This design comes from an exercise in tuning for small area on the open sky130 flow, not from production work. Where RTL was checked, it was by simulation tests only, not by an equivalence proof against the original. Not every run is shown, and edits may drop behaviour that the tests do not exercise. No functional check of the RTL was part of run 2. Power and IR drop assume default switching activity.

Run 1, routed clock nets over the placement:
Drawn at 1.5 px/um.
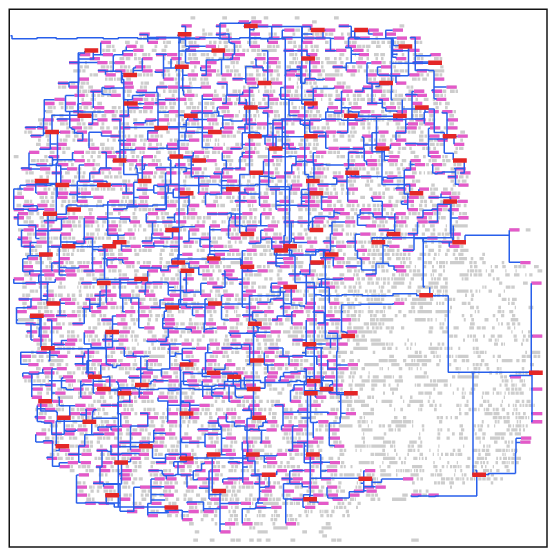
Run 1, where the registers sit:
Drawn at 1.5 px/um.
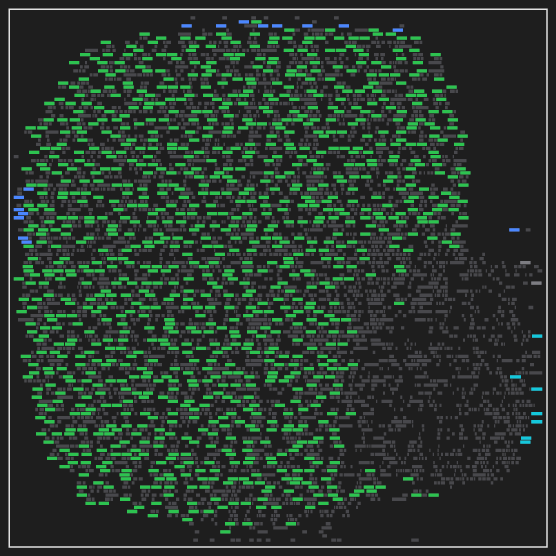
Run 1, routed metal per tile:
Drawn at 1 px/um. The die is cut into 36 by 36 equal tiles; black is low, pale yellow is high, scaled to the fullest tile. Values are wire area over tile area, all layers added.
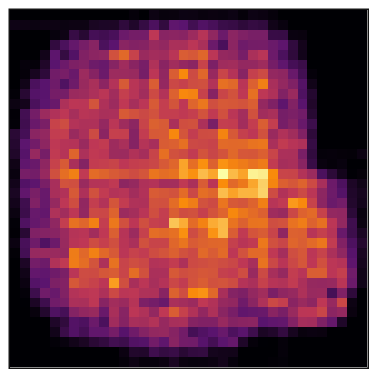
Run 1, worst path highlighted:
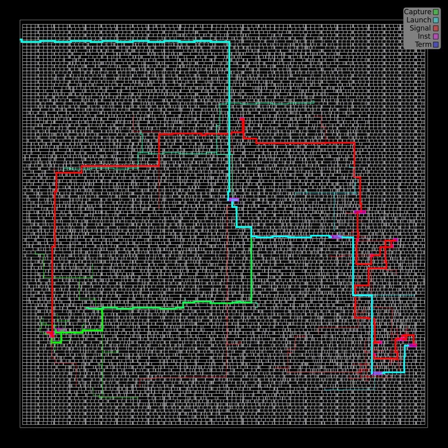
==> design/flow/design.v <==
module stack(d_in, d_out, push, pop, reset, empty, full, clock);
input [15:0]  d_in;
input push, pop, reset, clock;
output reg empty, full;  
output reg [15:0] d_out;
reg [15:0] stack_mem[0:63];  
reg  [6:0] SP;  
integer i;
always @ (posedge clock)
begin
    if (reset==1) begin
			SP       = 7'b1000000;  
			empty    = SP[6];  
			full     = 1'b0;  
			d_out  = 4'h0;
      for (i=0;i<64;i=i+1) begin
			stack_mem[i]= 0;  
      end
     end
  else if (reset==0) begin
			full = SP ? 0:1;
			empty  = SP[6];
			d_out = 16'h0000;
    if (full == 1'b0 && push == 1'b1) begin  
       SP            = SP-1'b1;  
       full          = SP ? 0:1;  
       empty         = SP[6];
       stack_mem[SP[5:0]] = d_in;  
     end
   else if (empty == 1'b0 && pop == 1'b1) begin  
       d_out  = stack_mem[SP[5:0]];  
       stack_mem[SP[5:0]] = 0;  
       SP  = SP+1;  
       full  = SP? 0:1;  
       empty  = SP[6];  
    end
   else;
  end
  else;
 end
endmodule
==> design/flow/run.sh <==
#!/bin/bash
# synth_recipe.tcl (not shown) runs the flow's synth.tcl, then flattens the netlist and writes it again
# the make line also repeats each setting of config.mk as NAME=value (left out here)
make -C /OpenROAD-flow-scripts/flow DESIGN_CONFIG=/design/flow/config.mk WORK_HOME=/design/flow/orfs CLKGATE_MAP_FILE= SYNTH_SCRIPT=/design/flow/synth_recipe.tcl finish
==> design/flow/config.mk <==
export PLATFORM = sky130hd
export DESIGN_NAME = stack
export DESIGN_NICKNAME = stack
export VERILOG_FILES = /design/flow/design.v
export SDC_FILE = /design/flow/constraint.sdc
export NUM_CORES = 8
export LEC_CHECK = 0
export CAP_MARGIN = 30
export CORE_MARGIN = 2
export CORE_UTILIZATION = 40
export SLEW_MARGIN = 40
==> design/flow/constraint.sdc <==
create_clock -name core_clock -period 7.0 [get_ports {clock}]
set_input_delay 1.4000 -clock core_clock [delete_from_list [all_inputs] [get_ports {clock}]]
set_output_delay 1.4000 -clock core_clock [all_outputs]
set_load 0.01 [all_outputs]
==> impl_metrics.csv, run 1 <==
group,metric,value,unit
logic_synthesis,synth_nets,5093,
sta,setup_viol,0,
global_routing,grt_max_degree,171,
clock_tree,clock_latency,770,ps
logic_synthesis,avgSynthCellArea,9.86,um^2
worst_setup_path,cp_max_fo,22,
place,dp_hpwl,152000,um
clock_tree,numCtsBuffers,111,
clock_tree,h-tree-depth,3,
place,dp_worst_setup_slack,1490,ps
clock_tree,post_cts_buffers,0,
sta,slew_headroom,35.7,%
sta,finalHoldViolCount,0,
final_layout,drive_gt1_share,12.4,%
logic_synthesis,synth_edf_count,0,
final_layout,fin_area,0.0572,mm^2
logic_synthesis,synth_warnings,2,
detailed_routing,routed_wl,240000,um
floorplanning,start_util,40.4,%
worst_setup_path,crit_chain,"inv_1, ha_1, buf_4, nor3_2, buf_4, o32a_1, nand4_1, or3_1, nor2_2, o2bb2ai_4, buf_4, mux2i_1",
worst_setup_path,crit_top_cell,"buf_4",
detailed_routing,ant_nets,0,
place,place_area,0.0531,mm^2
final_layout,area_delta_synth_final,14.5,%
logic_synthesis,netlist_instances,5067,
worst_setup_path,crit_path_start_kind,"flop",
logic_synthesis,ys_async_sr_fraction,0,%
outcome,outcome,"no timing/DRC/antenna violations",
final_layout,num-nets-final,5026,
logic_synthesis,ys_ff_latch,1049,
worst_setup_path,critical-path-max-stage-delay,870,ps
detailed_routing,route.detailed.drc,0,
worst_setup_path,cp-end-kind,"flop",
floorplanning,die_y,357,um
worst_setup_path,cp.required,7660,ps
detailed_routing,routedWlPerCell,35.7,um
floorplanning,num_rows,129,
place,gp_congestion,0.981,
sta,rsz0062_at_grt,"no",
global_routing,grt_pass1_wl,329000,um
global_routing,grt_pass1_vias,40800,
global_routing,antenna_found_initial,22,
clock_tree,clockBufferDepth,3,
sta,finalMaxSlewViolations,0,
clock_tree,hold_buffers,0,
pwr,powerDensity,447,mW/mm^2
sta,worstMarginPinSlew,964,ps
Back to the opening pictures, 'routed clock nets over the placement':
legend:
  flip-flops:
    colour: magenta
    count: 1049
  cells driving clock nets:
    colour: red
    count: 111
  clock wires:
    colour: blue
    length: 13600 um
routed clock nets: 112
Clk pwr share: 25.1%
Clock group: 0.00642 W
skew final: 72.3 ps

Back to the opening pictures, 'where the registers sit':
legend:
  stack_mem:
    colour: green
    sequential_cells: 1024
  d_out:
    colour: blue
    sequential_cells: 16
  SP:
    colour: cyan
    sequential_cells: 7
    where: lower right
Seq area share: 36.7%
post-layout util: 46.2%
register area: 0.0210 mm^2

Back to the opening pictures, 'routed metal per tile':
emptiest ninth of the die: upper right
nearly empty tiles: 17%
mean over tiles: 0.33
total track usage: 36.6%
via count: 43200

Back to the opening pictures, 'worst path highlighted':
post-route setup TNS: 0 ps
fin worst setup slack: 1420 ps
Finished Layout Cells: 6731

run 1: power breakdown:
group / switching (W) / internal [W] / total (W)
logic: 0.00766 / 0.00361 / 0.0113
registers: 0.000743 / 0.00711 / 0.00785
clock network: 0.00267 / 0.00375 / 0.00642
total: 0.0111 / 0.0145 / 0.0255
run 1: final cells by class:
| type | count | area (um^2) |
|---|---|---|
| multi-input cells | 3547 | 27600 |
| inverters | 13 | 48.8 |
| well taps | 1637 | 2050 |
| clock inverters | 50 | 742 |
| diodes | 3 | 7.51 |
| repair buffers | 278 | 2600 |
| flip-flops and latches | 1049 | 21000 |
| clock buffers | 154 | 3200 |
| fillers | 11600 | 66600 |
run 1: layout by cell type, fill, tap and decap left out, types with 22 or more instances in the layout:
cell type        count
nand2_1            172
mux2i_1            979
buf_4              199
nand4_1             68
nor3_1              59
nand2b_1           987
dfxtp_1           1045
nor2_2              49
clkbuf_16          111
and2_1              25
nand3_1             51
nor2_1              73
nor4_1              28
a32oi_1             22
o2bb2ai_1           34
a21oi_1             61
clkbuf_8            26
clkdlybuf4s50_1     36
a22oi_1            433
o21ai_0             60
run 1: cells in the mapped netlist (8+ instances only):
library cell	n	area, um^2
dfxtp_1	1049	21000
nand2b_1	987	6170
mux2i_1	979	9800
a22oi_1	433	3250
clkbuf_1	328	1230
nand2_1	188	706
nor2_1	136	510
nand4_1	68	425
a21oi_1	64	320
nor3_1	63	315
o21ai_0	63	315
buf_2	57	285
nand3_1	51	255
o2bb2ai_1	35	307
nor4_1	34	213
buf_4	28	210
buf_6	28	315
and2_1	25	156
a32oi_1	22	193
a221oi_1	21	184
a22o_1	20	175
nor3b_1	19	143
a222oi_1	17	170
a31oi_1	17	106
and3_1	17	106
buf_1	15	56.3
or3_1	15	93.8
a31oi_2	13	163
and4_1	13	114
inv_1	12	45.0
nand3b_1	12	90.1
o211ai_1	12	90.1
nor2b_1	11	68.8
or2_2	10	62.6
a211oi_1	9	67.6
o22ai_1	9	56.3
nor4b_1	8	70.1
o32ai_4	8	220
xnor2_1	8	70.1
run 1: cells by family after synthesis:
logic type,share of synthesized area [%]
buf+inv,4.36
xor+xnor,0.175
flops,42.0
simple gates,19.9
compound gates,13.7
fa+ha+maj,0.150
mux,19.6
run 1: state kept, by name (all words and copies together), names as in the netlist:
name and count:
d_out 16, full 1, empty 1, SP 7
stack_mem 1024
run 1: worst max-delay path: cells and delay by family (launching register included):
| family | cells | cell delay [ps] |
|---|---|---|
| buffers and inverters | 4 | 1300 |
| adder cells (fa/ha/maj) | 1 | 230 |
| AND/OR/NAND/NOR | 4 | 2450 |
| AO/OA/AOI/OAI | 2 | 520 |
| multiplexers | 1 | 240 |
| flip-flops | 1 | 740 |
run 1: metal layers:
layer	up-vias	GRT usage, %	share of wire (%)
met5	-	0	0.049
met4	18	24.0	8.0
met3	790	8.32	11
met2	2870	53.0	41
met1	21500	48.7	40
li1	18000	-	-
run 1: per-stage QoR:
stage	hold WS (ps)	utilization [%]
after floorplan	432	-
after global placement	445	42.5
after detailed placement	447	42.9
after CTS	465	46.1
after global routing	476	46.2
final	467	46.2
run 1: path summary, 6_finish.rpt:
kind                         start                to  slack, ps  cells after the start
setup / recovery             SP[1]   stack_mem[2][9]       1420                     12
hold / removal    stack_mem[43][7]  stack_mem[43][7]        470                      1
setup reg to reg             SP[1]   stack_mem[2][9]       1420                     12
hold reg to reg   stack_mem[43][7]  stack_mem[43][7]        470                      1
Run 1, M3 wires:
Drawn at 1.5 px/um.
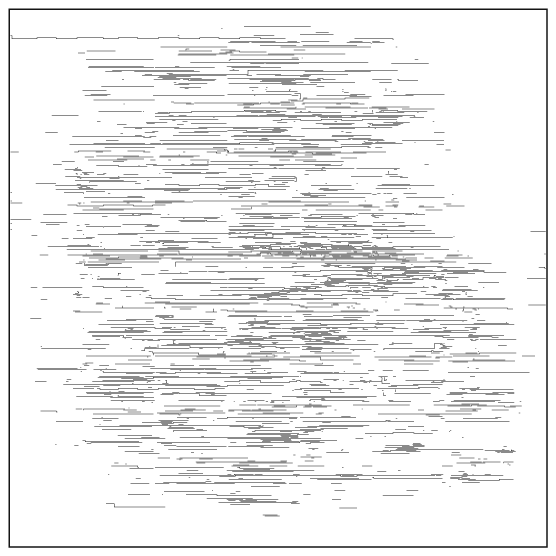

==> run 2: changes to the inputs <==
==> design/flow/design.v (replaced) <==
module stack(d_in, d_out, push, pop, reset, empty, full, clock);
input  [15:0] d_in;
input         push, pop, reset, clock;
output reg    empty, full;
output reg [15:0] d_out;
reg  [6:0]    n;           
reg           ph;          
reg  [1023:0] st;          
wire push_ok = push & ~full & ~reset;
wire pop_ok  = pop & ~empty & ~push_ok;
wire [6:0] m = reset ? 7'd0 : n - {6'd0, pop_ok};
wire [15:0] wdat = ~(d_in ^ {16{~ph}});
wire [15:0] c_even = (push_ok & ~n[0]) ? wdat : 16'hffff;
wire [15:0] c_odd  = (push_ok &  n[0]) ? wdat : 16'hffff;
wire [6:0] n_next = n + {6'd0, push_ok} - {6'd0, pop_ok};
integer j;
reg [15:0] rd;
always @(*) begin
    rd = 16'h0000;
    for (j = 0; j < 64; j = j + 1)
        if (m[5:0] == j) rd = st[16*j +: 16];
end
genvar g;
generate
    for (g = 0; g < 64; g = g + 1) begin : row
        wire r = ({1'b0, m} <= g);
        wire [15:0] c = (g % 2 == 0) ? c_even : c_odd;
        always @(posedge clock)
            st[16*g +: 16] <= ~(st[16*g +: 16] | ({16{r}} & c));
    end
endgenerate
always @(posedge clock) begin
    if (reset) begin
        n     <= 7'd0;
        ph    <= 1'b0;
        empty <= 1'b1;
        full  <= 1'b0;
        d_out <= 16'h0000;
    end else begin
        n     <= n_next;
        ph    <= ~ph;
        empty <= (n_next == 7'd0);
        full  <= n_next[6];
        d_out <= pop_ok ? (rd ^ {16{ph}}) : 16'h0000;
    end
end
endmodule
Run 2, M3 wires:
Drawn at 1.5 px/um.
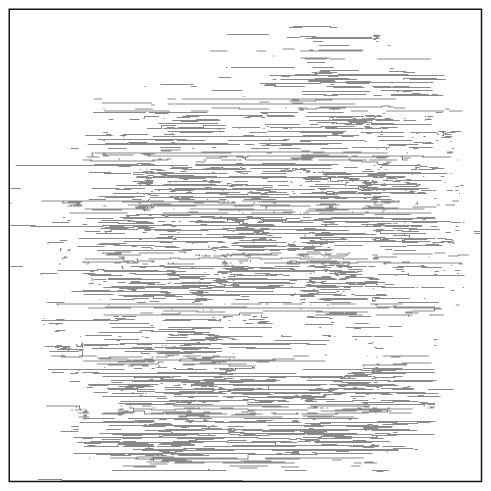
nets with wire on the layer: 810
main direction: horizontal
longest straight run: 157 um
share of all routed wire: 14%
wire length on this layer: 28.7 mm
met3 GRT Util: 13.6%
final wirelength: 199000 um

Run 2, routed clock nets over the placement:
Drawn at 1.5 px/um.
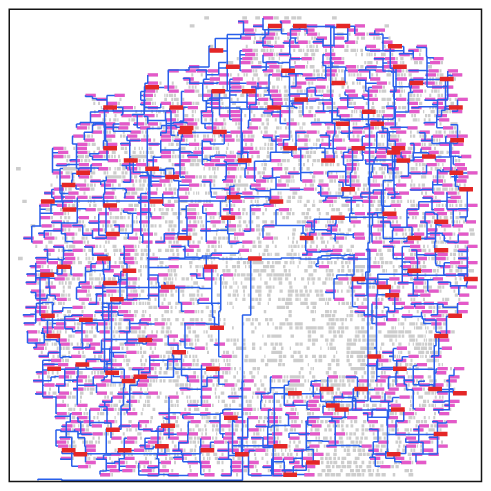
legend:
  flip-flops:
    colour: magenta
    count: 1049
  cells driving clock nets:
    colour: red
    count: 110
  clock wires:
    colour: blue
    length: 12500 um
flops lie: widely spread
routed clock nets: 111
skew final: 32.2 ps
Clk pwr share: 22.8%
Clock group: 0.00619 W
worst skew pair latency: 730 ps

Run 2, worst path highlighted:
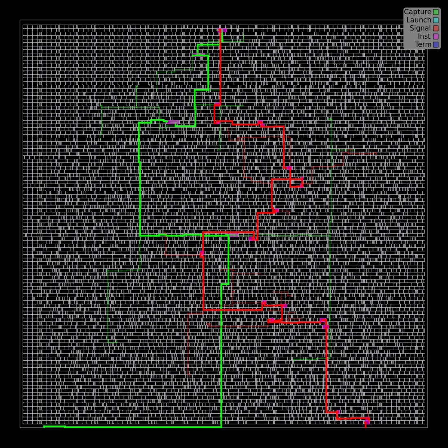
Period minus WS final: 6610 ps
Finished Layout Cells: 5732
fin worst setup slack: 394 ps
post-layout util: 48.9%

==> run 2 against run 1 <==
Effect of this change:
- die area down 23%
- highest routed layer unchanged
- total power increased by 6.2%
- sequential share of layout area increased by 8.4 points
- worst hold slack got worse by 67 ps
- register-to-register slack got worse by 340 ps
- largest cell class is now registers
- largest power group unchanged
- clock power is 3.6% lower
==> impl_metrics.csv, run 2 <==
group,metric,value,unit
floorplanning,num_rows,113,
logic_synthesis,ys_ff_latch,1049,
pwr,netSwitchingFraction,41.5,%
final_layout,mostFrequentLayoutCell,"a21oi_1",
hold_path,min_path_cells,1,
logic_synthesis,synth_warnings,1,
global_routing,grt_pass1_vias,36000,
global_routing,grt_pass1_wl,277000,um
worst_setup_path,r2r_start,"full",
clock_tree,h-tree-depth,3,
clock_tree,numCtsBuffers,110,
global_routing,antenna_found_initial,4,
place,dp_hpwl,135000,um
logic_synthesis,synth_edf_count,0,
hold_path,hold-path-endpoint,"st[418]",
sta,rsz0062_at_grt,"no",
worst_setup_path,worst-r2r-cell-count,19,
worst_setup_path,crit_path_start_kind,"primary input",
worst_setup_path,r2r-end,"d_out[4]",
global_routing,grt_max_degree,55,
logic_synthesis,yosysTopAreaCell,"dfxtp_1",
pwr,powerDensity,583,mW/mm^2
place,gp_congestion,1.06,
final_layout,multi_input_area,0.0164,mm^2
logic_synthesis,netlist_instances,4128,
sta,setup_viol,0,
final_layout,largest_reg_flops,1024,
sta,slew_headroom,36.1,%
detailed_routing,route.detailed.drc,0,
clock_tree,hold_buffers,0,
final_layout,drive_gt1_share,16.8,%
worst_setup_path,cp.required,7600,ps
sta,finalMaxSlewViolations,0,
hold_path,min_from,"st[418]",
floorplanning,die_y,314,um
final_layout,num-nets-final,4405,
detailed_routing,vias,38800,
floorplanning,start_util,40.4,%
detailed_routing,routedWlPerCell,34.7,um
outcome,outcome,"no timing/DRC/antenna violations",
final_layout,area_delta_synth_final,21.1,%
global_routing,grt_usage,39.0,%
clock_tree,clockBufferDepth,3,
logic_synthesis,synth_nets,4164,
logic_synthesis,synth.area.top_cells,"dfxtp_1 (55%), a21oi_1 (16%), a221oi_1 (2.6%)",
pwr,seqPwrFrac,37.6,%
final_layout,fill_cells,8881,
final_layout,final_cell_mix,"a21oi_1 (1185), dfxtp_1 (1048), buf_4 (409)",
pwr,p_int,0.0159,W
sta,finalHoldViolCount,0,
detailed_routing,ant_nets,0,
logic_synthesis,synth_top_area_share,54.7,%
[run 2: kinds of logic after synthesis]
| group | count (synthesis) | share of synthesized area, % |
|---|---|---|
| compound gates | 1950 | 30.7 |
| flops | 1049 | 54.7 |
| simple gates | 719 | 9.24 |
| buf+inv | 348 | 3.66 |
| xor+xnor | 25 | 0.638 |
| mux | 21 | 0.547 |
| fa+ha+maj | 16 | 0.541 |
[run 2: cell type report]
cell class	instances	share of cell area, %
inverter	21	0.169
timing repair buffer	456	7.69
sequential	1049	45.2
clock buffer	159	7.00
multi-input combinational	2731	35.3
tap	1265	3.40
clock inverter	47	1.25
antenna	4	0.0215
[run 2: routing by layer]
layer,GRT usage (%),routed length (um),up-vias
li1,-,-,16100
met1,51.5,76000,18800
met2,54.5,79900,3222
met3,13.6,28700,738
met4,23.6,14200,6
met5,0,35,-
[run 2: critical path, cell delays in order]
cell and delay (ps):
clkdlybuf4s50_1 450, nand2b_1 100, a21oi_1 320, ha_1 250
ha_1 360, buf_4 250, nor3b_2 570, o211ai_1 520
buf_4 330, nor4_2 390, buf_4 290, nand2_1 70
and3_1 250, a2111oi_1 660, buf_4 210, o21ai_0 70
a21oi_1 270, a22oi_1 140, mux2i_1 280
[run 2: worst max-delay path by stage]
| stage | startpoint | to | slack [ps] | cells past startpoint |
|---|---|---|---|---|
| floorplan | reset | d_out[9] | 960 | 20 |
| global placement | pop | d_out[4] | -120 | 19 |
| detailed placement | pop | d_out[4] | -190 | 19 |
| CTS | pop | d_out[4] | 480 | 19 |
| global route | pop | d_out[4] | 250 | 19 |
| finish | pop | d_out[4] | 390 | 19 |
[run 2: stage by stage]
step	hold WS (ps)	area (um^2)	setup slack [ps]	util (%)
detailed placement	393	42600	-190	44.8
finish	401	46500	394	48.9
global route	409	46500	248	48.9
floorplan	381	38400	962	-
global placement	391	42600	-115	44.7
CTS	402	46500	482	48.8
[run 2: power by group through the flow]
stage          sequential (W)  clock (W)  combinational [W]
6_report               0.0102    0.00619             0.0107
3_5_place_dp           0.0102          0             0.0102
5_1_grt                0.0104    0.00644             0.0111
2_1_floorplan         0.00981          0            0.00557
4_1_cts                0.0101    0.00619             0.0102
3_3_place_gp           0.0102          0             0.0100
Run 2, routed metal per tile:
Drawn at 1 px/um. The die is cut into 31 by 31 equal tiles; black is low, pale yellow is high, scaled to the fullest tile. Values are wire area over tile area, all layers added.
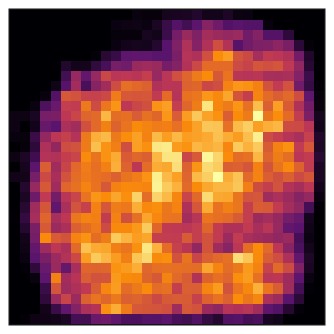

--- run 3 (changed files replaced; the others as in run 2) ---
removed: design/flow/run.sh
==> design/flow/design.v <==
module stack(d_in, d_out, push, pop, reset, empty, full, clock);
input  [15:0] d_in;
input         push, pop, reset, clock;
output reg    empty, full;
output reg [15:0] d_out;
reg  [6:0]    n;           
reg           ph;          
reg  [1023:0] st;          
wire push_ok = push & ~full & ~reset;
wire pop_ok  = pop & ~empty & ~reset & (~push | full);
wire [6:0] n_next = n + {6'd0, push_ok} - {6'd0, pop_ok};
wire [6:0] m = n - {6'd0, pop_ok};
wire [8:0] m_hlt, m_heq;    
wire [7:0] m_lle;           
genvar k, l, g, b;
generate
    for (k = 0; k < 8; k = k + 1) begin : mh
        assign m_hlt[k] = reset | (~m[6] & (m[5:3] < k));
        assign m_heq[k] = ~m[6] & (m[5:3] == k);
    end
    for (l = 0; l < 8; l = l + 1) begin : ml
        assign m_lle[l] = (m[2:0] <= l);
    end
endgenerate
wire [8:0] n_hoh;           
wire [7:0] n_loh;           
generate
    for (k = 0; k < 8; k = k + 1) begin : nh
        assign n_hoh[k] = ~n[6] & (n[5:3] == k);
    end
    assign n_hoh[8] = n[6];
    for (l = 0; l < 8; l = l + 1) begin : nl
        assign n_loh[l] = (n[2:0] == l);
    end
endgenerate
wire [63:0] r, sel;
generate
    for (g = 0; g < 64; g = g + 1) begin : dec
        assign r[g]   = m_hlt[g / 8] | (m_heq[g / 8] & m_lle[g % 8]);
        assign sel[g] = n_hoh[(g + 1) / 8] & n_loh[(g + 1) % 8];
    end
endgenerate
wire [15:0] wdat = d_in ^ {16{ph}};
wire [15:0] c_even = ~{16{push_ok & ~n[0]}} | wdat;
wire [15:0] c_odd  = ~{16{push_ok &  n[0]}} | wdat;
generate
    for (g = 0; g < 64; g = g + 1) begin : row
        wire [15:0] c = (g % 2 == 0) ? c_even : c_odd;
        always @(posedge clock)
            st[16*g +: 16] <= ~(st[16*g +: 16] | ({16{r[g]}} & c));
    end
endgenerate
wire [15:0] rd;
generate
    for (b = 0; b < 16; b = b + 1) begin : rcol
        wire [21:0] grp;    
        for (k = 0; k < 21; k = k + 1) begin : rg
            assign grp[k] = ~((sel[3*k]   & st[16*(3*k)   + b]) |
                              (sel[3*k+1] & st[16*(3*k+1) + b]) |
                              (sel[3*k+2] & st[16*(3*k+2) + b]));
        end
        assign grp[21] = ~(sel[63] & st[16*63 + b]);
        assign rd[b] = ~&grp;
    end
endgenerate
always @(posedge clock) begin
    if (reset) begin
        n     <= 7'd0;
        ph    <= 1'b0;
        empty <= 1'b1;
        full  <= 1'b0;
        d_out <= 16'h0000;
    end else begin
        n     <= n_next;
        ph    <= ~ph;
        empty <= (n_next == 7'd0);
        full  <= n_next[6];
        d_out <= pop_ok ? (rd ^ {16{ph}}) : 16'h0000;
    end
end
endmodule
==> design/flow/flow/run.sh <==
#!/bin/bash
# Own layout flow: the standard ORFS flow (standard.sh) with
#  - synthesis mapped by an area-oriented ABC script (registers unchanged:
#    same synth script, only the combinational mapping script differs),
#  - small port buffers, and a clock tree of small clock buffers without
#    dummy loads.
set -euo pipefail
W=$(pwd)
F=$W/flow

# synthesis script: the standard flow's synth_recipe.tcl, sourcing a copy of ORFS's
# synth.tcl whose abc call uses flow/abc_area.script
sed "s|log_cmd abc {\*}\$abc_args|set abc_args [lreplace \$abc_args 1 1 $F/abc_area.script]; log_cmd abc {*}\$abc_args|" \
    "$FLOW_HOME/scripts/synth.tcl" > "$W/own_synth.tcl"
grep -q "abc_area.script\]; log_cmd abc" "$W/own_synth.tcl"
sed "s|source \$::env(SCRIPTS_DIR)/synth.tcl|source $W/own_synth.tcl|" synth_recipe.tcl > "$W/own_synth_recipe.tcl"
grep -q "own_synth.tcl" "$W/own_synth_recipe.tcl"

CTS=$(cat "$F/cts_args.txt")

bash standard.sh \
    SYNTH_SCRIPT="$W/own_synth_recipe.tcl" \
    BUFFER_PORTS_ARGS="-buffer_cell sky130_fd_sc_hd__buf_1" \
    CTS_ARGS="$CTS" \
    finish > "$W/flow_make.log" 2>&1
==> design/flow/flow/abc_area.script <==
&get -n
&st
&dch
&nf -R 1000
&put
topo
stime -c
==> design/flow/flow/cts_args.txt <==
-sink_clustering_enable -repair_clock_nets -dont_use_dummy_load -buf_list sky130_fd_sc_hd__clkbuf_4 -sink_clustering_size 8 -sink_clustering_max_diameter 40
==> design/flow/standard.sh <==
#!/bin/bash
# synth_recipe.tcl (not shown) runs the flow's synth.tcl, then flattens the netlist and writes it again
# the make line also repeats each setting of config.mk as NAME=value (left out here)
make -C /OpenROAD-flow-scripts/flow DESIGN_CONFIG=/design/flow/config.mk WORK_HOME=/design/flow/orfs CLKGATE_MAP_FILE= SYNTH_SCRIPT=/design/flow/synth_recipe.tcl "${@:-finish}"
==> design/flow/config.mk <==
export PLATFORM = sky130hd
export DESIGN_NAME = stack
export DESIGN_NICKNAME = stack
export VERILOG_FILES = /design/flow/design.v
export SDC_FILE = /design/flow/constraint.sdc
export NUM_CORES = 8
export LEC_CHECK = 0
export CAP_MARGIN = 20
export CORE_MARGIN = 2
export CORE_UTILIZATION = 60
export GPL_TIMING_DRIVEN = 0
export SLEW_MARGIN = 20
Run 3, routed metal per tile:
Drawn at 1.5 px/um. The die is cut into 24 by 24 equal tiles; black is low, pale yellow is high, scaled to the fullest tile. Values are wire area over tile area, all layers added.
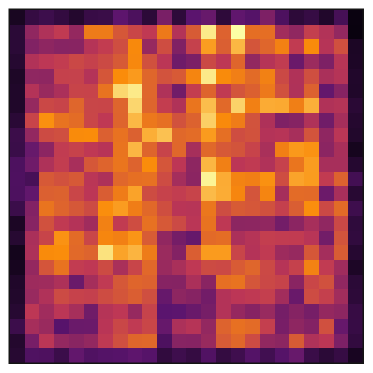
fullest tile: 0.76
mean over tiles: 0.37
tiles over half the peak: 51%
via count: 28000
final wirelength: 114000 um
total track usage: 40.0%

Run 3, where the registers sit:
Drawn at 2 px/um.
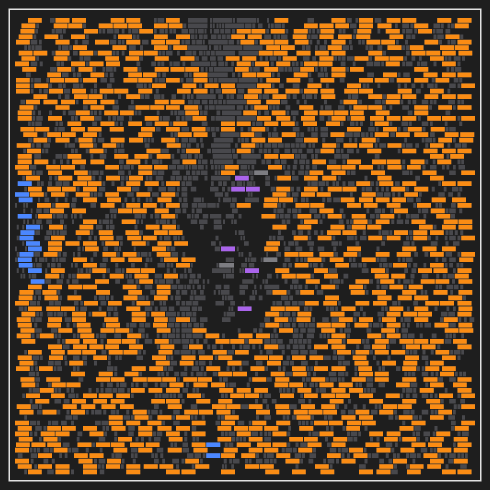
legend:
  st:
    colour: orange
    sequential_cells: 1024
    where: widely spread
  n:
    colour: purple
    sequential_cells: 6
    where: centre
  d_out:
    colour: blue
    sequential_cells: 16
post-layout util: 68.8%
Seq area share: 57.9%
Power Sequential: 0.00978 W
register area: 0.0210 mm^2

==> run 3 against run 2 <==
Effect of this change:
- utilization grew 20 points
- critical path type unchanged
- combinational power down 44%
- clock-buffer cell count down 4
- first-iteration DRC count fell by 23%
- still clean
- total power is 31% lower
- wire length shrank 43%
==> impl_metrics.csv, run 3 <==
group,metric,value,unit
outcome,outcome,"no timing/DRC/antenna violations",
place,place_area,0.0350,mm^2
sta,slew_headroom,20.7,%
logic_synthesis,synth_top_family_by_area,"compound AO/OA/AOI/OAI gates",
sta,period_minus_slack,6730,ps
worst_setup_path,critical-path-max-stage-delay,700,ps
sta,finalHoldViolCount,0,
detailed_routing,routedWlPerCell,29.8,um
pwr,power.switching,0.00713,W
floorplanning,start_util,60.8,%
logic_synthesis,synth_compound_area_share,27.7,%
floorplanning,die_y,235,um
place,dp_hpwl,76900,um
logic_synthesis,synth_top_area_share,65.6,%
logic_synthesis,synth_nets,2900,
pwr,seqPwrFrac,52.3,%
worst_setup_path,cp-end-kind,"flop",
worst_setup_path,crit_chain,"buf_1, clkinvlp_4, nand3b_1, a21o_1, clkinv_1, ha_1, ha_1, nand2_1, xnor2_1, nand2_1, a31oi_4, nand2_2, a21oi_4, o21ai_2, buf_6, a21oi_1",
final_layout,mostFrequentLayoutCell,"dfxtp_1",
logic_synthesis,synth_edf_count,0,
logic_synthesis,yosys-top-cells-count,"a21oi_1 (1064), dfxtp_1 (1049), a222oi_1 (336)",
global_routing,antenna_found_initial,6,
logic_synthesis,synth.area.mux_share,0,%
final_layout,multi_input_area,0.0115,mm^2
final_layout,largest_reg_flops,1024,
logic_synthesis,synth_warnings,1,
worst_setup_path,cp_max_fo,19,
clock_tree,post_cts_buffers,0,
detailed_routing,ant_nets,0,
sta,finalMaxSlewViolations,0,
global_routing,grt_max_degree,20,
worst_setup_path,crit_path_start_kind,"primary input",
logic_synthesis,ys_async_sr_fraction,0,%
sta,finalWorstSetupSlack,270,ps
worst_setup_path,path_buf_inv,4,
clock_tree,numCtsBuffers,155,
place,dp_worst_setup_slack,-2050,ps
place,gp_congestion,0.945,
final_layout,drive_gt1_share,13.1,%
sta,rsz0062_at_grt,"no",
logic_synthesis,synth-simple-area-share,4.71,%
sta,worstMarginPinSlew,1180,ps
logic_synthesis,ys_ff_latch,1049,
clock_tree,clockBufferDepth,3,
final_layout,final_cell_mix,"dfxtp_1 (1048), a21oi_1 (1027), a222oi_1 (336)",
detailed_routing,route.detailed.drc,0,
logic_synthesis,netlist_instances,2863,
logic_synthesis,yosysMostFrequentCell,"a21oi_1",
logic_synthesis,synth.area.top_cells,"dfxtp_1 (66%), a21oi_1 (17%), a222oi_1 (11%)",
worst_setup_path,slowest_stage,"a21oi_4",
worst_setup_path,cp.required,7920,ps
worst_setup_path,cp_top_family,"compound AO/OA/AOI/OAI gates",
logic_synthesis,synth_xor_area_share,1.23,%
Run 3, routed clock nets over the placement:
Drawn at 2 px/um.
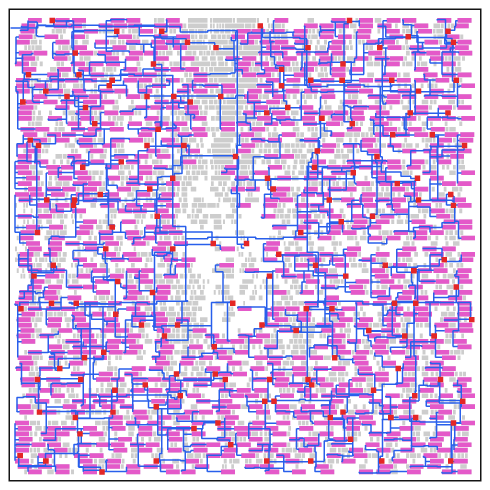
legend:
  flip-flops:
    colour: magenta
    count: 1049
  cells driving clock nets:
    colour: red
    count: 155
  clock wires:
    colour: blue
    length: 11200 um
routed clock nets: 156
flops lie: widely spread
worst skew pair latency: 1070 ps
skew final: 101 ps
Clk pwr share: 15.7%
Clock group: 0.00294 W

run 3: final timing paths:
path           start       to  slack (ps)  cells after the start
min reg2reg  st[348]  st[348]         410                      1
max            reset  st[863]         270                     16
min          st[348]  st[348]         410                      1
max reg2reg     full  st[863]        1550                     14
run 3: cell families after synthesis:
group / Yosys count
adder cells (fa/ha/maj): 17
flip-flops: 1049
buffers and inverters: 13
AO/OA/AOI/OAI: 1432
XOR/XNOR: 45
AND/OR/NAND/NOR: 307
run 3: metrics by stage:
stage | total power (W) | TNS, ps | hold slack, ps
finish | 0.0187 | 0 | 409
global route | 0.0196 | 0 | 413
CTS | 0.0184 | 0 | 407
detailed placement | 0.0156 | -758530 | 398
global placement | 0.0146 | -930570 | 395
floorplan | 0.0128 | 0 | 388
run 3: power groups by stage:
stage                     Combinational [W]  Clock (W)  Sequential (W)
after detailed placement            0.00578          0         0.00980
after global placement              0.00494          0         0.00967
after global routing                0.00637    0.00321         0.00997
after CTS                           0.00579    0.00296         0.00970
final                               0.00597    0.00294         0.00978
after floorplan                     0.00332          0         0.00949
run 3: timing repair:
action,in CTS,in global routing
hold buffers,0,0
gates resized for setup,5,4
endpoints found under the setup margin,331,147
run 3: final cells by class:
class | instances | area share, %
Sequential cell | 1049 | 57.9
Timing Repair Buffer | 119 | 4.45
Inverter | 13 | 0.145
Antenna cell | 8 | 0.0552
Clock buffer | 155 | 3.21
Multi-Input combinational cell | 1801 | 31.8
Tap cell | 688 | 2.38
run 3: per-layer routing:
metal	GRT usage, %	wire, um	vias to the layer above	part of all wire [%]
met5	0	36	-	0.032
met4	26.5	7520	6	6.6
met3	12.7	14600	434	13
met2	60.1	49900	2074	44
met1	49.6	41900	13500	37
li1	-	-	12000	-
Run 3, M3 wires:
Drawn at 2 px/um.
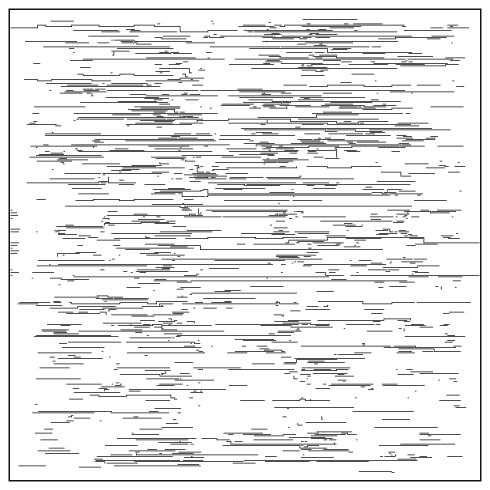

==> run 4: changes to the inputs <==
--- a/design/flow/config.mk
+++ b/design/flow/config.mk
@@ -8,5 +8,4 @@
 export CAP_MARGIN = 20
 export CORE_MARGIN = 2
 export CORE_UTILIZATION = 60
-export GPL_TIMING_DRIVEN = 0
 export SLEW_MARGIN = 20
Run 4, M3 wires:
Drawn at 2 px/um.
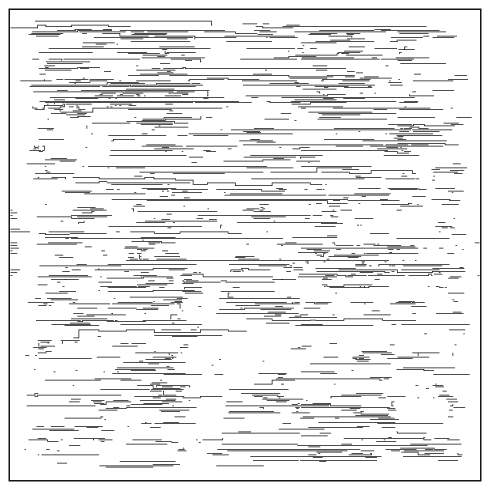
longest straight run: 131 um
nets with wire on the layer: 490
share of all routed wire: 12%
main direction: horizontal
met3 GRT Util: 10.9%
final wirelength: 115000 um
via count: 28100

Run 4, routed clock nets over the placement:
Drawn at 2 px/um.
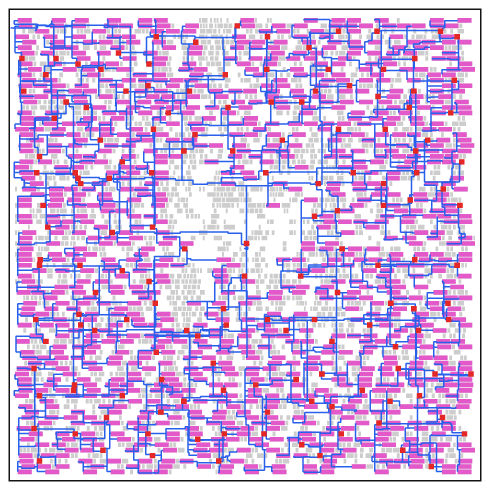
legend:
  flip-flops:
    colour: magenta
    count: 1049
  clock wires:
    colour: blue
    length: 10800 um
  cells driving clock nets:
    colour: red
    count: 152
flops lie: widely spread
Clock group: 0.00290 W
skew final: 82.3 ps
worst skew pair latency: 1040 ps
Clk pwr share: 15.9%

==> run 4 against run 3 <==
Effect of this change:
- sequential cell count unchanged
- wire length rose by 0.73%
- first-iteration DRC count grew 8.8%
- setup slack gained 1900 ps
- clock power is 1% lower
- sequential power about the same
- worst hold slack improved by 1.3 ps
- global-route usage rose by 0.34 points
- via count grew 0.27%
- critical path type is now flop to flop
==> impl_metrics.csv, run 4 <==
group,metric,value,unit
outcome,outcome,"no timing/DRC/antenna violations",
clock_tree,postCtsResizedCells,0,
detailed_routing,route.detailed.drc,0,
sta,worstMarginPinSlew,1170,ps
sta,setup_viol,0,
pwr,p_int,0.0114,W
pwr,powerDensity,520,mW/mm^2
logic_synthesis,ys_async_sr_fraction,0,%
pwr,combinationalPowerShare,30.6,%
place,dp_hpwl,69600,um
global_routing,antenna_found_initial,6,
final_layout,regArea,0.0210,mm^2
worst_setup_path,cp_max_fo,12,
floorplanning,die_y,235,um
logic_synthesis,synth.area.mux_share,0,%
sta,finalHoldViolCount,0,
final_layout,num-nets-final,3204,
logic_synthesis,yosysMostFrequentCell,"a21oi_1",
logic_synthesis,synth_xor_area_share,1.23,%
clock_tree,hold_buffers,0,
global_routing,grt_usage,40.4,%
worst_setup_path,crit_path_start_kind,"flop",
clock_tree,post_cts_buffers,0,
worst_setup_path,r2r_start,"n[2]",
final_layout,largest_reg_flops,1024,
clock_tree,numCtsBuffers,152,
final_layout,mostFrequentLayoutCell,"a21oi_1",
final_layout,area_delta_synth_final,9.89,%
logic_synthesis,synth_nets,2900,
logic_synthesis,yosysTopAreaCell,"dfxtp_1",
worst_setup_path,r2r-end,"d_out[11]",
global_routing,grt_pass1_vias,27100,
floorplanning,start_util,60.8,%
detailed_routing,ant_nets,0,
final_layout,final_cell_mix,"a21oi_1 (1063), dfxtp_1 (1048), a222oi_1 (336)",
logic_synthesis,yosys-top-cells-count,"a21oi_1 (1064), dfxtp_1 (1049), a222oi_1 (336)",
sta,rsz0062_at_grt,"no",
logic_synthesis,synthAdderAreaFrac,0.688,%
final_layout,drive_gt1_share,10.2,%
final_layout,fill_cells,4136,
logic_synthesis,synth_compound_area_share,27.7,%
sta,slew_headroom,21.7,%
logic_synthesis,synth_warnings,1,
logic_synthesis,synth_top_area_share,65.6,%
worst_setup_path,cp-startpoint,"n[2]",
pwr,seqPwrFrac,53.5,%
hold_path,min_path_cells,1,
pwr,netSwitchingFraction,37.5,%
logic_synthesis,avgSynthCellArea,11.2,um^2
global_routing,grt_max_degree,34,
place,gp_congestion,0.981,
final_layout,multi_input_area,0.0111,mm^2
worst_setup_path,cp.required,7910,ps
Run 4, worst path highlighted:
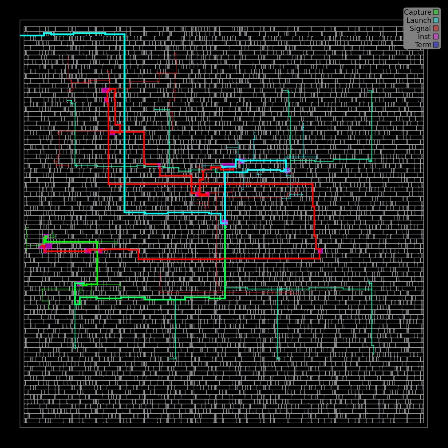
post-layout util: 66.8%
Finished Layout Cells: 3859
Period minus WS final: 4800 ps
fin worst setup slack: 2200 ps

## run 4: cell counts after synthesis
No cell type changed its count.
## run 4: layout make-up
class                   count  area share, %
well taps                 688           2.45
diodes                      6         0.0427
inverters                  13          0.139
clock buffers             152           3.24
flip-flops and latches   1049           59.7
multi-input cells        1801           31.7
repair buffers            150           2.80
## run 4: worst max-delay path by stage
stage | to | slack, ps | cells past startpoint
after floorplan | st[768] | 1260 | 14
final | d_out[11] | 2200 | 10
after global routing | st[700] | 2020 | 20
after global placement | st[579] | 1400 | 15
after CTS | d_out[2] | 2320 | 10
after detailed placement | st[138] | 1330 | 17
## run 4: power by group through the flow
| stage | logic (W) | registers [W] | clock network, W |
|---|---|---|---|
| after CTS | 0.00544 | 0.00971 | 0.00291 |
| after global placement | 0.00519 | 0.00970 | 0 |
| final | 0.00560 | 0.00980 | 0.00290 |
| after floorplan | 0.00332 | 0.00949 | 0 |
| after detailed placement | 0.00546 | 0.00981 | 0 |
| after global routing | 0.00603 | 0.0100 | 0.00316 |
## run 4: worst max-delay path, cell delays in order (launching register included)
cell	delay [ps]
dfxtp_1	580
clkinv_1	350
nand3_1	590
nor2_1	330
buf_4	290
a222oi_1	360
nand4_1	510
nor4_1	1120
nand4_1	230
xnor2_1	290
nor2_1	60
## run 4: cells by family after synthesis
kind of cell / count (synthesis)
XOR/XNOR: 45
adder cells (fa/ha/maj): 17
buffers and inverters: 13
AO/OA/AOI/OAI: 1432
flip-flops: 1049
AND/OR/NAND/NOR: 307
## run 4: metrics by stage
step	total power, W	cell area [um^2]	hold slack, ps	std cells	worst slack [ps]
after floorplan	0.0128	32000	388	2863	1260
after global placement	0.0149	34000	395	3701	1400
after detailed placement	0.0153	34000	398	3701	1330
after CTS	0.0181	35100	409	3853	2320
after global routing	0.0192	35200	416	3858	2020
final	0.0183	35200	410	3859	2200
## run 4: per-layer routing
layer / global-route usage (%) / wire, um
met5: 0 / 52
met4: 26.7 / 7950
met3: 10.9 / 13700
met2: 59.9 / 49700
met1: 51.9 / 43400
Run 4, where the registers sit:
Drawn at 2 px/um.
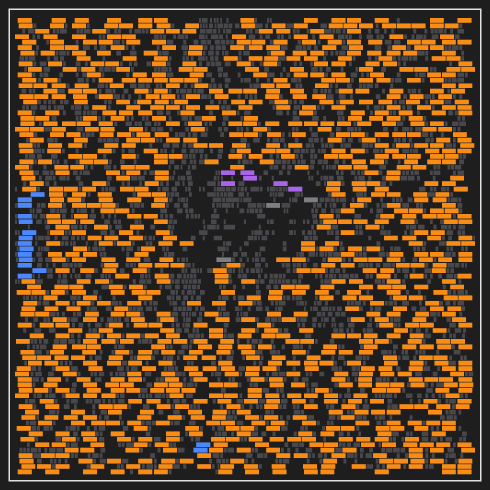

==> run 5: changes to the inputs <==
==> design/flow/flow/cts_args.txt (replaced) <==
-sink_clustering_enable -repair_clock_nets -dont_use_dummy_load -buf_list sky130_fd_sc_hd__clkbuf_8 -sink_clustering_size 14 -sink_clustering_max_diameter 50
--- a/design/flow/config.mk
+++ b/design/flow/config.mk
@@ -8,4 +8,5 @@
 export CAP_MARGIN = 20
 export CORE_MARGIN = 2
 export CORE_UTILIZATION = 60
+export GPL_TIMING_DRIVEN = 0
 export SLEW_MARGIN = 20
Run 5, where the registers sit:
Drawn at 2 px/um.
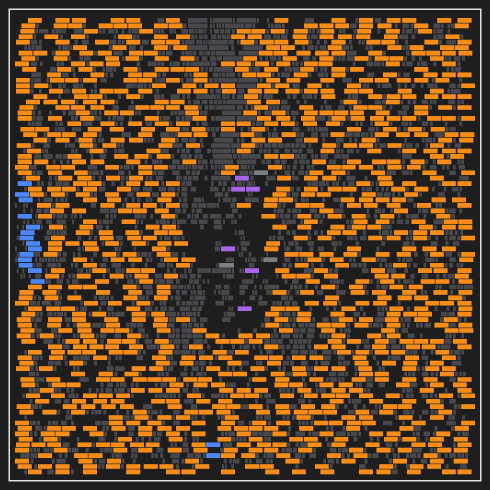
legend:
  st:
    colour: orange
    sequential_cells: 1024
    where: widely spread
  d_out:
    colour: blue
    sequential_cells: 16
  n:
    colour: purple
    sequential_cells: 6
    where: centre
not coloured: 3
Seq area share: 57.8%
post-layout util: 69.0%

Run 5, routed clock nets over the placement:
Drawn at 2 px/um.
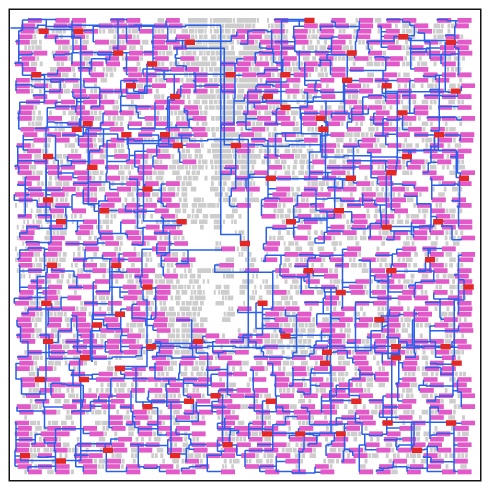
legend:
  clock wires:
    colour: blue
    length: 10200 um
  flip-flops:
    colour: magenta
    count: 1049
  cells driving clock nets:
    colour: red
    count: 89
routed clock nets: 90
flops lie: widely spread
skew final: 38.9 ps
Clock group: 0.00299 W
worst skew pair latency: 710 ps

Run 5, routed metal per tile:
Drawn at 1.5 px/um. The die is cut into 24 by 24 equal tiles; black is low, pale yellow is high, scaled to the fullest tile. Values are wire area over tile area, all layers added.
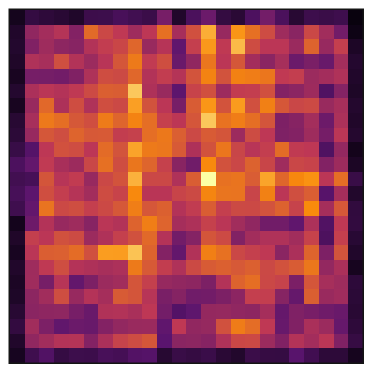
fullest tile: 0.82
densest ninth of the die: centre
tiles over half the peak: 42%
total track usage: 39.3%
via count: 27700

==> run 5 against run 4 <==
Effect of this change:
- clock power rose by 3%
- sequential share of layout area fell by 1.8 points
- highest routed layer unchanged
- combinational power rose by 6.6%
- still clean on timing, DRC and antenna
==> impl_metrics.csv, run 5 <==
group,metric,value,unit
floorplanning,die_y,235,um
sta,fin_setup_tns,0,ps
logic_synthesis,synth_edf_count,0,
logic_synthesis,synth.area.mux_share,0,%
logic_synthesis,synth_nets,2900,
global_routing,top_usage_layer,"met2",
pwr,p_int,0.0117,W
worst_setup_path,cp-end-kind,"flop",
floorplanning,start_util,60.8,%
pwr,netSwitchingFraction,37.6,%
logic_synthesis,synth_warnings,1,
sta,finalHoldViolCount,0,
worst_setup_path,worst-r2r-cell-count,13,
global_routing,antenna_found_initial,7,
logic_synthesis,ys_ff_latch,1049,
global_routing,grt_max_degree,20,
sta,finalMaxSlewViolations,0,
worst_setup_path,cp_max_fo,19,
pwr,seqPwrFrac,52.2,%
pwr,powerDensity,516,mW/mm^2
logic_synthesis,synth-simple-area-share,4.71,%
logic_synthesis,synth_top_family_by_area,"compound AO/OA/AOI/OAI gates",
place,dp_hpwl,76900,um
final_layout,fin_area,0.0363,mm^2
detailed_routing,route.detailed.drc,0,
global_routing,use_met2,59.6,%
global_routing,grt_pass1_wl,165000,um
clock_tree,hold_buffers,0,
final_layout,area_delta_synth_final,13.4,%
final_layout,final_cell_mix,"dfxtp_1 (1048), a21oi_1 (1027), a222oi_1 (336)",
detailed_routing,routedWlPerCell,30.0,um
sta,setup_viol,0,
global_routing,grt_use_met3,11.1,%
final_layout,mostFrequentLayoutCell,"dfxtp_1",
global_routing,grt_pass1_vias,26500,
outcome,outcome,"no timing/DRC/antenna violations",
detailed_routing,ant_nets,0,
logic_synthesis,yosys-top-cells-count,"a21oi_1 (1064), dfxtp_1 (1049), a222oi_1 (336)",
place,place_area,0.0350,mm^2
worst_setup_path,crit_path_start_kind,"primary input",
sta,slew_headroom,13.5,%
final_layout,num-nets-final,3112,
logic_synthesis,netlist_instances,2863,
worst_setup_path,cp.required,7620,ps
clock_tree,clockBufferDepth,3,
-- run 5: final timing paths --
kind / start / end / slack, ps
max: reset / st[713] / 260
min: st[957] / st[957] / 410
max reg2reg: full / st[214] / 1580
min reg2reg: st[957] / st[957] / 410
-- run 5: area by class of cell --
class,instances,area [um^2]
multi-input combinational,1801,11500
inverter,13,50.0
timing repair buffer,121,1640
tap,688,861
sequential,1049,21000
antenna,2,5.00
clock buffer,89,1220
fill,3823,16300
-- run 5: worst max-delay path: stages --
cell and delay [ps]:
buf_1 640, clkinv_2 480, nand3b_1 260, a21o_1 630, clkinv_1 170, ha_1 240, ha_1 260, nand2_1 180
xnor2_1 300, nand2_1 200, a31oi_4 650, nand2_2 560, nor2_2 610, a21oi_2 320, buf_6 270, a21oi_1 150
-- run 5: through the flow --
stage	std cells	hold slack (ps)	setup WS, ps	total power, W
after detailed placement	3670	398	-2050	0.0156
after floorplan	2863	388	1260	0.0128
after CTS	3759	409	85.6	0.0185
after global routing	3761	416	11.7	0.0196
final	3763	408	257	0.0187
after global placement	3588	395	-2130	0.0146
-- run 5: routing by layer --
layer  wire [um]  vias to the layer above  part of all wire, %
met4        7680                       12                  6.8
met3       13900                      428                   12
met2       49500                     1961                   44
met5          71                        -                0.063
met1       41700                    13500                   37
li1            -                    11800                    -
-- run 5: cell families (layout without fill, tap and decap cells) --
group / Yosys count / in the layout
compound gates: 1432 / 1432
xor+xnor: 45 / 45
fa+ha+maj: 17 / 17
buf+inv: 13 / 223
flops: 1049 / 1049
other cells: 0 / 2
simple gates: 307 / 307
-- run 5: repair_timing --
item / 4_1_cts / 5_1_grt
gates resized for setup: 6 / 3
setup endpoints to repair: 548 / 179
buffers inserted: 0 / 2
cloned: 0 / 0
-- run 5: power by group through the flow --
stage          registers, W  clock network [W]  logic (W)
2_1_floorplan       0.00949                  0    0.00332
5_1_grt             0.00997            0.00321    0.00637
3_5_place_dp        0.00980                  0    0.00578
4_1_cts             0.00969            0.00300    0.00579
6_report            0.00978            0.00299    0.00597
3_3_place_gp        0.00967                  0    0.00494
Run 5, worst path highlighted:
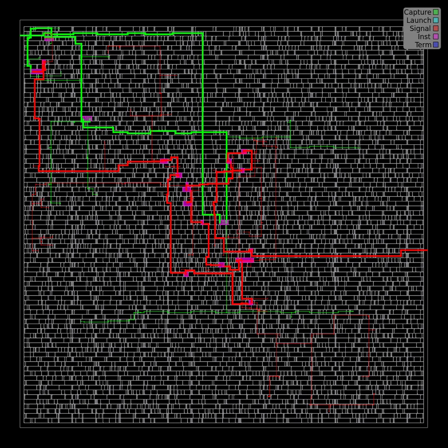

==> run 6: changes to the inputs <==
--- a/design/flow/flow/run.sh
+++ b/design/flow/flow/run.sh
@@ -5,6 +5,7 @@
 #  - small port buffers, and a clock tree of small clock buffers without
 #    dummy loads.
 set -euo pipefail
+export UPSIZE_FO=10
 W=$(pwd)
 F=$W/flow
 
@@ -22,4 +23,5 @@
     SYNTH_SCRIPT="$W/own_synth_recipe.tcl" \
     BUFFER_PORTS_ARGS="-buffer_cell sky130_fd_sc_hd__buf_1" \
     CTS_ARGS="$CTS" \
+    PRE_GLOBAL_PLACE_TCL="$F/pre_gpl.tcl" \
     finish > "$W/flow_make.log" 2>&1
==> design/flow/flow/cts_args.txt (replaced) <==
-sink_clustering_enable -repair_clock_nets -dont_use_dummy_load -buf_list sky130_fd_sc_hd__clkbuf_4 -sink_clustering_size 8 -sink_clustering_max_diameter 40
==> design/flow/flow/pre_gpl.tcl (new file) <==
# size up the drivers of high-fanout nets (row selects, write buses) so
# that placement does not need to buffer them
set n 0
foreach inst [get_cells *] {
  set cell [get_property $inst ref_name]
  if {![regexp {^sky130_fd_sc_hd__(nor2|nand2|a21oi|o21ai|nor2b|nand2b|and2|or2|a21o|o21a|xnor2|xor2|inv|clkinv)_(0|1)$} $cell -> base drv]} continue
  foreach pin [get_pins -of_objects $inst -filter "direction==output"] {
    set net [get_nets -of_objects $pin]
    set fo [llength [get_pins -of_objects $net -filter "direction==input"]]
    if {$fo >= $::env(UPSIZE_FO)} {
      replace_cell $inst sky130_fd_sc_hd__${base}_2
      incr n
    }
  }
}
puts "pre_gpl: upsized $n drivers"
--- a/design/flow/config.mk
+++ b/design/flow/config.mk
@@ -8,5 +8,4 @@
 export CAP_MARGIN = 20
 export CORE_MARGIN = 2
 export CORE_UTILIZATION = 60
-export GPL_TIMING_DRIVEN = 0
 export SLEW_MARGIN = 20
Run 6, worst path highlighted:
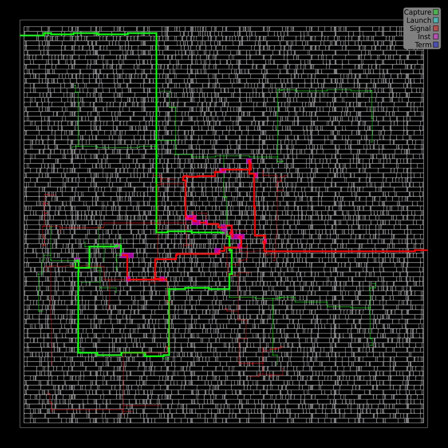
Period minus WS final: 5020 ps
post-layout util: 66.1%

Run 6, routed clock nets over the placement:
Drawn at 2 px/um.
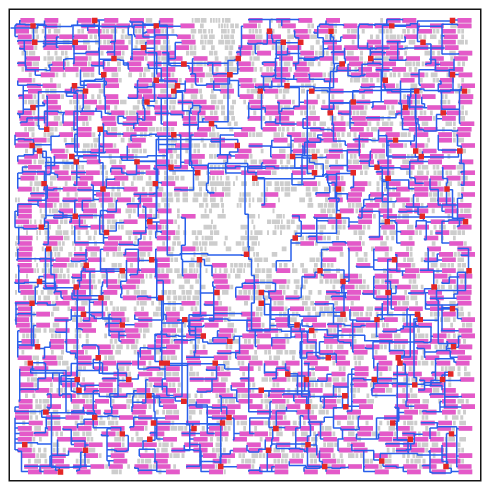
legend:
  flip-flops:
    colour: magenta
    count: 1049
  cells driving clock nets:
    colour: red
    count: 153
  clock wires:
    colour: blue
    length: 11200 um
flops lie: widely spread
routed clock nets: 154
worst skew pair latency: 1040 ps
Clock group: 0.00294 W

==> run 6 against run 5 <==
Effect of this change:
- non-clock buffer count decreased by 72
- via count increased by 0.35%
- wire length increased by 1.5%
- clock-buffer cell count increased by 64
- sequential cell count unchanged
- sequential share of layout area increased by 2.5 points
- first-iteration DRC count decreased by 11%
- cell count decreased by 0.13%
- global-route usage increased by 1.1 points
- synthesized cell count unchanged
- total power decreased by 3.1%
- critical path depth unchanged
- critical path type unchanged
- largest cell class unchanged
- largest power group unchanged
==> impl_metrics.csv, run 6 <==
group,metric,value,unit
global_routing,antenna_found_initial,8,
detailed_routing,ant_nets,0,
worst_setup_path,crit_path_start_kind,"primary input",
place,gp_congestion,0.973,
sta,worstMarginPinSlew,1220,ps
logic_synthesis,yosysMostFrequentCell,"a21oi_1",
logic_synthesis,synth_nets,2900,
floorplanning,die_y,235,um
pwr,powerDensity,522,mW/mm^2
place,place_area,0.0336,mm^2
floorplanning,start_util,60.8,%
place,dp_worst_setup_slack,1080,ps
global_routing,grt_pass1_vias,26800,
final_layout,fill_cells,4180,
sta,fin_skew,71.9,ps
outcome,outcome,"no timing/DRC/antenna violations",
logic_synthesis,yosysTopAreaCell,"dfxtp_1",
logic_synthesis,yosys-top-cells-count,"a21oi_1 (1064), dfxtp_1 (1049), a222oi_1 (336)",
clock_tree,h-tree-depth,4,
final_layout,mostFrequentLayoutCell,"dfxtp_1",
pwr,finalPower,0.0182,W
global_routing,grt_usage,40.4,%
final_layout,fin_area,0.0348,mm^2
clock_tree,hold_buffers,0,
logic_synthesis,synth.area.top_cells,"dfxtp_1 (66%), a21oi_1 (17%), a222oi_1 (11%)",
detailed_routing,routedWlPerCell,30.5,um
sta,finalHoldViolCount,0,
sta,finalMaxSlewViolations,0,
final_layout,area_delta_synth_final,8.66,%
final_layout,num-nets-final,3104,
sta,rsz0062_at_grt,"no",
final_layout,largest_reg_flops,1024,
worst_setup_path,cp-end-kind,"flop",
place,dp_hpwl,69500,um
logic_synthesis,synth_top_area_share,65.6,%
Run 6, M3 wires:
Drawn at 2 px/um.
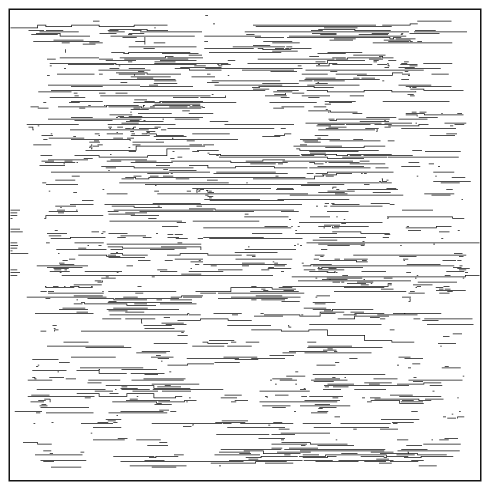
wire length on this layer: 14600 um
share of all routed wire: 13%
main direction: horizontal
met3 GRT Util: 11.4%
final wirelength: 115000 um
via count: 27800

run 6: metal layers:
| metal | track usage (%) | part of all wire (%) | up-vias |
|---|---|---|---|
| met5 | 0 | 0.049 | - |
| met4 | 26.1 | 6.5 | 8 |
| met3 | 11.4 | 13 | 405 |
| met2 | 59.1 | 43 | 2101 |
| met1 | 52.6 | 38 | 13400 |
| li1 | - | - | 11900 |
run 6: cell families after synthesis:
kind of cell	after synthesis	share of synthesized area, %
AO/OA/AOI/OAI	1432	27.7
XOR/XNOR	45	1.23
adder cells (fa/ha/maj)	17	0.687
buffers and inverters	13	0.152
flip-flops	1049	65.6
AND/OR/NAND/NOR	307	4.71
run 6: final timing paths:
path | end | cells after the start | slack, ps | start
setup / recovery | st[884] | 16 | 1980 | reset
hold / removal | st[944] | 1 | 410 | st[944]
setup reg to reg | st[884] | 14 | 2050 | full
hold reg to reg | st[944] | 1 | 410 | st[944]
run 6: layout make-up:
type | instances | area, um^2 | area share [%]
multi-input combinational | 1801 | 11500 | 33.0
sequential | 1049 | 21000 | 60.3
antenna | 5 | 12.5 | 0.0359
inverter | 13 | 50.0 | 0.144
timing repair buffer | 49 | 241 | 0.694
tap | 688 | 861 | 2.47
clock buffer | 153 | 1150 | 3.30
run 6: metrics by stage:
stage,util [%],hold WS [ps],cells
after floorplan,-,388,2863
after global placement,63.9,395,3599
after detailed placement,63.9,398,3599
after CTS,66.0,410,3752
after global routing,66.1,419,3757
final,66.1,409,3758
run 6: worst max-delay path: stages:
cell	delay [ps]
buf_1	170
clkinv_2	80
nand3b_1	130
a21o_2	370
clkinv_1	130
ha_1	220
ha_1	250
nand2_1	150
xnor2_1	220
nand2_1	140
a31oi_2	190
buf_4	290
nand2_2	330
a21oi_2	920
nand2_2	620
a21oi_1	310
run 6: report_power, final:
part           switching (W)  internal [W]  total [W]
registers            0.00128       0.00850    0.00977
logic                0.00372       0.00173    0.00545
clock network        0.00194       0.00101    0.00294
Run 6, where the registers sit:
Drawn at 2 px/um.
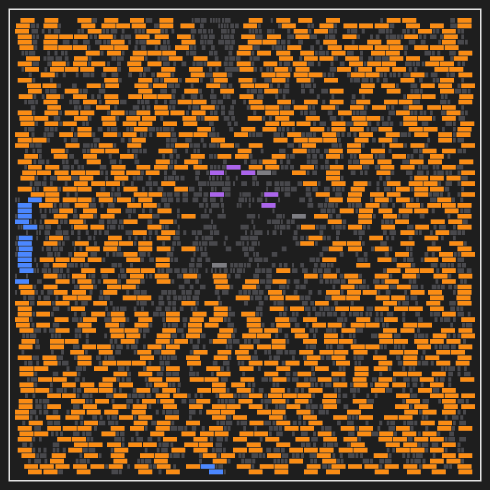

==> run 7: changes to the inputs <==
==> design/flow/flow/cts_args.txt (replaced) <==
-sink_clustering_enable -repair_clock_nets -dont_use_dummy_load -buf_list sky130_fd_sc_hd__clkbuf_4 -sink_clustering_size 10 -sink_clustering_max_diameter 40
Run 7, where the registers sit:
Drawn at 2 px/um.
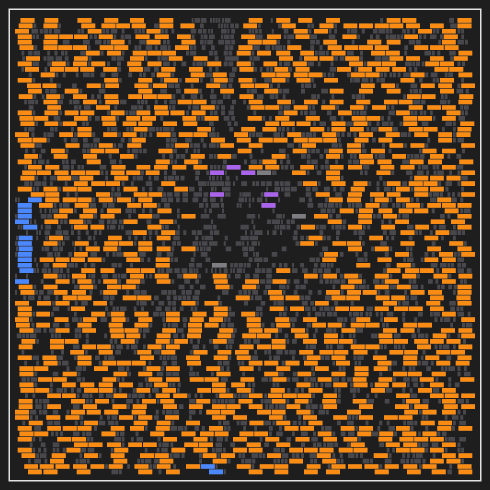
legend:
  n:
    colour: purple
    sequential_cells: 6
  d_out:
    colour: blue
    sequential_cells: 16
  st:
    colour: orange
    sequential_cells: 1024
    where: widely spread
not coloured: 3
post-layout util: 65.9%
Seq area share: 60.6%

Run 7, routed clock nets over the placement:
Drawn at 2 px/um.
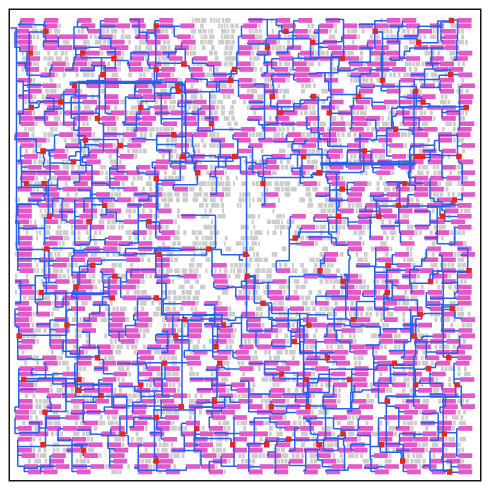
legend:
  cells driving clock nets:
    colour: red
    count: 134
  flip-flops:
    colour: magenta
    count: 1049
  clock wires:
    colour: blue
    length: 10900 um
flops lie: widely spread
routed clock nets: 135
Clock group: 0.00279 W
skew final: 96.6 ps
Clk pwr share: 15.5%
worst skew pair latency: 1080 ps

Run 7, worst path highlighted:
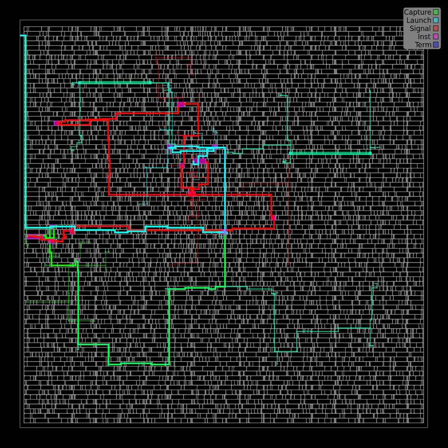
Period minus WS final: 5110 ps
fin worst setup slack: 1890 ps
Finished Layout Cells: 3744

==> run 7 against run 6 <==
Effect of this change:
- still clean on timing, DRC and antenna
- non-clock buffer count stayed put
- global-route usage is 0.070 points lower
- worst hold slack better by 0.90 ps
- area after synthesis stayed put
- total power is 0.84% lower
- highest routed layer unchanged
- combinational power hardly changed
==> impl_metrics.csv, run 7 <==
group,metric,value,unit
outcome,outcome,"no timing/DRC/antenna violations",
worst_setup_path,crit_chain,"clkinv_1, nand3_1, nor2_2, a222oi_1, nand4_1, nor4_1, nand4_1, xnor2_1, nor2_1",
final_layout,final_cell_mix,"dfxtp_1 (1048), a21oi_1 (1028), a222oi_1 (336)",
sta,slew_headroom,13.2,%
clock_tree,hold_buffers,0,
sta,timing.final.crit_share,73.0,%
sta,fin_setup_tns,0,ps
detailed_routing,routedWlPerCell,30.6,um
worst_setup_path,slowest_stage,"nor4_1",
place,io_buffers,37,
floorplanning,num_rows,84,
global_routing,use_met2,59.2,%
logic_synthesis,yosysTopAreaCell,"dfxtp_1",
worst_setup_path,cp_max_fo,16,
clock_tree,postCtsResizedCells,0,
global_routing,grt_pass1_wl,168000,um
detailed_routing,ant_nets,0,
global_routing,grt_usage,40.3,%
worst_setup_path,cp-end-kind,"flop",
sta,setup_viol,0,
detailed_routing,route.detailed.drc,0,
floorplanning,die_y,235,um
final_layout,num-nets-final,3085,
global_routing,antenna_found_initial,7,
logic_synthesis,avgSynthCellArea,11.2,um^2
place,gp_congestion,0.973,
logic_synthesis,ys_async_sr_fraction,0,%
place,dp_hpwl,69500,um
logic_synthesis,synth.area.top_cells,"dfxtp_1 (66%), a21oi_1 (17%), a222oi_1 (11%)",
clock_tree,post_cts_buffers,0,
logic_synthesis,synth_warnings,1,
logic_synthesis,synth_edf_count,0,
sta,rsz0062_at_grt,"no",
pwr,finalPower,0.0180,W
logic_synthesis,synth_top_area_share,65.6,%
floorplanning,start_util,60.8,%
detailed_routing,vias,27700,
final_layout,fill_cells,4213,
global_routing,grt_max_degree,34,
global_routing,top_usage_layer,"met2",
worst_setup_path,crit_top_cell,"nand4_1",
sta,worstMarginPinSlew,1290,ps
worst_setup_path,critical-path-max-stage-delay,1190,ps
logic_synthesis,ys_ff_latch,1049,
pwr,powerDensity,519,mW/mm^2
final_layout,mostFrequentLayoutCell,"dfxtp_1",
worst_setup_path,crit_path_start_kind,"flop",
sta,finalMaxSlewViolations,0,
worst_setup_path,cp_top_family,"simple AND/OR/NAND/NOR gates",
final_layout,area_delta_synth_final,8.25,%
global_routing,grt_pass1_vias,26600,
clock_tree,clockBufferDepth,3,
logic_synthesis,synth_nets,2900,
global_routing,grt_use_met1,52.3,%
final_layout,largest_reg_flops,1024,
sta,finalHoldViolCount,0,
detailed_routing,routed_wl,114000,um
logic_synthesis,netlist_instances,2863,
-- run 7: logic make-up (layout without fill, tap and decap cells) --
group	count (synthesis)	in the layout	share of synthesized area, %
DFF	1049	1049	65.6
AOI/OAI and AO/OA	1432	1432	27.7
other	0	10	0
adders and majority gates	17	17	0.687
xor gates and xnor gates	45	45	1.23
buffers and inverters	13	196	0.152
and+or+nand+nor	307	307	4.71
-- run 7: area by class of cell --
cell class	instances	area, um^2	area share, %
Inverter	13	50.0	0.144
Antenna cell	10	25.0	0.0722
Clock buffer	134	1010	2.90
Sequential cell	1049	21000	60.6
Tap cell	688	861	2.48
Timing Repair Buffer	49	241	0.696
Multi-Input combinational cell	1801	11500	33.1
-- run 7: metal layers --
layer	share of wire (%)	vias up
li1	-	11800
met1	38	13500
met2	43	1927
met3	12	409
met4	6.7	10
met5	0.11	-
-- run 7: worst paths after layout --
kind | start | end | slack, ps | cells after the start
max | n[2] | d_out[10] | 1890 | 9
min | st[624] | st[624] | 410 | 1
max reg2reg | n[2] | d_out[10] | 1890 | 9
min reg2reg | st[624] | st[624] | 410 | 1
-- run 7: per-stage QoR --
step	hold slack, ps	cell area [um^2]	util, %	setup slack (ps)	cells
3_3_place_gp	395	33600	63.9	1240	3599
3_5_place_dp	398	33600	63.9	1080	3599
5_1_grt	421	34700	65.8	1820	3741
2_1_floorplan	388	32000	-	1260	2863
6_report	410	34700	65.9	1890	3744
4_1_cts	410	34600	65.8	2180	3733
-- run 7: power breakdown --
part / internal (W) / switching (W)
combinational: 0.00173 / 0.00372
sequential: 0.00849 / 0.00128
clock: 0.000883 / 0.00190
-- run 7: worst register-to-register path, cell delays in order, from the launching register on --
cell      delay [ps]
dfxtp_1          570
clkinv_1         340
nand3_1          640
nor2_2           330
a222oi_1         790
nand4_1          560
nor4_1          1190
nand4_1          300
xnor2_1          250
nor2_1            60
Run 7, M3 wires:
Drawn at 2 px/um.
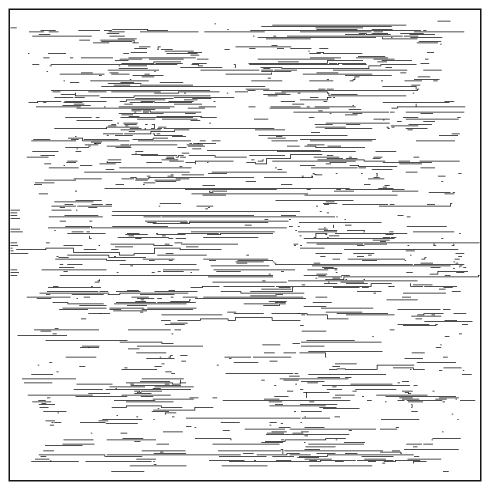

==> run 8: changes to the inputs <==
==> design/flow/design.v (replaced) <==
module stack(d_in, d_out, push, pop, reset, empty, full, clock);
input  [15:0] d_in;
input         push, pop, reset, clock;
output reg    empty;
output        full;
output reg [15:0] d_out;
reg  [6:0]   n;            
reg  [1:0]   p;            
reg          tc;           
reg          infl;         
reg  [15:0]  T;            
reg  [15:0]  W;            
reg  [503:0] sa, sb;       
assign full = n[6];
wire pu  = push & ~n[6] & ~reset;                   
wire po  = pop & ~empty & ~reset & (~push | n[6]);  
wire wr1 = pu & ~empty & ~tc;                       
wire wr2 = infl & ~reset;                           
wire [6:0] m = (reset | empty) ? 7'd0 : n - 7'd1 - {6'd0, infl} + {6'd0, tc & ~po};
wire [1:0] f1 = n[1:0] - 2'd1;
wire [1:0] f2 = n[1:0] - 2'd2;
wire [7:0] gT, gW;
genvar i, j, q;
generate
    for (i = 0; i < 8; i = i + 1) begin : enc
        assign gT[i] = (p[0] ? T[2*i] : T[2*i+1]) ^ p[1];
        assign gW[i] = (p[0] ? W[2*i] : W[2*i+1]) ^ p[1];
    end
endgenerate
wire [7:0] c [0:3];
generate
    for (q = 0; q < 4; q = q + 1) begin : bus
        wire s1 = wr1 & (f1 == q);
        wire s2 = wr2 & (f2 == q);
        assign c[q] = ~(({8{s1}} & ~gT) | ({8{s2}} & ~gW));
    end
endgenerate
wire [8:0] hoh;
wire [7:0] loh;
generate
    for (q = 0; q < 8; q = q + 1) begin : oh
        assign hoh[q] = ~n[6] & (n[5:3] == q);
        assign loh[q] = (n[2:0] == q);
    end
endgenerate
assign hoh[8] = n[6];
wire [62:0] r, sel;
generate
    for (j = 0; j < 63; j = j + 1) begin : row
        assign r[j]   = ({1'b0, m} <= j);
        assign sel[j] = hoh[(j + 2) / 8] & loh[(j + 2) % 8];
        always @(posedge clock) begin
            sa[8*j +: 8] <= ~(sb[8*j +: 8] | ({8{r[j]}} & c[j % 4]));
            sb[8*j +: 8] <= sa[8*j +: 8];
        end
    end
endgenerate
wire [15:0] rab;           
generate
    for (i = 0; i < 16; i = i + 1) begin : rcol
        wire [62:0] col;
        for (j = 0; j < 63; j = j + 1) begin : cj
            assign col[j] = (i < 8) ? sa[8*j + i] : sb[8*j + i - 8];
        end
        wire [20:0] grp;    
        for (q = 0; q < 21; q = q + 1) begin : rg
            assign grp[q] = ~((sel[3*q]   & col[3*q]) |
                              (sel[3*q+1] & col[3*q+1]) |
                              (sel[3*q+2] & col[3*q+2]));
        end
        assign rab[i] = ~&grp;
    end
endgenerate
wire [7:0] ra = rab[7:0];
wire [7:0] rb = rab[15:8];
wire [15:0] rdw;
generate
    for (i = 0; i < 8; i = i + 1) begin : dec
        assign rdw[2*i]   = (p[0] ? rb[i] : ra[i]) ^ p[1];
        assign rdw[2*i+1] = (p[0] ? ra[i] : rb[i]) ^ p[1] ^ p[0];
    end
endgenerate
wire [6:0] n_next = n + {6'd0, pu} - {6'd0, po};
always @(posedge clock) begin
    W <= T;
    if (pu)
        T <= d_in;
    else if (po)
        T <= infl ? W : rdw;
    if (reset) begin
        n     <= 7'd0;
        p     <= 2'd0;
        tc    <= 1'b0;
        infl  <= 1'b0;
        empty <= 1'b1;
        d_out <= 16'h0000;
    end else begin
        n     <= n_next;
        p     <= p + 2'd1;
        tc    <= pu ? 1'b0 : (po ? (n != 7'd1) : tc);
        infl  <= wr1;
        empty <= (n_next == 7'd0);
        d_out <= po ? T : 16'h0000;
    end
end
endmodule
Run 8, M3 wires:
Drawn at 2 px/um.
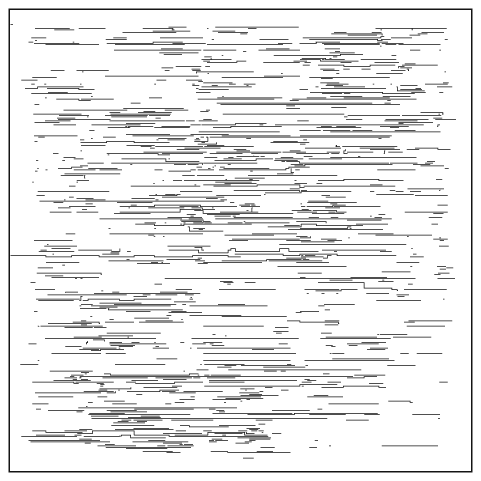
nets with wire on the layer: 483
main direction: horizontal
longest straight run: 136 um
via count: 24400
met3 GRT Util: 8.81%
final wirelength: 108000 um

Run 8, where the registers sit:
Drawn at 2 px/um.
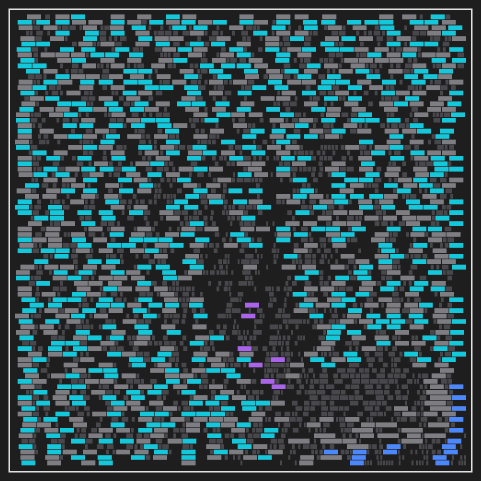
legend:
  sb:
    colour: cyan
    sequential_cells: 504
    where: widely spread
  d_out:
    colour: blue
    sequential_cells: 16
    where: lower right
  n:
    colour: purple
    sequential_cells: 7
    where: bottom centre
Seq area share: 64.3%
Power Sequential: 0.00997 W
register area: 0.0215 mm^2
post-layout util: 65.7%

==> run 8 against run 7 <==
Effect of this change:
- non-clock buffer count rose by 39
- largest cell class unchanged
- cell count is 9.6% lower
- utilization down 0.12 points
- sequential power increased by 2%
- combinational power decreased by 35%
- sequential cell count rose by 19
- worst hold slack got worse by 94 ps
- synthesized cell count down 13%
==> impl_metrics.csv, run 8 <==
group,metric,value,unit
outcome,outcome,"no timing/DRC/antenna violations",
global_routing,antenna_found_initial,4,
sta,worstMarginPinSlew,1180,ps
hold_path,min_path_cells,0,
clock_tree,cts.clk_slew.worst_paths,110,ps
pwr,ir_worst_vdd,0.255,mV
final_layout,drive_gt1_share,10.6,%
logic_synthesis,synth_top_area_share,68.4,%
worst_setup_path,cp_max_fo,16,
logic_synthesis,synth.area.top_cells,"dfxtp_1 (68%), a222oi_1 (11%), a21oi_1 (9.3%)",
logic_synthesis,ys_async_sr_fraction,0,%
sta,finalHoldViolCount,0,
floorplanning,start_util,60.4,%
logic_synthesis,yosysTopAreaCell,"dfxtp_1",
sta,fin_setup_tns,0,ps
sta,timing.final.crit_share,79.2,%
logic_synthesis,yosys-top-cells-count,"dfxtp_1 (1052), a21oi_1 (571), a222oi_1 (336)",
hold_path,hold-path-endpoint,"sb[88]",
place,io_buffers,37,
logic_synthesis,avgSynthCellArea,12.4,um^2
sta,rsz0062_at_grt,"no",
logic_synthesis,synth_nets,2521,
worst_setup_path,cp-end-kind,"flop",
detailed_routing,route.detailed.drc,0,
sta,period_minus_slack,5540,ps
final_layout,mostFrequentLayoutCell,"dfxtp_1",
pwr,finalPower,0.0163,W
logic_synthesis,netlist_instances,2483,
sta,finalWorstSetupSlack,1460,ps
worst_setup_path,crit_path_start_kind,"flop",
sta,setup_viol,0,
clock_tree,clockBufferDepth,3,
logic_synthesis,synth_edf_count,16,
clock_tree,clock_latency,1030,ps
sta,slew_headroom,21.0,%
logic_synthesis,yosysMostFrequentCell,"dfxtp_1",
floorplanning,die_y,231,um
place,gp_congestion,0.963,
logic_synthesis,synth_warnings,1,
worst_setup_path,cp.required,7700,ps
clock_tree,numCtsBuffers,133,
worst_setup_path,worstPathArrival,6240,ps
pwr,powerDensity,486,mW/mm^2
worst_setup_path,r2r-end,"T[5]",
global_routing,grt_pass1_vias,23300,
place,dp_worst_setup_slack,1300,ps
worst_setup_path,worst-r2r-cell-count,13,
worst_setup_path,reg2reg_slack,1460,ps
floorplanning,num_rows,83,
hold_path,min_from,"sa[88]",
global_routing,grt_max_degree,43,
detailed_routing,ant_nets,0,
sta,finalMaxSlewViolations,0,
worst_setup_path,r2r_start,"n[1]",
clock_tree,post_cts_buffers,0,
Run 8, routed metal per tile:
Drawn at 1.5 px/um. The die is cut into 23 by 23 equal tiles; black is low, pale yellow is high, scaled to the fullest tile. Values are wire area over tile area, all layers added.
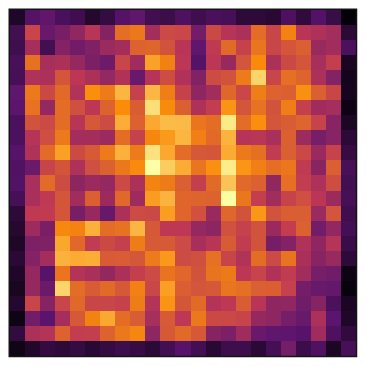
emptiest ninth of the die: lower right
tiles over half the peak: 53%
fullest tile: 0.73
nearly empty tiles: 0.20%
densest ninth of the die: centre
total track usage: 40.1%
WL/cell: 31.8 um

## run 8: worst max-delay path by stage
stage / from / end / cells after the start
final: n[1] / T[5] / 13
after global routing: n[1] / T[5] / 13
after CTS: n[1] / T[5] / 13
after detailed placement: reset / sa[171] / 16
after global placement: reset / sa[174] / 16
after floorplan: reset / sa[128] / 14
## run 8: power by group
group	switching, W	internal [W]	leakage [nW]
logic	0.00244	0.00109	2.93
clock network	0.00189	0.000877	0.612
registers	0.00136	0.00861	8.83
total	0.00570	0.0106	12.4
## run 8: layout make-up
cell class	count	area, um^2
sequential	1068	21500
antenna	2	5.00
fill	4009	17500
clock buffer	133	998
multi-input combinational	1402	9540
inverter	13	50.0
timing repair buffer	88	529
tap	680	851
## run 8: through the flow
step / instances / instance area, um^2
6_report: 3386 / 33500
5_1_grt: 3385 / 33500
4_1_cts: 3382 / 33500
3_5_place_dp: 3249 / 32500
3_3_place_gp: 3248 / 32500
2_1_floorplan: 2483 / 30800
## run 8: logic make-up (layout without fill, tap and decap cells)
family | after synthesis | count (layout) | share of synthesized area [%]
DFF | 1068 | 1068 | 70.0
AOI/OAI and AO/OA | 978 | 978 | 21.6
and+or+nand+nor | 339 | 339 | 5.47
xor gates and xnor gates | 43 | 43 | 1.22
muxes | 24 | 24 | 0.780
adders and majority gates | 18 | 18 | 0.780
buffers and inverters | 13 | 234 | 0.158
other | 0 | 2 | 0
## run 8: critical path: stages (launching register included)
cell	delay, ps
dfxtp_1	630
clkinv_1	330
nand3_1	790
nor2_2	340
a222oi_1	490
nand4_1	430
nor4_1	1050
and3_1	470
nand2_1	80
o21ai_0	140
xnor2_1	150
nor2_1	70
a21oi_1	150
o21ai_0	100
## run 8: metal layers
| metal | vias up | GRT usage [%] | part of all wire, % |
|---|---|---|---|
| met5 | - | 0 | 0.010 |
| met4 | 2 | 24.0 | 6.1 |
| met3 | 348 | 8.81 | 12 |
| met2 | 1755 | 57.2 | 42 |
| met1 | 12000 | 55.9 | 40 |
| li1 | 10300 | - | - |
Run 8, routed clock nets over the placement:
Drawn at 2 px/um.
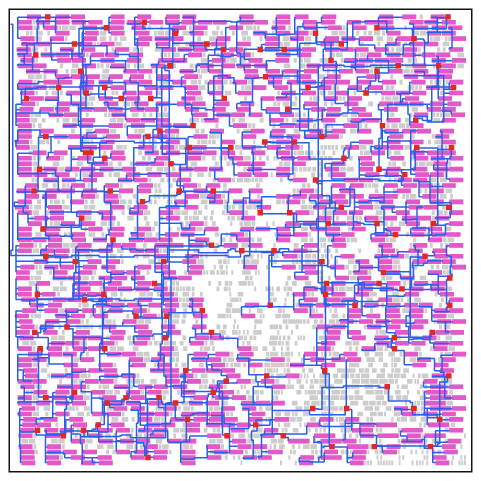

==> run 9: changes to the inputs <==
--- a/design/flow/design.v
+++ b/design/flow/design.v
@@ -9,7 +9,7 @@
 reg          tc;           
 reg          infl;         
 reg  [15:0]  T;            
-reg  [15:0]  W;            
+reg  [7:0]   W;            
 reg  [503:0] sa, sb;       
 assign full = n[6];
 wire pu  = push & ~n[6] & ~reset;                   
@@ -24,7 +24,7 @@
 generate
     for (i = 0; i < 8; i = i + 1) begin : enc
         assign gT[i] = (p[0] ? T[2*i] : T[2*i+1]) ^ p[1];
-        assign gW[i] = (p[0] ? W[2*i] : W[2*i+1]) ^ p[1];
+        assign gW[i] = (p[0] ? ~T[2*i+1] : T[2*i]) ^ p[1];
     end
 endgenerate
 wire [7:0] c [0:3];
@@ -32,7 +32,7 @@
     for (q = 0; q < 4; q = q + 1) begin : bus
         wire s1 = wr1 & (f1 == q);
         wire s2 = wr2 & (f2 == q);
-        assign c[q] = ~(({8{s1}} & ~gT) | ({8{s2}} & ~gW));
+        assign c[q] = ~(({8{s1}} & ~gT) | ({8{s2}} & ~W));
     end
 endgenerate
 wire [8:0] hoh;
@@ -72,7 +72,7 @@
     end
 endgenerate
 wire [7:0] ra = rab[7:0];
-wire [7:0] rb = rab[15:8];
+wire [7:0] rb = infl ? W : rab[15:8];
 wire [15:0] rdw;
 generate
     for (i = 0; i < 8; i = i + 1) begin : dec
@@ -82,11 +82,11 @@
 endgenerate
 wire [6:0] n_next = n + {6'd0, pu} - {6'd0, po};
 always @(posedge clock) begin
-    W <= T;
+    W <= gW;
     if (pu)
         T <= d_in;
     else if (po)
-        T <= infl ? W : rdw;
+        T <= rdw;
     if (reset) begin
         n     <= 7'd0;
         p     <= 2'd0;
Run 9, routed clock nets over the placement:
Drawn at 2 px/um.
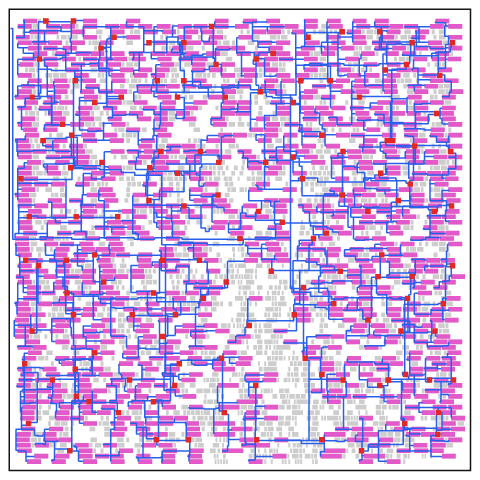
legend:
  flip-flops:
    colour: magenta
    count: 1060
  cells driving clock nets:
    colour: red
    count: 134
  clock wires:
    colour: blue
    length: 10500 um
routed clock nets: 135
flops lie: widely spread
Clock group: 0.00276 W
worst skew pair latency: 1070 ps
Clk pwr share: 16.9%

Run 9, M3 wires:
Drawn at 2 px/um.
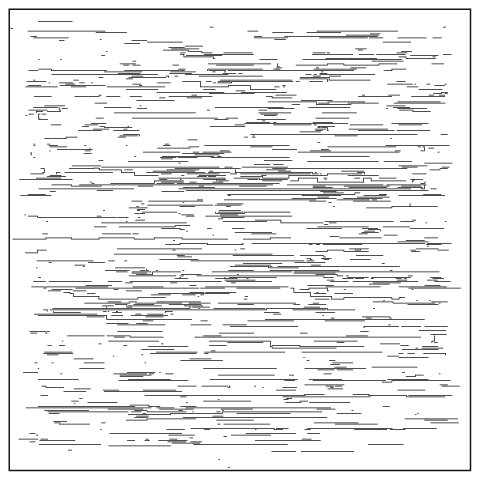
nets with wire on the layer: 442
main direction: horizontal
wire length on this layer: 12600 um
met3 GRT Util: 11.5%
final wirelength: 107000 um
via count: 24300

Run 9, worst path highlighted:
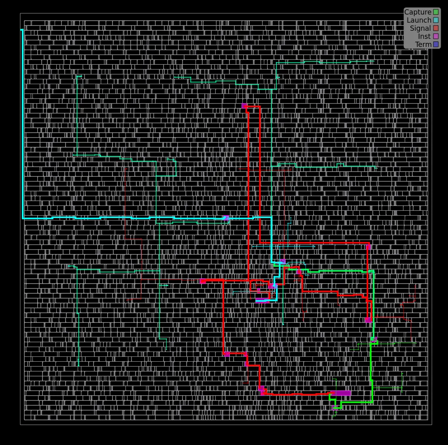
Period minus WS final: 5360 ps
fin worst setup slack: 1640 ps
Finished Layout Cells: 3399
post-layout util: 66.5%

==> run 9 against run 8 <==
Effect of this change:
- critical endpoint is now T[1]
- global-route usage about the same
- area after synthesis decreased by 0.59%
- combinational power increased by 2%
- still clean on timing, DRC and antenna
- largest power group unchanged
- via count decreased by 0.55%
==> impl_metrics.csv, run 9 <==
group,metric,value,unit
pwr,p_int,0.0106,W
hold_path,min_path_cells,0,
place,place_area,0.0324,mm^2
worst_setup_path,reg2reg_slack,1640,ps
pwr,netSwitchingFraction,35.0,%
detailed_routing,ant_nets,0,
final_layout,mostFrequentLayoutCell,"dfxtp_1",
global_routing,grt_pass1_vias,23800,
sta,timing.final.crit_share,76.6,%
final_layout,area_delta_synth_final,9.13,%
clock_tree,postCtsResizedCells,0,
clock_tree,cts.clk_slew.worst_paths,100,ps
final_layout,fill_cells,3868,
logic_synthesis,synth_nets,2529,
floorplanning,start_util,60.9,%
place,gp_congestion,1.01,
worst_setup_path,cp.required,7700,ps
place,io_buffers,37,
logic_synthesis,avgSynthCellArea,12.3,um^2
hold_path,hold-path-endpoint,"sb[148]",
global_routing,grt_pass1_wl,155000,um
pwr,finalPower,0.0163,W
final_layout,drive_gt1_share,11.0,%
logic_synthesis,synth_top_area_share,68.3,%
logic_synthesis,synth.area.top_cells,"dfxtp_1 (68%), a222oi_1 (11%), a21oi_1 (9.9%)",
pwr,power.switching,0.00571,W
global_routing,grt_max_degree,51,
sta,worstMarginPinSlew,1240,ps
sta,setup_viol,0,
worst_setup_path,cp-end-kind,"flop",
logic_synthesis,yosys-top-cells-count,"dfxtp_1 (1044), a21oi_1 (606), a222oi_1 (324)",
final_layout,final_cell_mix,"dfxtp_1 (1042), a21oi_1 (573), a222oi_1 (324)",
detailed_routing,routedWlPerCell,31.6,um
floorplanning,num_rows,82,
logic_synthesis,ys_async_sr_fraction,0,%
sta,rsz0062_at_grt,"no",
worst_setup_path,r2r-end,"T[1]",
logic_synthesis,synth_edf_count,16,
clock_tree,numCtsBuffers,134,
global_routing,antenna_found_initial,7,
outcome,outcome,"no timing/DRC/antenna violations",
pwr,ir_worst_vdd,0.289,mV
global_routing,grt_usage,40.1,%
worst_setup_path,cp_max_fo,16,
sta,finalMaxSlewViolations,0,
## run 9: worst max-delay path by stage
stage	end	depth (start not counted)	from
global route	T[1]	12	n[2]
floorplan	sa[136]	14	reset
CTS	T[1]	12	n[2]
finish	T[1]	12	n[2]
global placement	sa[210]	13	reset
detailed placement	sa[207]	13	reset
## run 9: power by group through the flow
stage                     Clock, W  Combinational, W  Sequential (W)
after detailed placement         0           0.00344         0.00999
final                      0.00276           0.00359         0.00997
after global routing       0.00303           0.00379          0.0102
after floorplan                  0           0.00199         0.00957
after CTS                  0.00276           0.00346         0.00989
after global placement           0           0.00334         0.00989
## run 9: kinds of logic after synthesis
kind of cell,synth area share [%]
AND/OR/NAND/NOR,5.58
buffers and inverters,0.147
flip-flops,69.8
adder cells (fa/ha/maj),0.785
multiplexers,0.785
AO/OA/AOI/OAI,21.6
XOR/XNOR,1.23
## run 9: critical path, cell delays in order, from the launching register on
cell,delay [ps]
dfxtp_1,460
clkinv_1,270
nand3_1,690
nor2_2,340
a222oi_1,540
nand4_1,400
or4_1,780
a2111oi_0,810
buf_4,250
nand2_1,50
o21ai_0,170
xnor2_1,160
a21oi_1,130
## run 9: per-layer routing
metal,vias up,part of all wire (%),global-route usage (%)
met2,1694,43,58.2
met3,385,12,11.5
li1,10300,-,-
met5,-,0.020,0
met4,4,7.2,27.4
met1,11900,38,52.0
## run 9: per-stage QoR
stage	hold slack (ps)	std cells	setup slack (ps)	utilization (%)
2_1_floorplan	327	2491	2480	-
3_3_place_gp	331	3259	1320	64.4
6_report	313	3399	1640	66.5
4_1_cts	302	3393	1750	66.4
5_1_grt	315	3397	1580	66.4
3_5_place_dp	335	3259	1170	64.4
## run 9: area by class of cell
cell class              count  area, um^2  area share (%)
inverters                  12        46.3           0.139
well taps                 672         841            2.52
diodes                      5        12.5          0.0375
flip-flops and latches   1060       21400            64.0
clock buffers             134        1010            3.01
repair buffers             97         589            1.76
multi-input cells        1419        9530            28.5
Run 9, where the registers sit:
Drawn at 2 px/um.
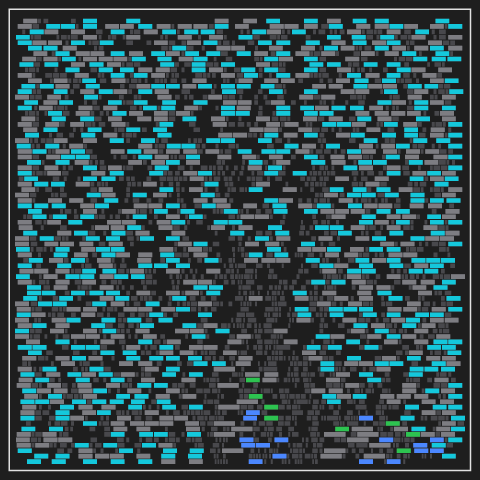

==> run 10: changes to the inputs <==
--- a/design/flow/config.mk
+++ b/design/flow/config.mk
@@ -7,5 +7,5 @@
 export LEC_CHECK = 0
 export CAP_MARGIN = 20
 export CORE_MARGIN = 2
-export CORE_UTILIZATION = 60
+export CORE_UTILIZATION = 70
 export SLEW_MARGIN = 20
Run 10, where the registers sit:
Drawn at 3 px/um.
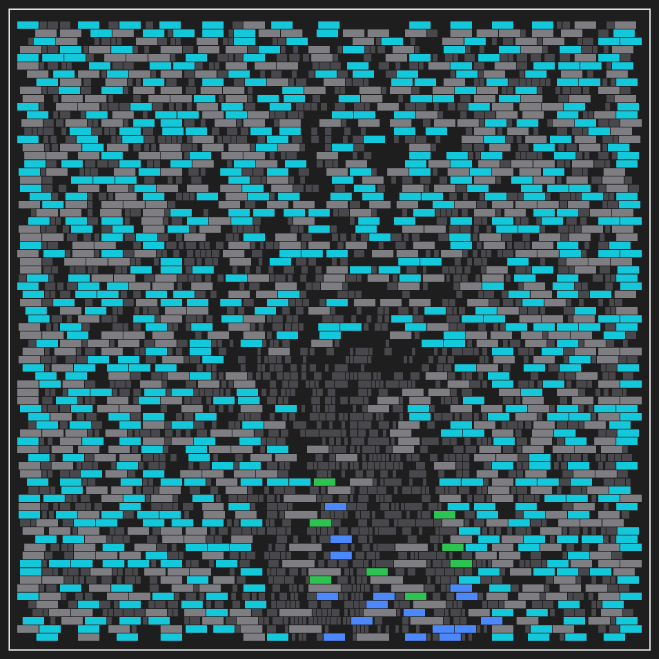
legend:
  W:
    colour: green
    sequential_cells: 8
    where: bottom centre
  d_out:
    colour: blue
    sequential_cells: 16
    where: bottom centre
  sb:
    colour: cyan
    sequential_cells: 504
    where: widely spread
not coloured: 532
Power Sequential: 0.0100 W
register area: 0.0214 mm^2

Run 10, worst path highlighted:
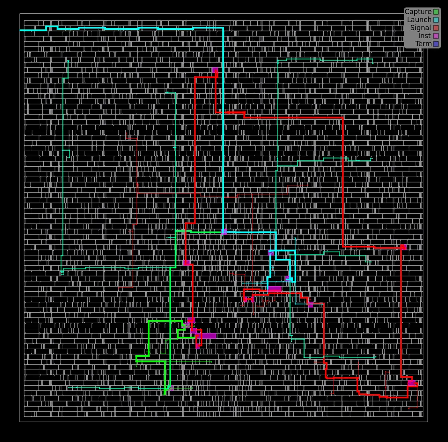
Period minus WS final: 5340 ps
fin worst setup slack: 1660 ps
post-layout util: 77.0%
Finished Layout Cells: 3288

Run 10, routed clock nets over the placement:
Drawn at 2 px/um.
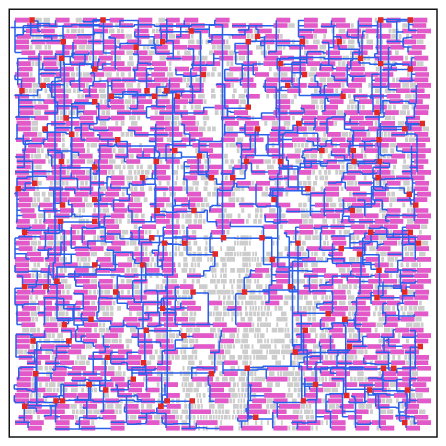
legend:
  flip-flops:
    colour: magenta
    count: 1060
  cells driving clock nets:
    colour: red
    count: 131
  clock wires:
    colour: blue
    length: 10300 um
routed clock nets: 132
Clock group: 0.00273 W
Clk pwr share: 16.8%

==> run 10 against run 9 <==
Effect of this change:
- highest routed layer unchanged
- critical path depth down 2
- largest power group unchanged
- total power down 0.62%
- die area shrank 14%
- maximum frequency increased by 0.41%
- non-clock buffer count down 23
- sequential share of layout area increased by 0.49 points
- global-route usage up 5.0 points
- critical endpoint is now T[14]
- final area is 0.76% lower
- clock-buffer cell count fell by 3
- sequential cell count unchanged
- largest cell class unchanged
- sequential power about the same
==> impl_metrics.csv, run 10 <==
group,metric,value,unit
outcome,outcome,"no timing/DRC/antenna violations",
place,dp_hpwl,68300,um
floorplanning,num_rows,76,
worst_setup_path,cp_max_fo,16,
sta,setup_viol,0,
worst_setup_path,worst-r2r-cell-count,10,
hold_path,hold-path-endpoint,"sb[377]",
detailed_routing,ant_nets,0,
worst_setup_path,cp.required,7720,ps
hold_path,min_path_cells,0,
final_layout,final_cell_mix,"dfxtp_1 (1042), a21oi_1 (574), a222oi_1 (324)",
pwr,powerDensity,489,mW/mm^2
logic_synthesis,synth_top_area_share,68.3,%
logic_synthesis,synth.area.top_cells,"dfxtp_1 (68%), a222oi_1 (11%), a21oi_1 (9.9%)",
place,io_buffers,37,
place,gp_congestion,1.03,
logic_synthesis,yosysMostFrequentCell,"dfxtp_1",
clock_tree,cts.clk_slew.worst_paths,110,ps
global_routing,grt_max_degree,51,
floorplanning,die_y,213,um
logic_synthesis,synth_nets,2529,
clock_tree,postCtsResizedCells,0,
worst_setup_path,r2r_start,"n[1]",
sta,fin_skew,91.1,ps
worst_setup_path,crit_path_start_kind,"flop",
sta,timing.final.crit_share,76.3,%
sta,hold_ws,275,ps
global_routing,antenna_found_initial,10,
sta,finalMaxSlewViolations,0,
clock_tree,post_cts_buffers,0,
sta,rsz0062_at_grt,"no",
clock_tree,h-tree-depth,4,
clock_tree,hold_buffers,0,
## run 10: cell counts after synthesis
No cell type changed its count.
## run 10: cell type report
| class | instances | area (um^2) |
|---|---|---|
| diodes | 7 | 17.5 |
| multi-input cells | 1419 | 9580 |
| well taps | 585 | 732 |
| clock buffers | 131 | 983 |
| flip-flops and latches | 1060 | 21400 |
| inverters | 12 | 46.3 |
| fillers | 2797 | 9920 |
| repair buffers | 74 | 417 |
## run 10: routing by layer
layer,track usage (%),vias to the layer above,routed length [um]
li1,-,10300,-
met1,56.8,11900,37500
met2,64.6,1991,43400
met3,13.6,470,13400
met4,36.2,8,8910
met5,0,-,44
## run 10: stage by stage
| step | area (um^2) | std cells | setup WS [ps] | utilization, % |
|---|---|---|---|---|
| 2_1_floorplan | 30600 | 2491 | 2480 | - |
| 3_3_place_gp | 32200 | 3150 | 1460 | 74.6 |
| 3_5_place_dp | 32200 | 3150 | 1290 | 74.6 |
| 4_1_cts | 33100 | 3281 | 1870 | 76.9 |
| 5_1_grt | 33100 | 3284 | 1480 | 76.9 |
| 6_report | 33200 | 3288 | 1660 | 77.0 |
## run 10: cells by family after synthesis
group / share of synthesized area [%]
XOR/XNOR: 1.23
buffers and inverters: 0.147
AO/OA/AOI/OAI: 21.6
multiplexers: 0.785
adder cells (fa/ha/maj): 0.785
flip-flops: 69.8
AND/OR/NAND/NOR: 5.58
## run 10: report_power, final
part,switching [W],internal [W]
logic,0.00239,0.00108
registers,0.00143,0.00858
clock network,0.00187,0.000865
## run 10: worst max-delay path by stage
stage,to,slack [ps],cells after the start
after global routing,T[15],1480,11
after detailed placement,sa[6],1290,16
after global placement,sa[173],1460,16
final,T[14],1660,10
after floorplan,sa[136],2480,14
after CTS,T[14],1870,10
## run 10: critical path: stages, from the launching register on
cell       delay [ps]
dfxtp_1           540
nor2_1            170
nand2_1           640
nor2_2            340
a222oi_1          740
nand4_1           550
or4_1             800
a2111oi_0         780
mux2i_1           200
xnor2_1           210
a21oi_1            90
Run 10, routed metal per tile:
Drawn at 2 px/um. The die is cut into 21 by 21 equal tiles; black is low, pale yellow is high, scaled to the fullest tile. Values are wire area over tile area, all layers added.
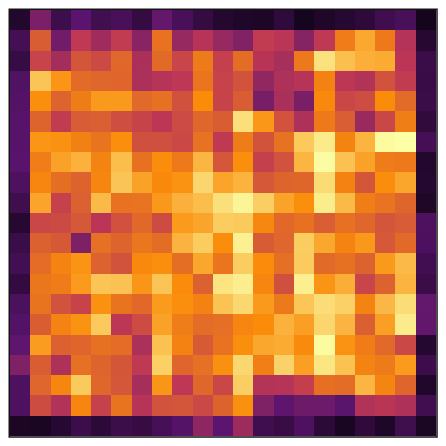

==> run 11: changes to the inputs <==
--- a/design/flow/design.v
+++ b/design/flow/design.v
@@ -3,10 +3,11 @@
 input         push, pop, reset, clock;
 output reg    empty;
 output        full;
-output reg [15:0] d_out;
+output [15:0] d_out;
 reg  [6:0]   n;            
 reg  [1:0]   p;            
 reg          tc;           
+reg          lp;           
 reg          infl;         
 reg  [15:0]  T;            
 reg  [7:0]   W;            
@@ -48,7 +49,7 @@
 generate
     for (j = 0; j < 63; j = j + 1) begin : row
         assign r[j]   = ({1'b0, m} <= j);
-        assign sel[j] = hoh[(j + 2) / 8] & loh[(j + 2) % 8];
+        assign sel[j] = hoh[(j + 1) / 8] & loh[(j + 1) % 8];
         always @(posedge clock) begin
             sa[8*j +: 8] <= ~(sb[8*j +: 8] | ({8{r[j]}} & c[j % 4]));
             sb[8*j +: 8] <= sa[8*j +: 8];
@@ -72,7 +73,7 @@
     end
 endgenerate
 wire [7:0] ra = rab[7:0];
-wire [7:0] rb = infl ? W : rab[15:8];
+wire [7:0] rb = rab[15:8];
 wire [15:0] rdw;
 generate
     for (i = 0; i < 8; i = i + 1) begin : dec
@@ -80,12 +81,13 @@
         assign rdw[2*i+1] = (p[0] ? ra[i] : rb[i]) ^ p[1] ^ p[0];
     end
 endgenerate
+assign d_out = {16{lp}} & T;
 wire [6:0] n_next = n + {6'd0, pu} - {6'd0, po};
 always @(posedge clock) begin
     W <= gW;
     if (pu)
         T <= d_in;
-    else if (po)
+    else if (po & tc)
         T <= rdw;
     if (reset) begin
         n     <= 7'd0;
@@ -93,14 +95,14 @@
         tc    <= 1'b0;
         infl  <= 1'b0;
         empty <= 1'b1;
-        d_out <= 16'h0000;
+        lp    <= 1'b0;
     end else begin
         n     <= n_next;
         p     <= p + 2'd1;
         tc    <= pu ? 1'b0 : (po ? (n != 7'd1) : tc);
         infl  <= wr1;
         empty <= (n_next == 7'd0);
-        d_out <= po ? T : 16'h0000;
+        lp    <= po;
     end
 end
 endmodule
Run 11, routed metal per tile:
Drawn at 2 px/um. The die is cut into 21 by 21 equal tiles; black is low, pale yellow is high, scaled to the fullest tile. Values are wire area over tile area, all layers added.
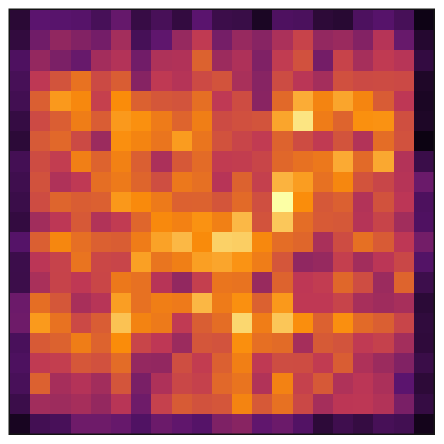
fullest tile: 0.85
mean over tiles: 0.43
tiles over half the peak: 60%
WL/cell: 32.1 um
total track usage: 46.3%
via count: 24500
final wirelength: 105000 um

Run 11, routed clock nets over the placement:
Drawn at 2 px/um.
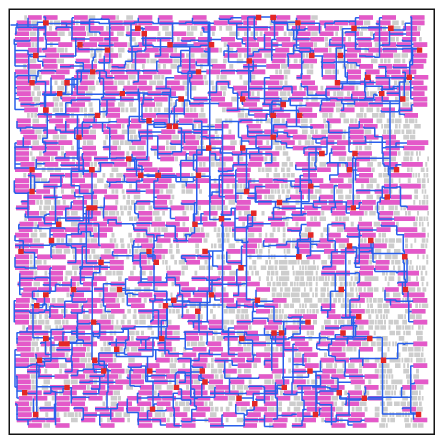
legend:
  flip-flops:
    colour: magenta
    count: 1045
  cells driving clock nets:
    colour: red
    count: 120
  clock wires:
    colour: blue
    length: 9770 um
flops lie: widely spread
Clock group: 0.00259 W
skew final: 97.7 ps
Clk pwr share: 16.4%
worst skew pair latency: 970 ps

Run 11, where the registers sit:
Drawn at 3 px/um.
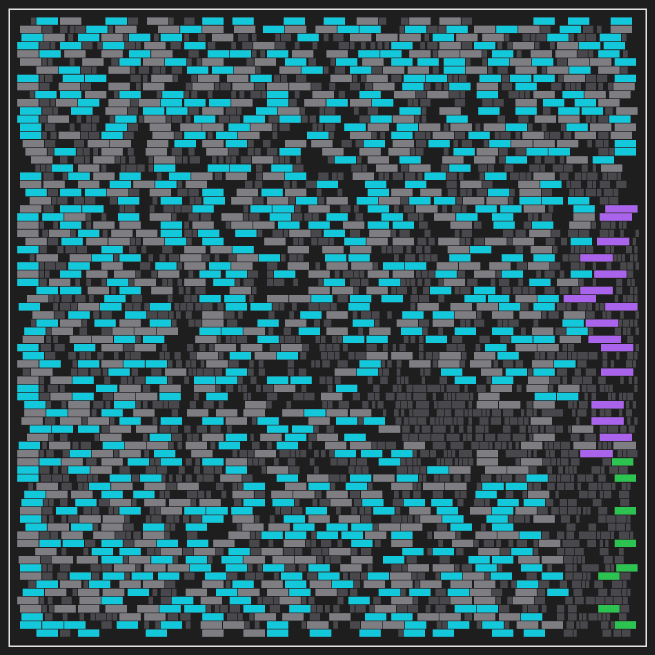
legend:
  sb:
    colour: cyan
    sequential_cells: 504
    where: widely spread
  W:
    colour: green
    sequential_cells: 8
    where: lower right
  T:
    colour: purple
    sequential_cells: 16
    where: middle right
not coloured: 517
Seq area share: 64.5%
Power Sequential: 0.00984 W
post-layout util: 76.2%

==> run 11 against run 10 <==
Effect of this change:
- clock skew rose by 6.6 ps
- via count fell by 0.53%
- still clean on timing, DRC and antenna
- utilization fell by 0.73 points
- highest routed layer unchanged
- first-iteration DRC count fell by 1.5%
- non-clock buffer count rose by 8
==> impl_metrics.csv, run 11 <==
group,metric,value,unit
outcome,outcome,"no timing/DRC/antenna violations",
sta,finalHoldViolCount,0,
sta,period_minus_slack,5550,ps
clock_tree,hold_buffers,0,
final_layout,area_delta_synth_final,8.15,%
worst_setup_path,worstPathArrival,6430,ps
global_routing,grt_max_degree,51,
logic_synthesis,ys_ff_latch,1045,
worst_setup_path,worst-r2r-cell-count,12,
detailed_routing,route.top_layer_used,"met5",
logic_synthesis,yosys-top-cells-count,"dfxtp_1 (1029), a21oi_1 (586), a222oi_1 (336)",
worst_setup_path,cp.required,7880,ps
worst_setup_path,cp-end-kind,"flop",
final_layout,num-nets-final,2706,
hold_path,min_path_cells,0,
detailed_routing,dr_wl_met3,14600,um
worst_setup_path,crit_path_start_kind,"primary input",
logic_synthesis,synth_top_area_share,68.1,%
sta,worstMarginPinSlew,1180,ps
logic_synthesis,netlist_instances,2464,
worst_setup_path,cp_max_fo,16,
logic_synthesis,ys_async_sr_fraction,0,%
logic_synthesis,yosysTopAreaCell,"dfxtp_1",
place,dp_hpwl,67500,um
sta,timing.final.crit_share,79.3,%
logic_synthesis,synth.area.top_cells,"dfxtp_1 (68%), a222oi_1 (11%), a21oi_1 (9.7%)",
final_layout,drive_gt1_share,10.2,%
final_layout,final_cell_mix,"dfxtp_1 (1027), a21oi_1 (552), a222oi_1 (336)",
detailed_routing,ant_nets,0,
logic_synthesis,avgSynthCellArea,12.3,um^2
run 11: cell types whose count changed after synthesis, moves of 8 or more:
cell and delta:
a21oi_1 -20, a222oi_1 +12, a22o_1 -12, and3_1 +14, dfxtp_1 -15, mux2i_1 -8, nand2_1 +12, nand3_1 -9
nor2_1 -15, o21ai_0 +20
run 11: per-stage QoR:
| step | power (W) | area (um^2) | worst slack (ps) | cells |
|---|---|---|---|---|
| 2_1_floorplan | 0.0114 | 30200 | 2630 | 2464 |
| 3_3_place_gp | 0.0128 | 31700 | 1140 | 3128 |
| 3_5_place_dp | 0.0130 | 31800 | 934 | 3130 |
| 4_1_cts | 0.0155 | 32700 | 1930 | 3250 |
| 5_1_grt | 0.0164 | 32700 | 1290 | 3256 |
| 6_report | 0.0158 | 32700 | 1450 | 3256 |
run 11: final timing paths:
path / from / to / slack (ps)
setup / recovery: reset / sa[280] / 1450
hold / removal: sa[418] / sb[418] / 280
setup reg to reg: n[1] / T[1] / 2000
hold reg to reg: sa[418] / sb[418] / 280
run 11: kinds of logic (layout without fill, tap and decap cells):
kind of cell | after synthesis | in the layout | share of synthesized area, %
flops | 1045 | 1045 | 69.7
compound gates | 973 | 973 | 21.7
simple gates | 357 | 357 | 5.82
xor+xnor | 43 | 43 | 1.25
fa+ha+maj | 18 | 18 | 0.795
mux | 16 | 16 | 0.530
buf+inv | 12 | 214 | 0.149
other cells | 0 | 5 | 0
run 11: worst max-delay path, stage by stage:
cell,delay (ps)
buf_1,540
nor2_1,260
nand3_1,240
nand2_1,130
fa_1,440
o21ai_0,340
nand2_1,140
and3_1,200
nor3_1,630
o21ai_0,570
nor2_1,740
a21oi_1,480
a21oi_1,310
run 11: area by class of cell:
class | count | area, um^2
sequential | 1045 | 21100
fill | 2880 | 10200
inverter | 12 | 45.0
tap | 585 | 732
antenna | 5 | 12.5
clock buffer | 120 | 901
timing repair buffer | 82 | 485
multi-input combinational | 1407 | 9440
run 11: where the power goes:
group          switching (W)  internal [W]  total (W)
sequential           0.00140       0.00845    0.00984
clock                0.00181      0.000782    0.00259
combinational        0.00232       0.00104    0.00337
total                0.00553        0.0103     0.0158
run 11: per-layer routing:
metal / global-route usage (%) / up-vias
met3: 16.0 / 516
met1: 56.8 / 11700
li1: - / 10200
met2: 66.5 / 2095
met5: 0 / -
met4: 37.1 / 6
Run 11, M3 wires:
Drawn at 2 px/um.
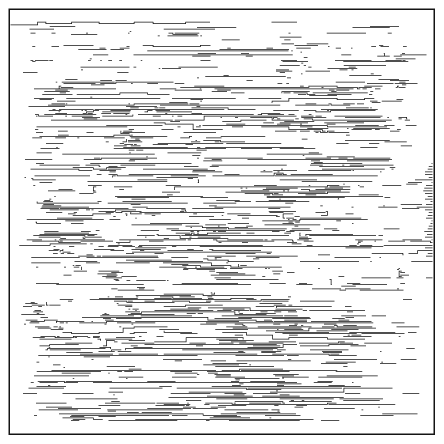

==> run 12: changes to the inputs <==
==> design/flow/flow/cts_args.txt (replaced) <==
-sink_clustering_enable -repair_clock_nets -dont_use_dummy_load -buf_list sky130_fd_sc_hd__clkbuf_4 -sink_clustering_size 10 -sink_clustering_max_diameter 50
--- a/design/flow/config.mk
+++ b/design/flow/config.mk
@@ -7,5 +7,5 @@
 export LEC_CHECK = 0
 export CAP_MARGIN = 20
 export CORE_MARGIN = 2
-export CORE_UTILIZATION = 70
+export CORE_UTILIZATION = 75
 export SLEW_MARGIN = 20
Run 12, M3 wires:
Drawn at 2 px/um.
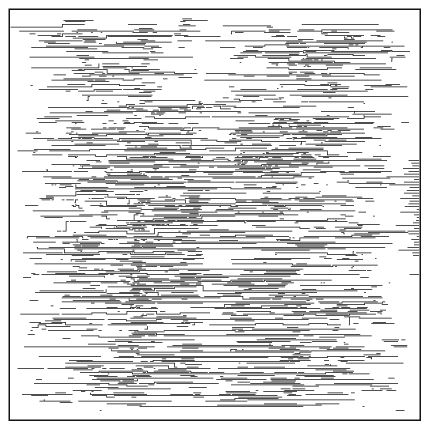
share of all routed wire: 18%
main direction: horizontal
longest straight run: 125 um
wire length on this layer: 18600 um
nets with wire on the layer: 675
via count: 25000
met3 GRT Util: 21.4%
final wirelength: 105000 um

Run 12, where the registers sit:
Drawn at 3 px/um.
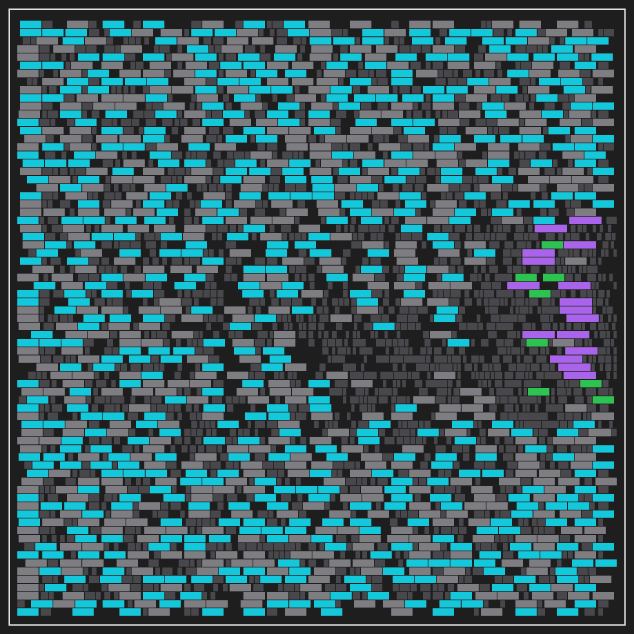
legend:
  sb:
    colour: cyan
    sequential_cells: 504
    where: widely spread
  W:
    colour: green
    sequential_cells: 8
    where: middle right
  T:
    colour: purple
    sequential_cells: 16
    where: middle right
not coloured: 517
Seq area share: 64.7%
Power Sequential: 0.00987 W
register area: 0.0211 mm^2
post-layout util: 82.0%

==> run 12 against run 11 <==
Effect of this change:
- first-iteration DRC count rose by 17%
- sequential power is essentially flat
- still clean
- synthesized cell count did not move
==> impl_metrics.csv, run 12 <==
group,metric,value,unit
floorplanning,start_util,76.1,%
final_layout,drive_gt1_share,9.69,%
sta,rsz0062_at_grt,"no",
sta,timing.final.crit_share,77.4,%
place,gp_congestion,1.05,
detailed_routing,route.top_layer_used,"met5",
logic_synthesis,synth.area.top_cells,"dfxtp_1 (68%), a222oi_1 (11%), a21oi_1 (9.7%)",
detailed_routing,wl_met1,37800,um
detailed_routing,wl_met2,41100,um
clock_tree,numCtsBuffers,115,
worst_setup_path,crit_path_start_kind,"flop",
outcome,outcome,"no timing/DRC/antenna violations",
logic_synthesis,yosysMostFrequentCell,"dfxtp_1",
clock_tree,hold_buffers,0,
sta,slew_headroom,14.6,%
worst_setup_path,cp_top_family,"simple AND/OR/NAND/NOR gates",
final_layout,mostFrequentLayoutCell,"dfxtp_1",
final_layout,final_cell_mix,"dfxtp_1 (1027), a21oi_1 (553), a222oi_1 (336)",
logic_synthesis,netlist_instances,2464,
logic_synthesis,synth_nets,2502,
worst_setup_path,cp_max_fo,16,
logic_synthesis,yosysTopAreaCell,"dfxtp_1",
place,dp_hpwl,68400,um
detailed_routing,ant_nets,0,
final_layout,num-nets-final,2691,
Run 12, routed clock nets over the placement:
Drawn at 2 px/um.
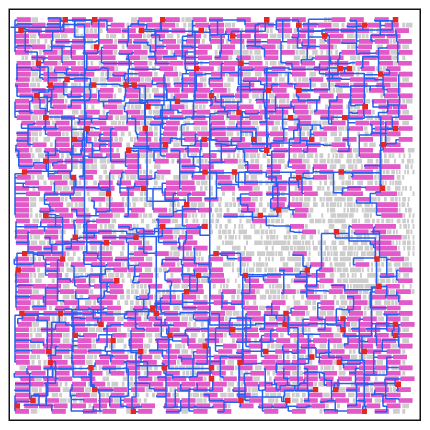
legend:
  cells driving clock nets:
    colour: red
    count: 115
  clock wires:
    colour: blue
    length: 9570 um
  flip-flops:
    colour: magenta
    count: 1045
flops lie: widely spread
skew final: 114 ps
Clock group: 0.00256 W

==> run 12: cell counts after synthesis <==
No cell type changed its count.
==> run 12: layout make-up <==
type / instances / share of cell area, %
clock buffers: 115 / 2.65
flip-flops and latches: 1045 / 64.7
diodes: 4 / 0.0307
well taps: 525 / 2.02
inverters: 12 / 0.138
multi-input cells: 1407 / 29.2
repair buffers: 72 / 1.29
==> run 12: worst paths after layout <==
check           from       to  slack, ps  depth (start not counted)
max             n[2]    T[11]       1580                         11
min          sa[182]  sb[182]        290                          0
max reg2reg     n[2]    T[11]       1580                         11
min reg2reg  sa[182]  sb[182]        290                          0
==> run 12: metrics by stage <==
step                instances  hold slack [ps]  worst slack, ps  instance area (um^2)
floorplan                2464              330             2630                 30200
global placement         3060              331             1360                 31700
detailed placement       3060              335             1150                 31700
CTS                      3175              287             2090                 32500
global route             3177              282             1670                 32600
finish                   3180              287             1580                 32600
==> run 12: metal layers <==
layer	vias up	global-route usage, %
li1	10100	-
met1	11900	66.6
met2	2498	65.5
met3	499	21.4
met4	6	29.2
met5	-	0
==> run 12: power by group <==
group / leakage [nW] / internal [W] / switching (W)
Clock: 0.529 / 0.000750 / 0.00181
Combinational: 2.88 / 0.00103 / 0.00242
Sequential: 8.64 / 0.00845 / 0.00143
==> run 12: kinds of logic (layout without fill, tap and decap cells) <==
family	count (synthesis)	count (layout)	synth area share [%]
AND/OR/NAND/NOR	357	357	5.82
adder cells (fa/ha/maj)	18	18	0.795
XOR/XNOR	43	43	1.25
multiplexers	16	16	0.530
AO/OA/AOI/OAI	973	973	21.7
other	0	4	0
buffers and inverters	12	199	0.149
flip-flops	1045	1045	69.7
==> run 13: changes to the inputs <==
--- a/design/flow/flow/run.sh
+++ b/design/flow/flow/run.sh
@@ -2,8 +2,12 @@
 # Own layout flow: the standard ORFS flow (standard.sh) with
 #  - synthesis mapped by an area-oriented ABC script (registers unchanged:
 #    same synth script, only the combinational mapping script differs),
+#  - drivers of high-fanout nets sized up before global placement
+#    (pre_gpl.tcl), so timing-driven placement buffers fewer nets,
 #  - small port buffers, and a clock tree of small clock buffers without
-#    dummy loads.
+#    dummy loads (cts_args.txt).
+# Every tool's output goes to the ORFS logs under orfs/logs and to
+# flow_make.log in the work folder.
 set -euo pipefail
 export UPSIZE_FO=10
 W=$(pwd)
Run 13, routed metal per tile:
Drawn at 2 px/um. The die is cut into 20 by 20 equal tiles; black is low, pale yellow is high, scaled to the fullest tile. Values are wire area over tile area, all layers added.
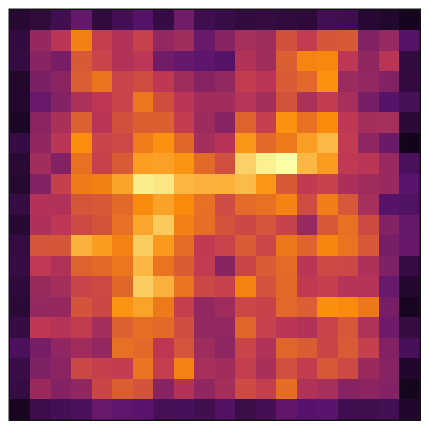
mean over tiles: 0.47
fullest tile: 0.99
densest ninth of the die: centre
tiles over half the peak: 50%
WL/cell: 33.0 um
total track usage: 49.4%

==> run 13 against run 12 <==
Effect of this change:
- maximum frequency unchanged
- first-iteration DRC count unchanged
- clock power barely moved
- final area is the same
- setup slack stayed put
==> impl_metrics.csv, run 13 <==
group,metric,value,unit
detailed_routing,ant_nets,0,
logic_synthesis,synth_nets,2502,
final_layout,mostFrequentLayoutCell,"dfxtp_1",
clock_tree,numCtsBuffers,115,
final_layout,fin_area,0.0326,mm^2
floorplanning,start_util,76.1,%
logic_synthesis,netlist_instances,2464,
logic_synthesis,yosysTopAreaCell,"dfxtp_1",
pwr,finalPower,0.0159,W
global_routing,grt_pass1_vias,23400,
sta,worstMarginPinSlew,1280,ps
sta,timing.final.crit_share,77.4,%
clock_tree,hold_buffers,0,
detailed_routing,routed_wl,105000,um
worst_setup_path,slowest_stage,"nor4_1",
worst_setup_path,cp-end-kind,"flop",
logic_synthesis,avgSynthCellArea,12.3,um^2
global_routing,grt_pass1_wl,151000,um
clock_tree,postCtsResizedCells,0,
logic_synthesis,synth_top_area_share,68.1,%
sta,setup_viol,0,
final_layout,drive_gt1_share,9.69,%
floorplanning,num_rows,73,
worst_setup_path,cp_top_family,"simple AND/OR/NAND/NOR gates",
place,io_buffers,37,
logic_synthesis,synth_warnings,1,
place,gp_congestion,1.05,
sta,finalHoldViolCount,0,
final_layout,area_delta_synth_final,7.80,%
worst_setup_path,critical-path-max-stage-delay,1150,ps
worst_setup_path,worstPathArrival,6090,ps
sta,slew_headroom,14.6,%
worst_setup_path,cp.required,7670,ps
worst_setup_path,cp_max_fo,16,
logic_synthesis,ys_ff_latch,1045,
sta,fin_setup_tns,0,ps
worst_setup_path,crit_path_start_kind,"flop",
worst_setup_path,crit_chain,"clkinv_1, nand2_1, nor2_2, a222oi_1, nand4_1, nor4_1, and3_1, nand2_1, o21ai_0, xnor2_1, o21ai_0",
place,place_area,0.0317,mm^2
final_layout,final_cell_mix,"dfxtp_1 (1027), a21oi_1 (553), a222oi_1 (336)",
outcome,outcome,"no timing/DRC/antenna violations",
floorplanning,die_y,205,um
clock_tree,h-tree-depth,3,
logic_synthesis,ys_async_sr_fraction,0,%
Run 13, worst path highlighted:
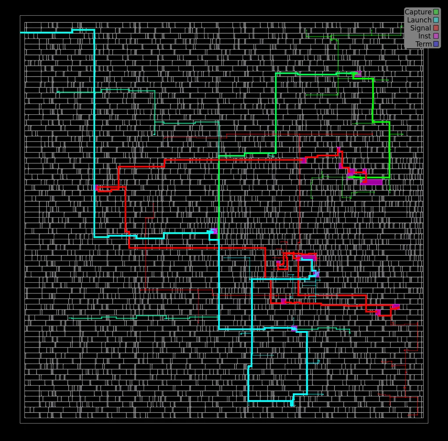
fin worst setup slack: 1580 ps
Finished Layout Cells: 3180
Period minus WS final: 5420 ps

[run 13: cell counts in the layout (fill, tap and decap cells not counted)]
No cell type changed its count.
[run 13: power by group]
part	internal, W	leakage, nW	switching [W]	total [W]
clock	0.000750	0.529	0.00181	0.00256
sequential	0.00845	8.64	0.00143	0.00987
combinational	0.00103	2.88	0.00242	0.00345
[run 13: cell families (layout without fill, tap and decap cells)]
kind of cell / Yosys count / after routing / share of synthesized area, %
DFF: 1045 / 1045 / 69.7
AOI/OAI and AO/OA: 973 / 973 / 21.7
and+or+nand+nor: 357 / 357 / 5.82
buffers and inverters: 12 / 199 / 0.149
other: 0 / 4 / 0
adders and majority gates: 18 / 18 / 0.795
xor gates and xnor gates: 43 / 43 / 1.25
muxes: 16 / 16 / 0.530
[run 13: cell type report]
type | count | area [um^2]
inverters | 12 | 45.0
multi-input cells | 1407 | 9510
flip-flops and latches | 1045 | 21100
fillers | 2325 | 7150
clock buffers | 115 | 863
diodes | 4 | 10.0
well taps | 525 | 657
repair buffers | 72 | 422
[run 13: path summary, 6_finish.rpt]
path,startpoint,to,slack (ps),cells past startpoint
max reg2reg,n[2],T[11],1580,11
max,n[2],T[11],1580,11
min,sa[182],sb[182],290,0
min reg2reg,sa[182],sb[182],290,0
[run 13: per-stage QoR]
stage / utilization (%) / setup slack (ps)
5_1_grt: 82.0 / 1670
4_1_cts: 81.9 / 2090
6_report: 82.0 / 1580
3_3_place_gp: 79.7 / 1360
2_1_floorplan: - / 2630
3_5_place_dp: 79.7 / 1150
[run 13: routing by layer]
layer,track usage [%],vias up,share of wire (%)
li1,-,10100,-
met1,66.6,11900,36
met2,65.5,2498,39
met3,21.4,499,18
met4,29.2,6,7.0
met5,0,-,0.11
[run 13: worst reg2reg max path, stage by stage (launching register included)]
cell	delay, ps
dfxtp_1	500
clkinv_1	300
nand2_1	860
nor2_2	360
a222oi_1	670
nand4_1	510
nor4_1	1150
and3_1	350
nand2_1	70
o21ai_0	150
xnor2_1	150
o21ai_0	90

## Gallery

Routed metal per tile.
(a)
Drawn at 1.5 px/um. The die is cut into 24 by 24 equal tiles; black is low, pale yellow is high, scaled to the fullest tile. Values are wire area over tile area, all layers added.
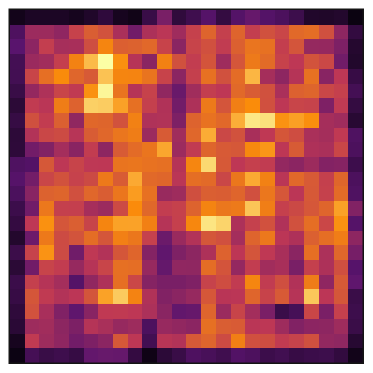
(b)
Drawn at 1.5 px/um. The die is cut into 23 by 23 equal tiles; black is low, pale yellow is high, scaled to the fullest tile. Values are wire area over tile area, all layers added.
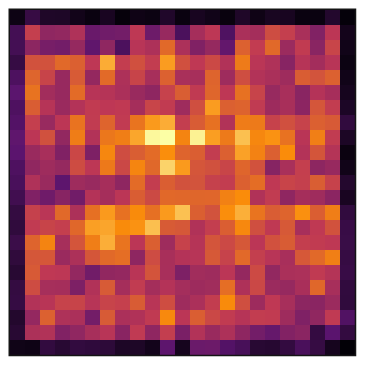
- (b) = run 9
- (a) = run 7


==> gallery <==
Worst path highlighted.
Plate I
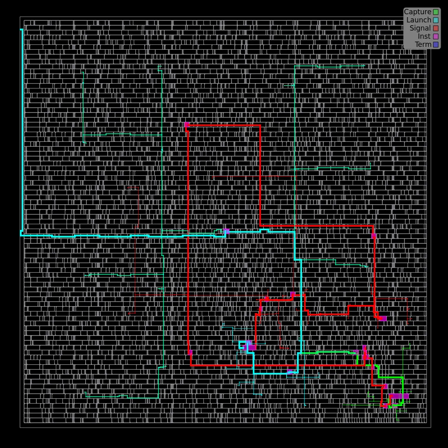
Plate II
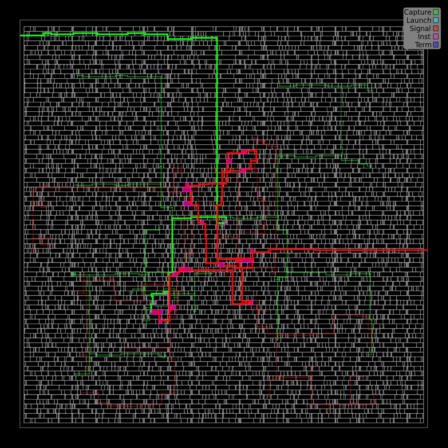
Plate II comes from run 3.
Plate I comes from run 8.

afterwards: timing with drivers on the ports:
How much do the figures lean on ideal ports? The routed layouts below were timed once more, with nothing changed but the port constraints.
Step 1 sets driving cells, clkbuf_16 on the clock port and buf_2 on the other inputs (assumed; they add their load-dependent delay and slew).
Step 2 adds t to the input delays and takes it off the output delays; t is the mean of the earliest and latest rising clock arrival at the registers after step 1. Input paths then give back, and output paths get back, about the clock's delay inside the block.
a / b / c = ideal / step 1 / step 2; a / b = the first two.
run	t (ns)	slack for setup (ns)	slew at the worst register clock pin (ns)	worst slew at a driven data input, ns
run 1	0.809	1.420 / 1.420 / 1.420	0.07 / 0.07	0.05
run 2	0.776	0.394 / 0.439 / -0.336	0.07 / 0.07	0.04
run 3	1.080	0.270 / 0.212 / -0.868	0.10 / 0.10	0.12
run 4	1.062	2.195 / 2.195 / 1.187	0.10 / 0.10	0.04
run 5	0.754	0.257 / 0.182 / -0.572	0.10 / 0.10	0.13
run 6	1.062	1.982 / 1.926 / 0.864	0.10 / 0.10	0.12
run 7	1.086	1.889 / 1.889 / 0.880	0.11 / 0.11	0.12
run 8	1.026	1.459 / 1.459 / 1.217	0.11 / 0.11	0.04
run 9	1.079	1.638 / 1.638 / 0.828	0.11 / 0.11	0.06
run 10	1.060	1.660 / 1.660 / 1.126	0.12 / 0.12	0.08
run 11	0.983	1.452 / 1.482 / 0.499	0.11 / 0.11	0.05
run 12	0.995	1.582 / 1.582 / 0.857	0.12 / 0.12	0.04
run 13	0.995	1.582 / 1.582 / 0.857	0.12 / 0.12	0.04
With both steps, setup timing fails in run 2, run 3 and run 5, where it was met with ideal ports. The setup slack of run 3, which loses most, moves by -0.058 ns with the drivers and by -1.138 ns with both steps.
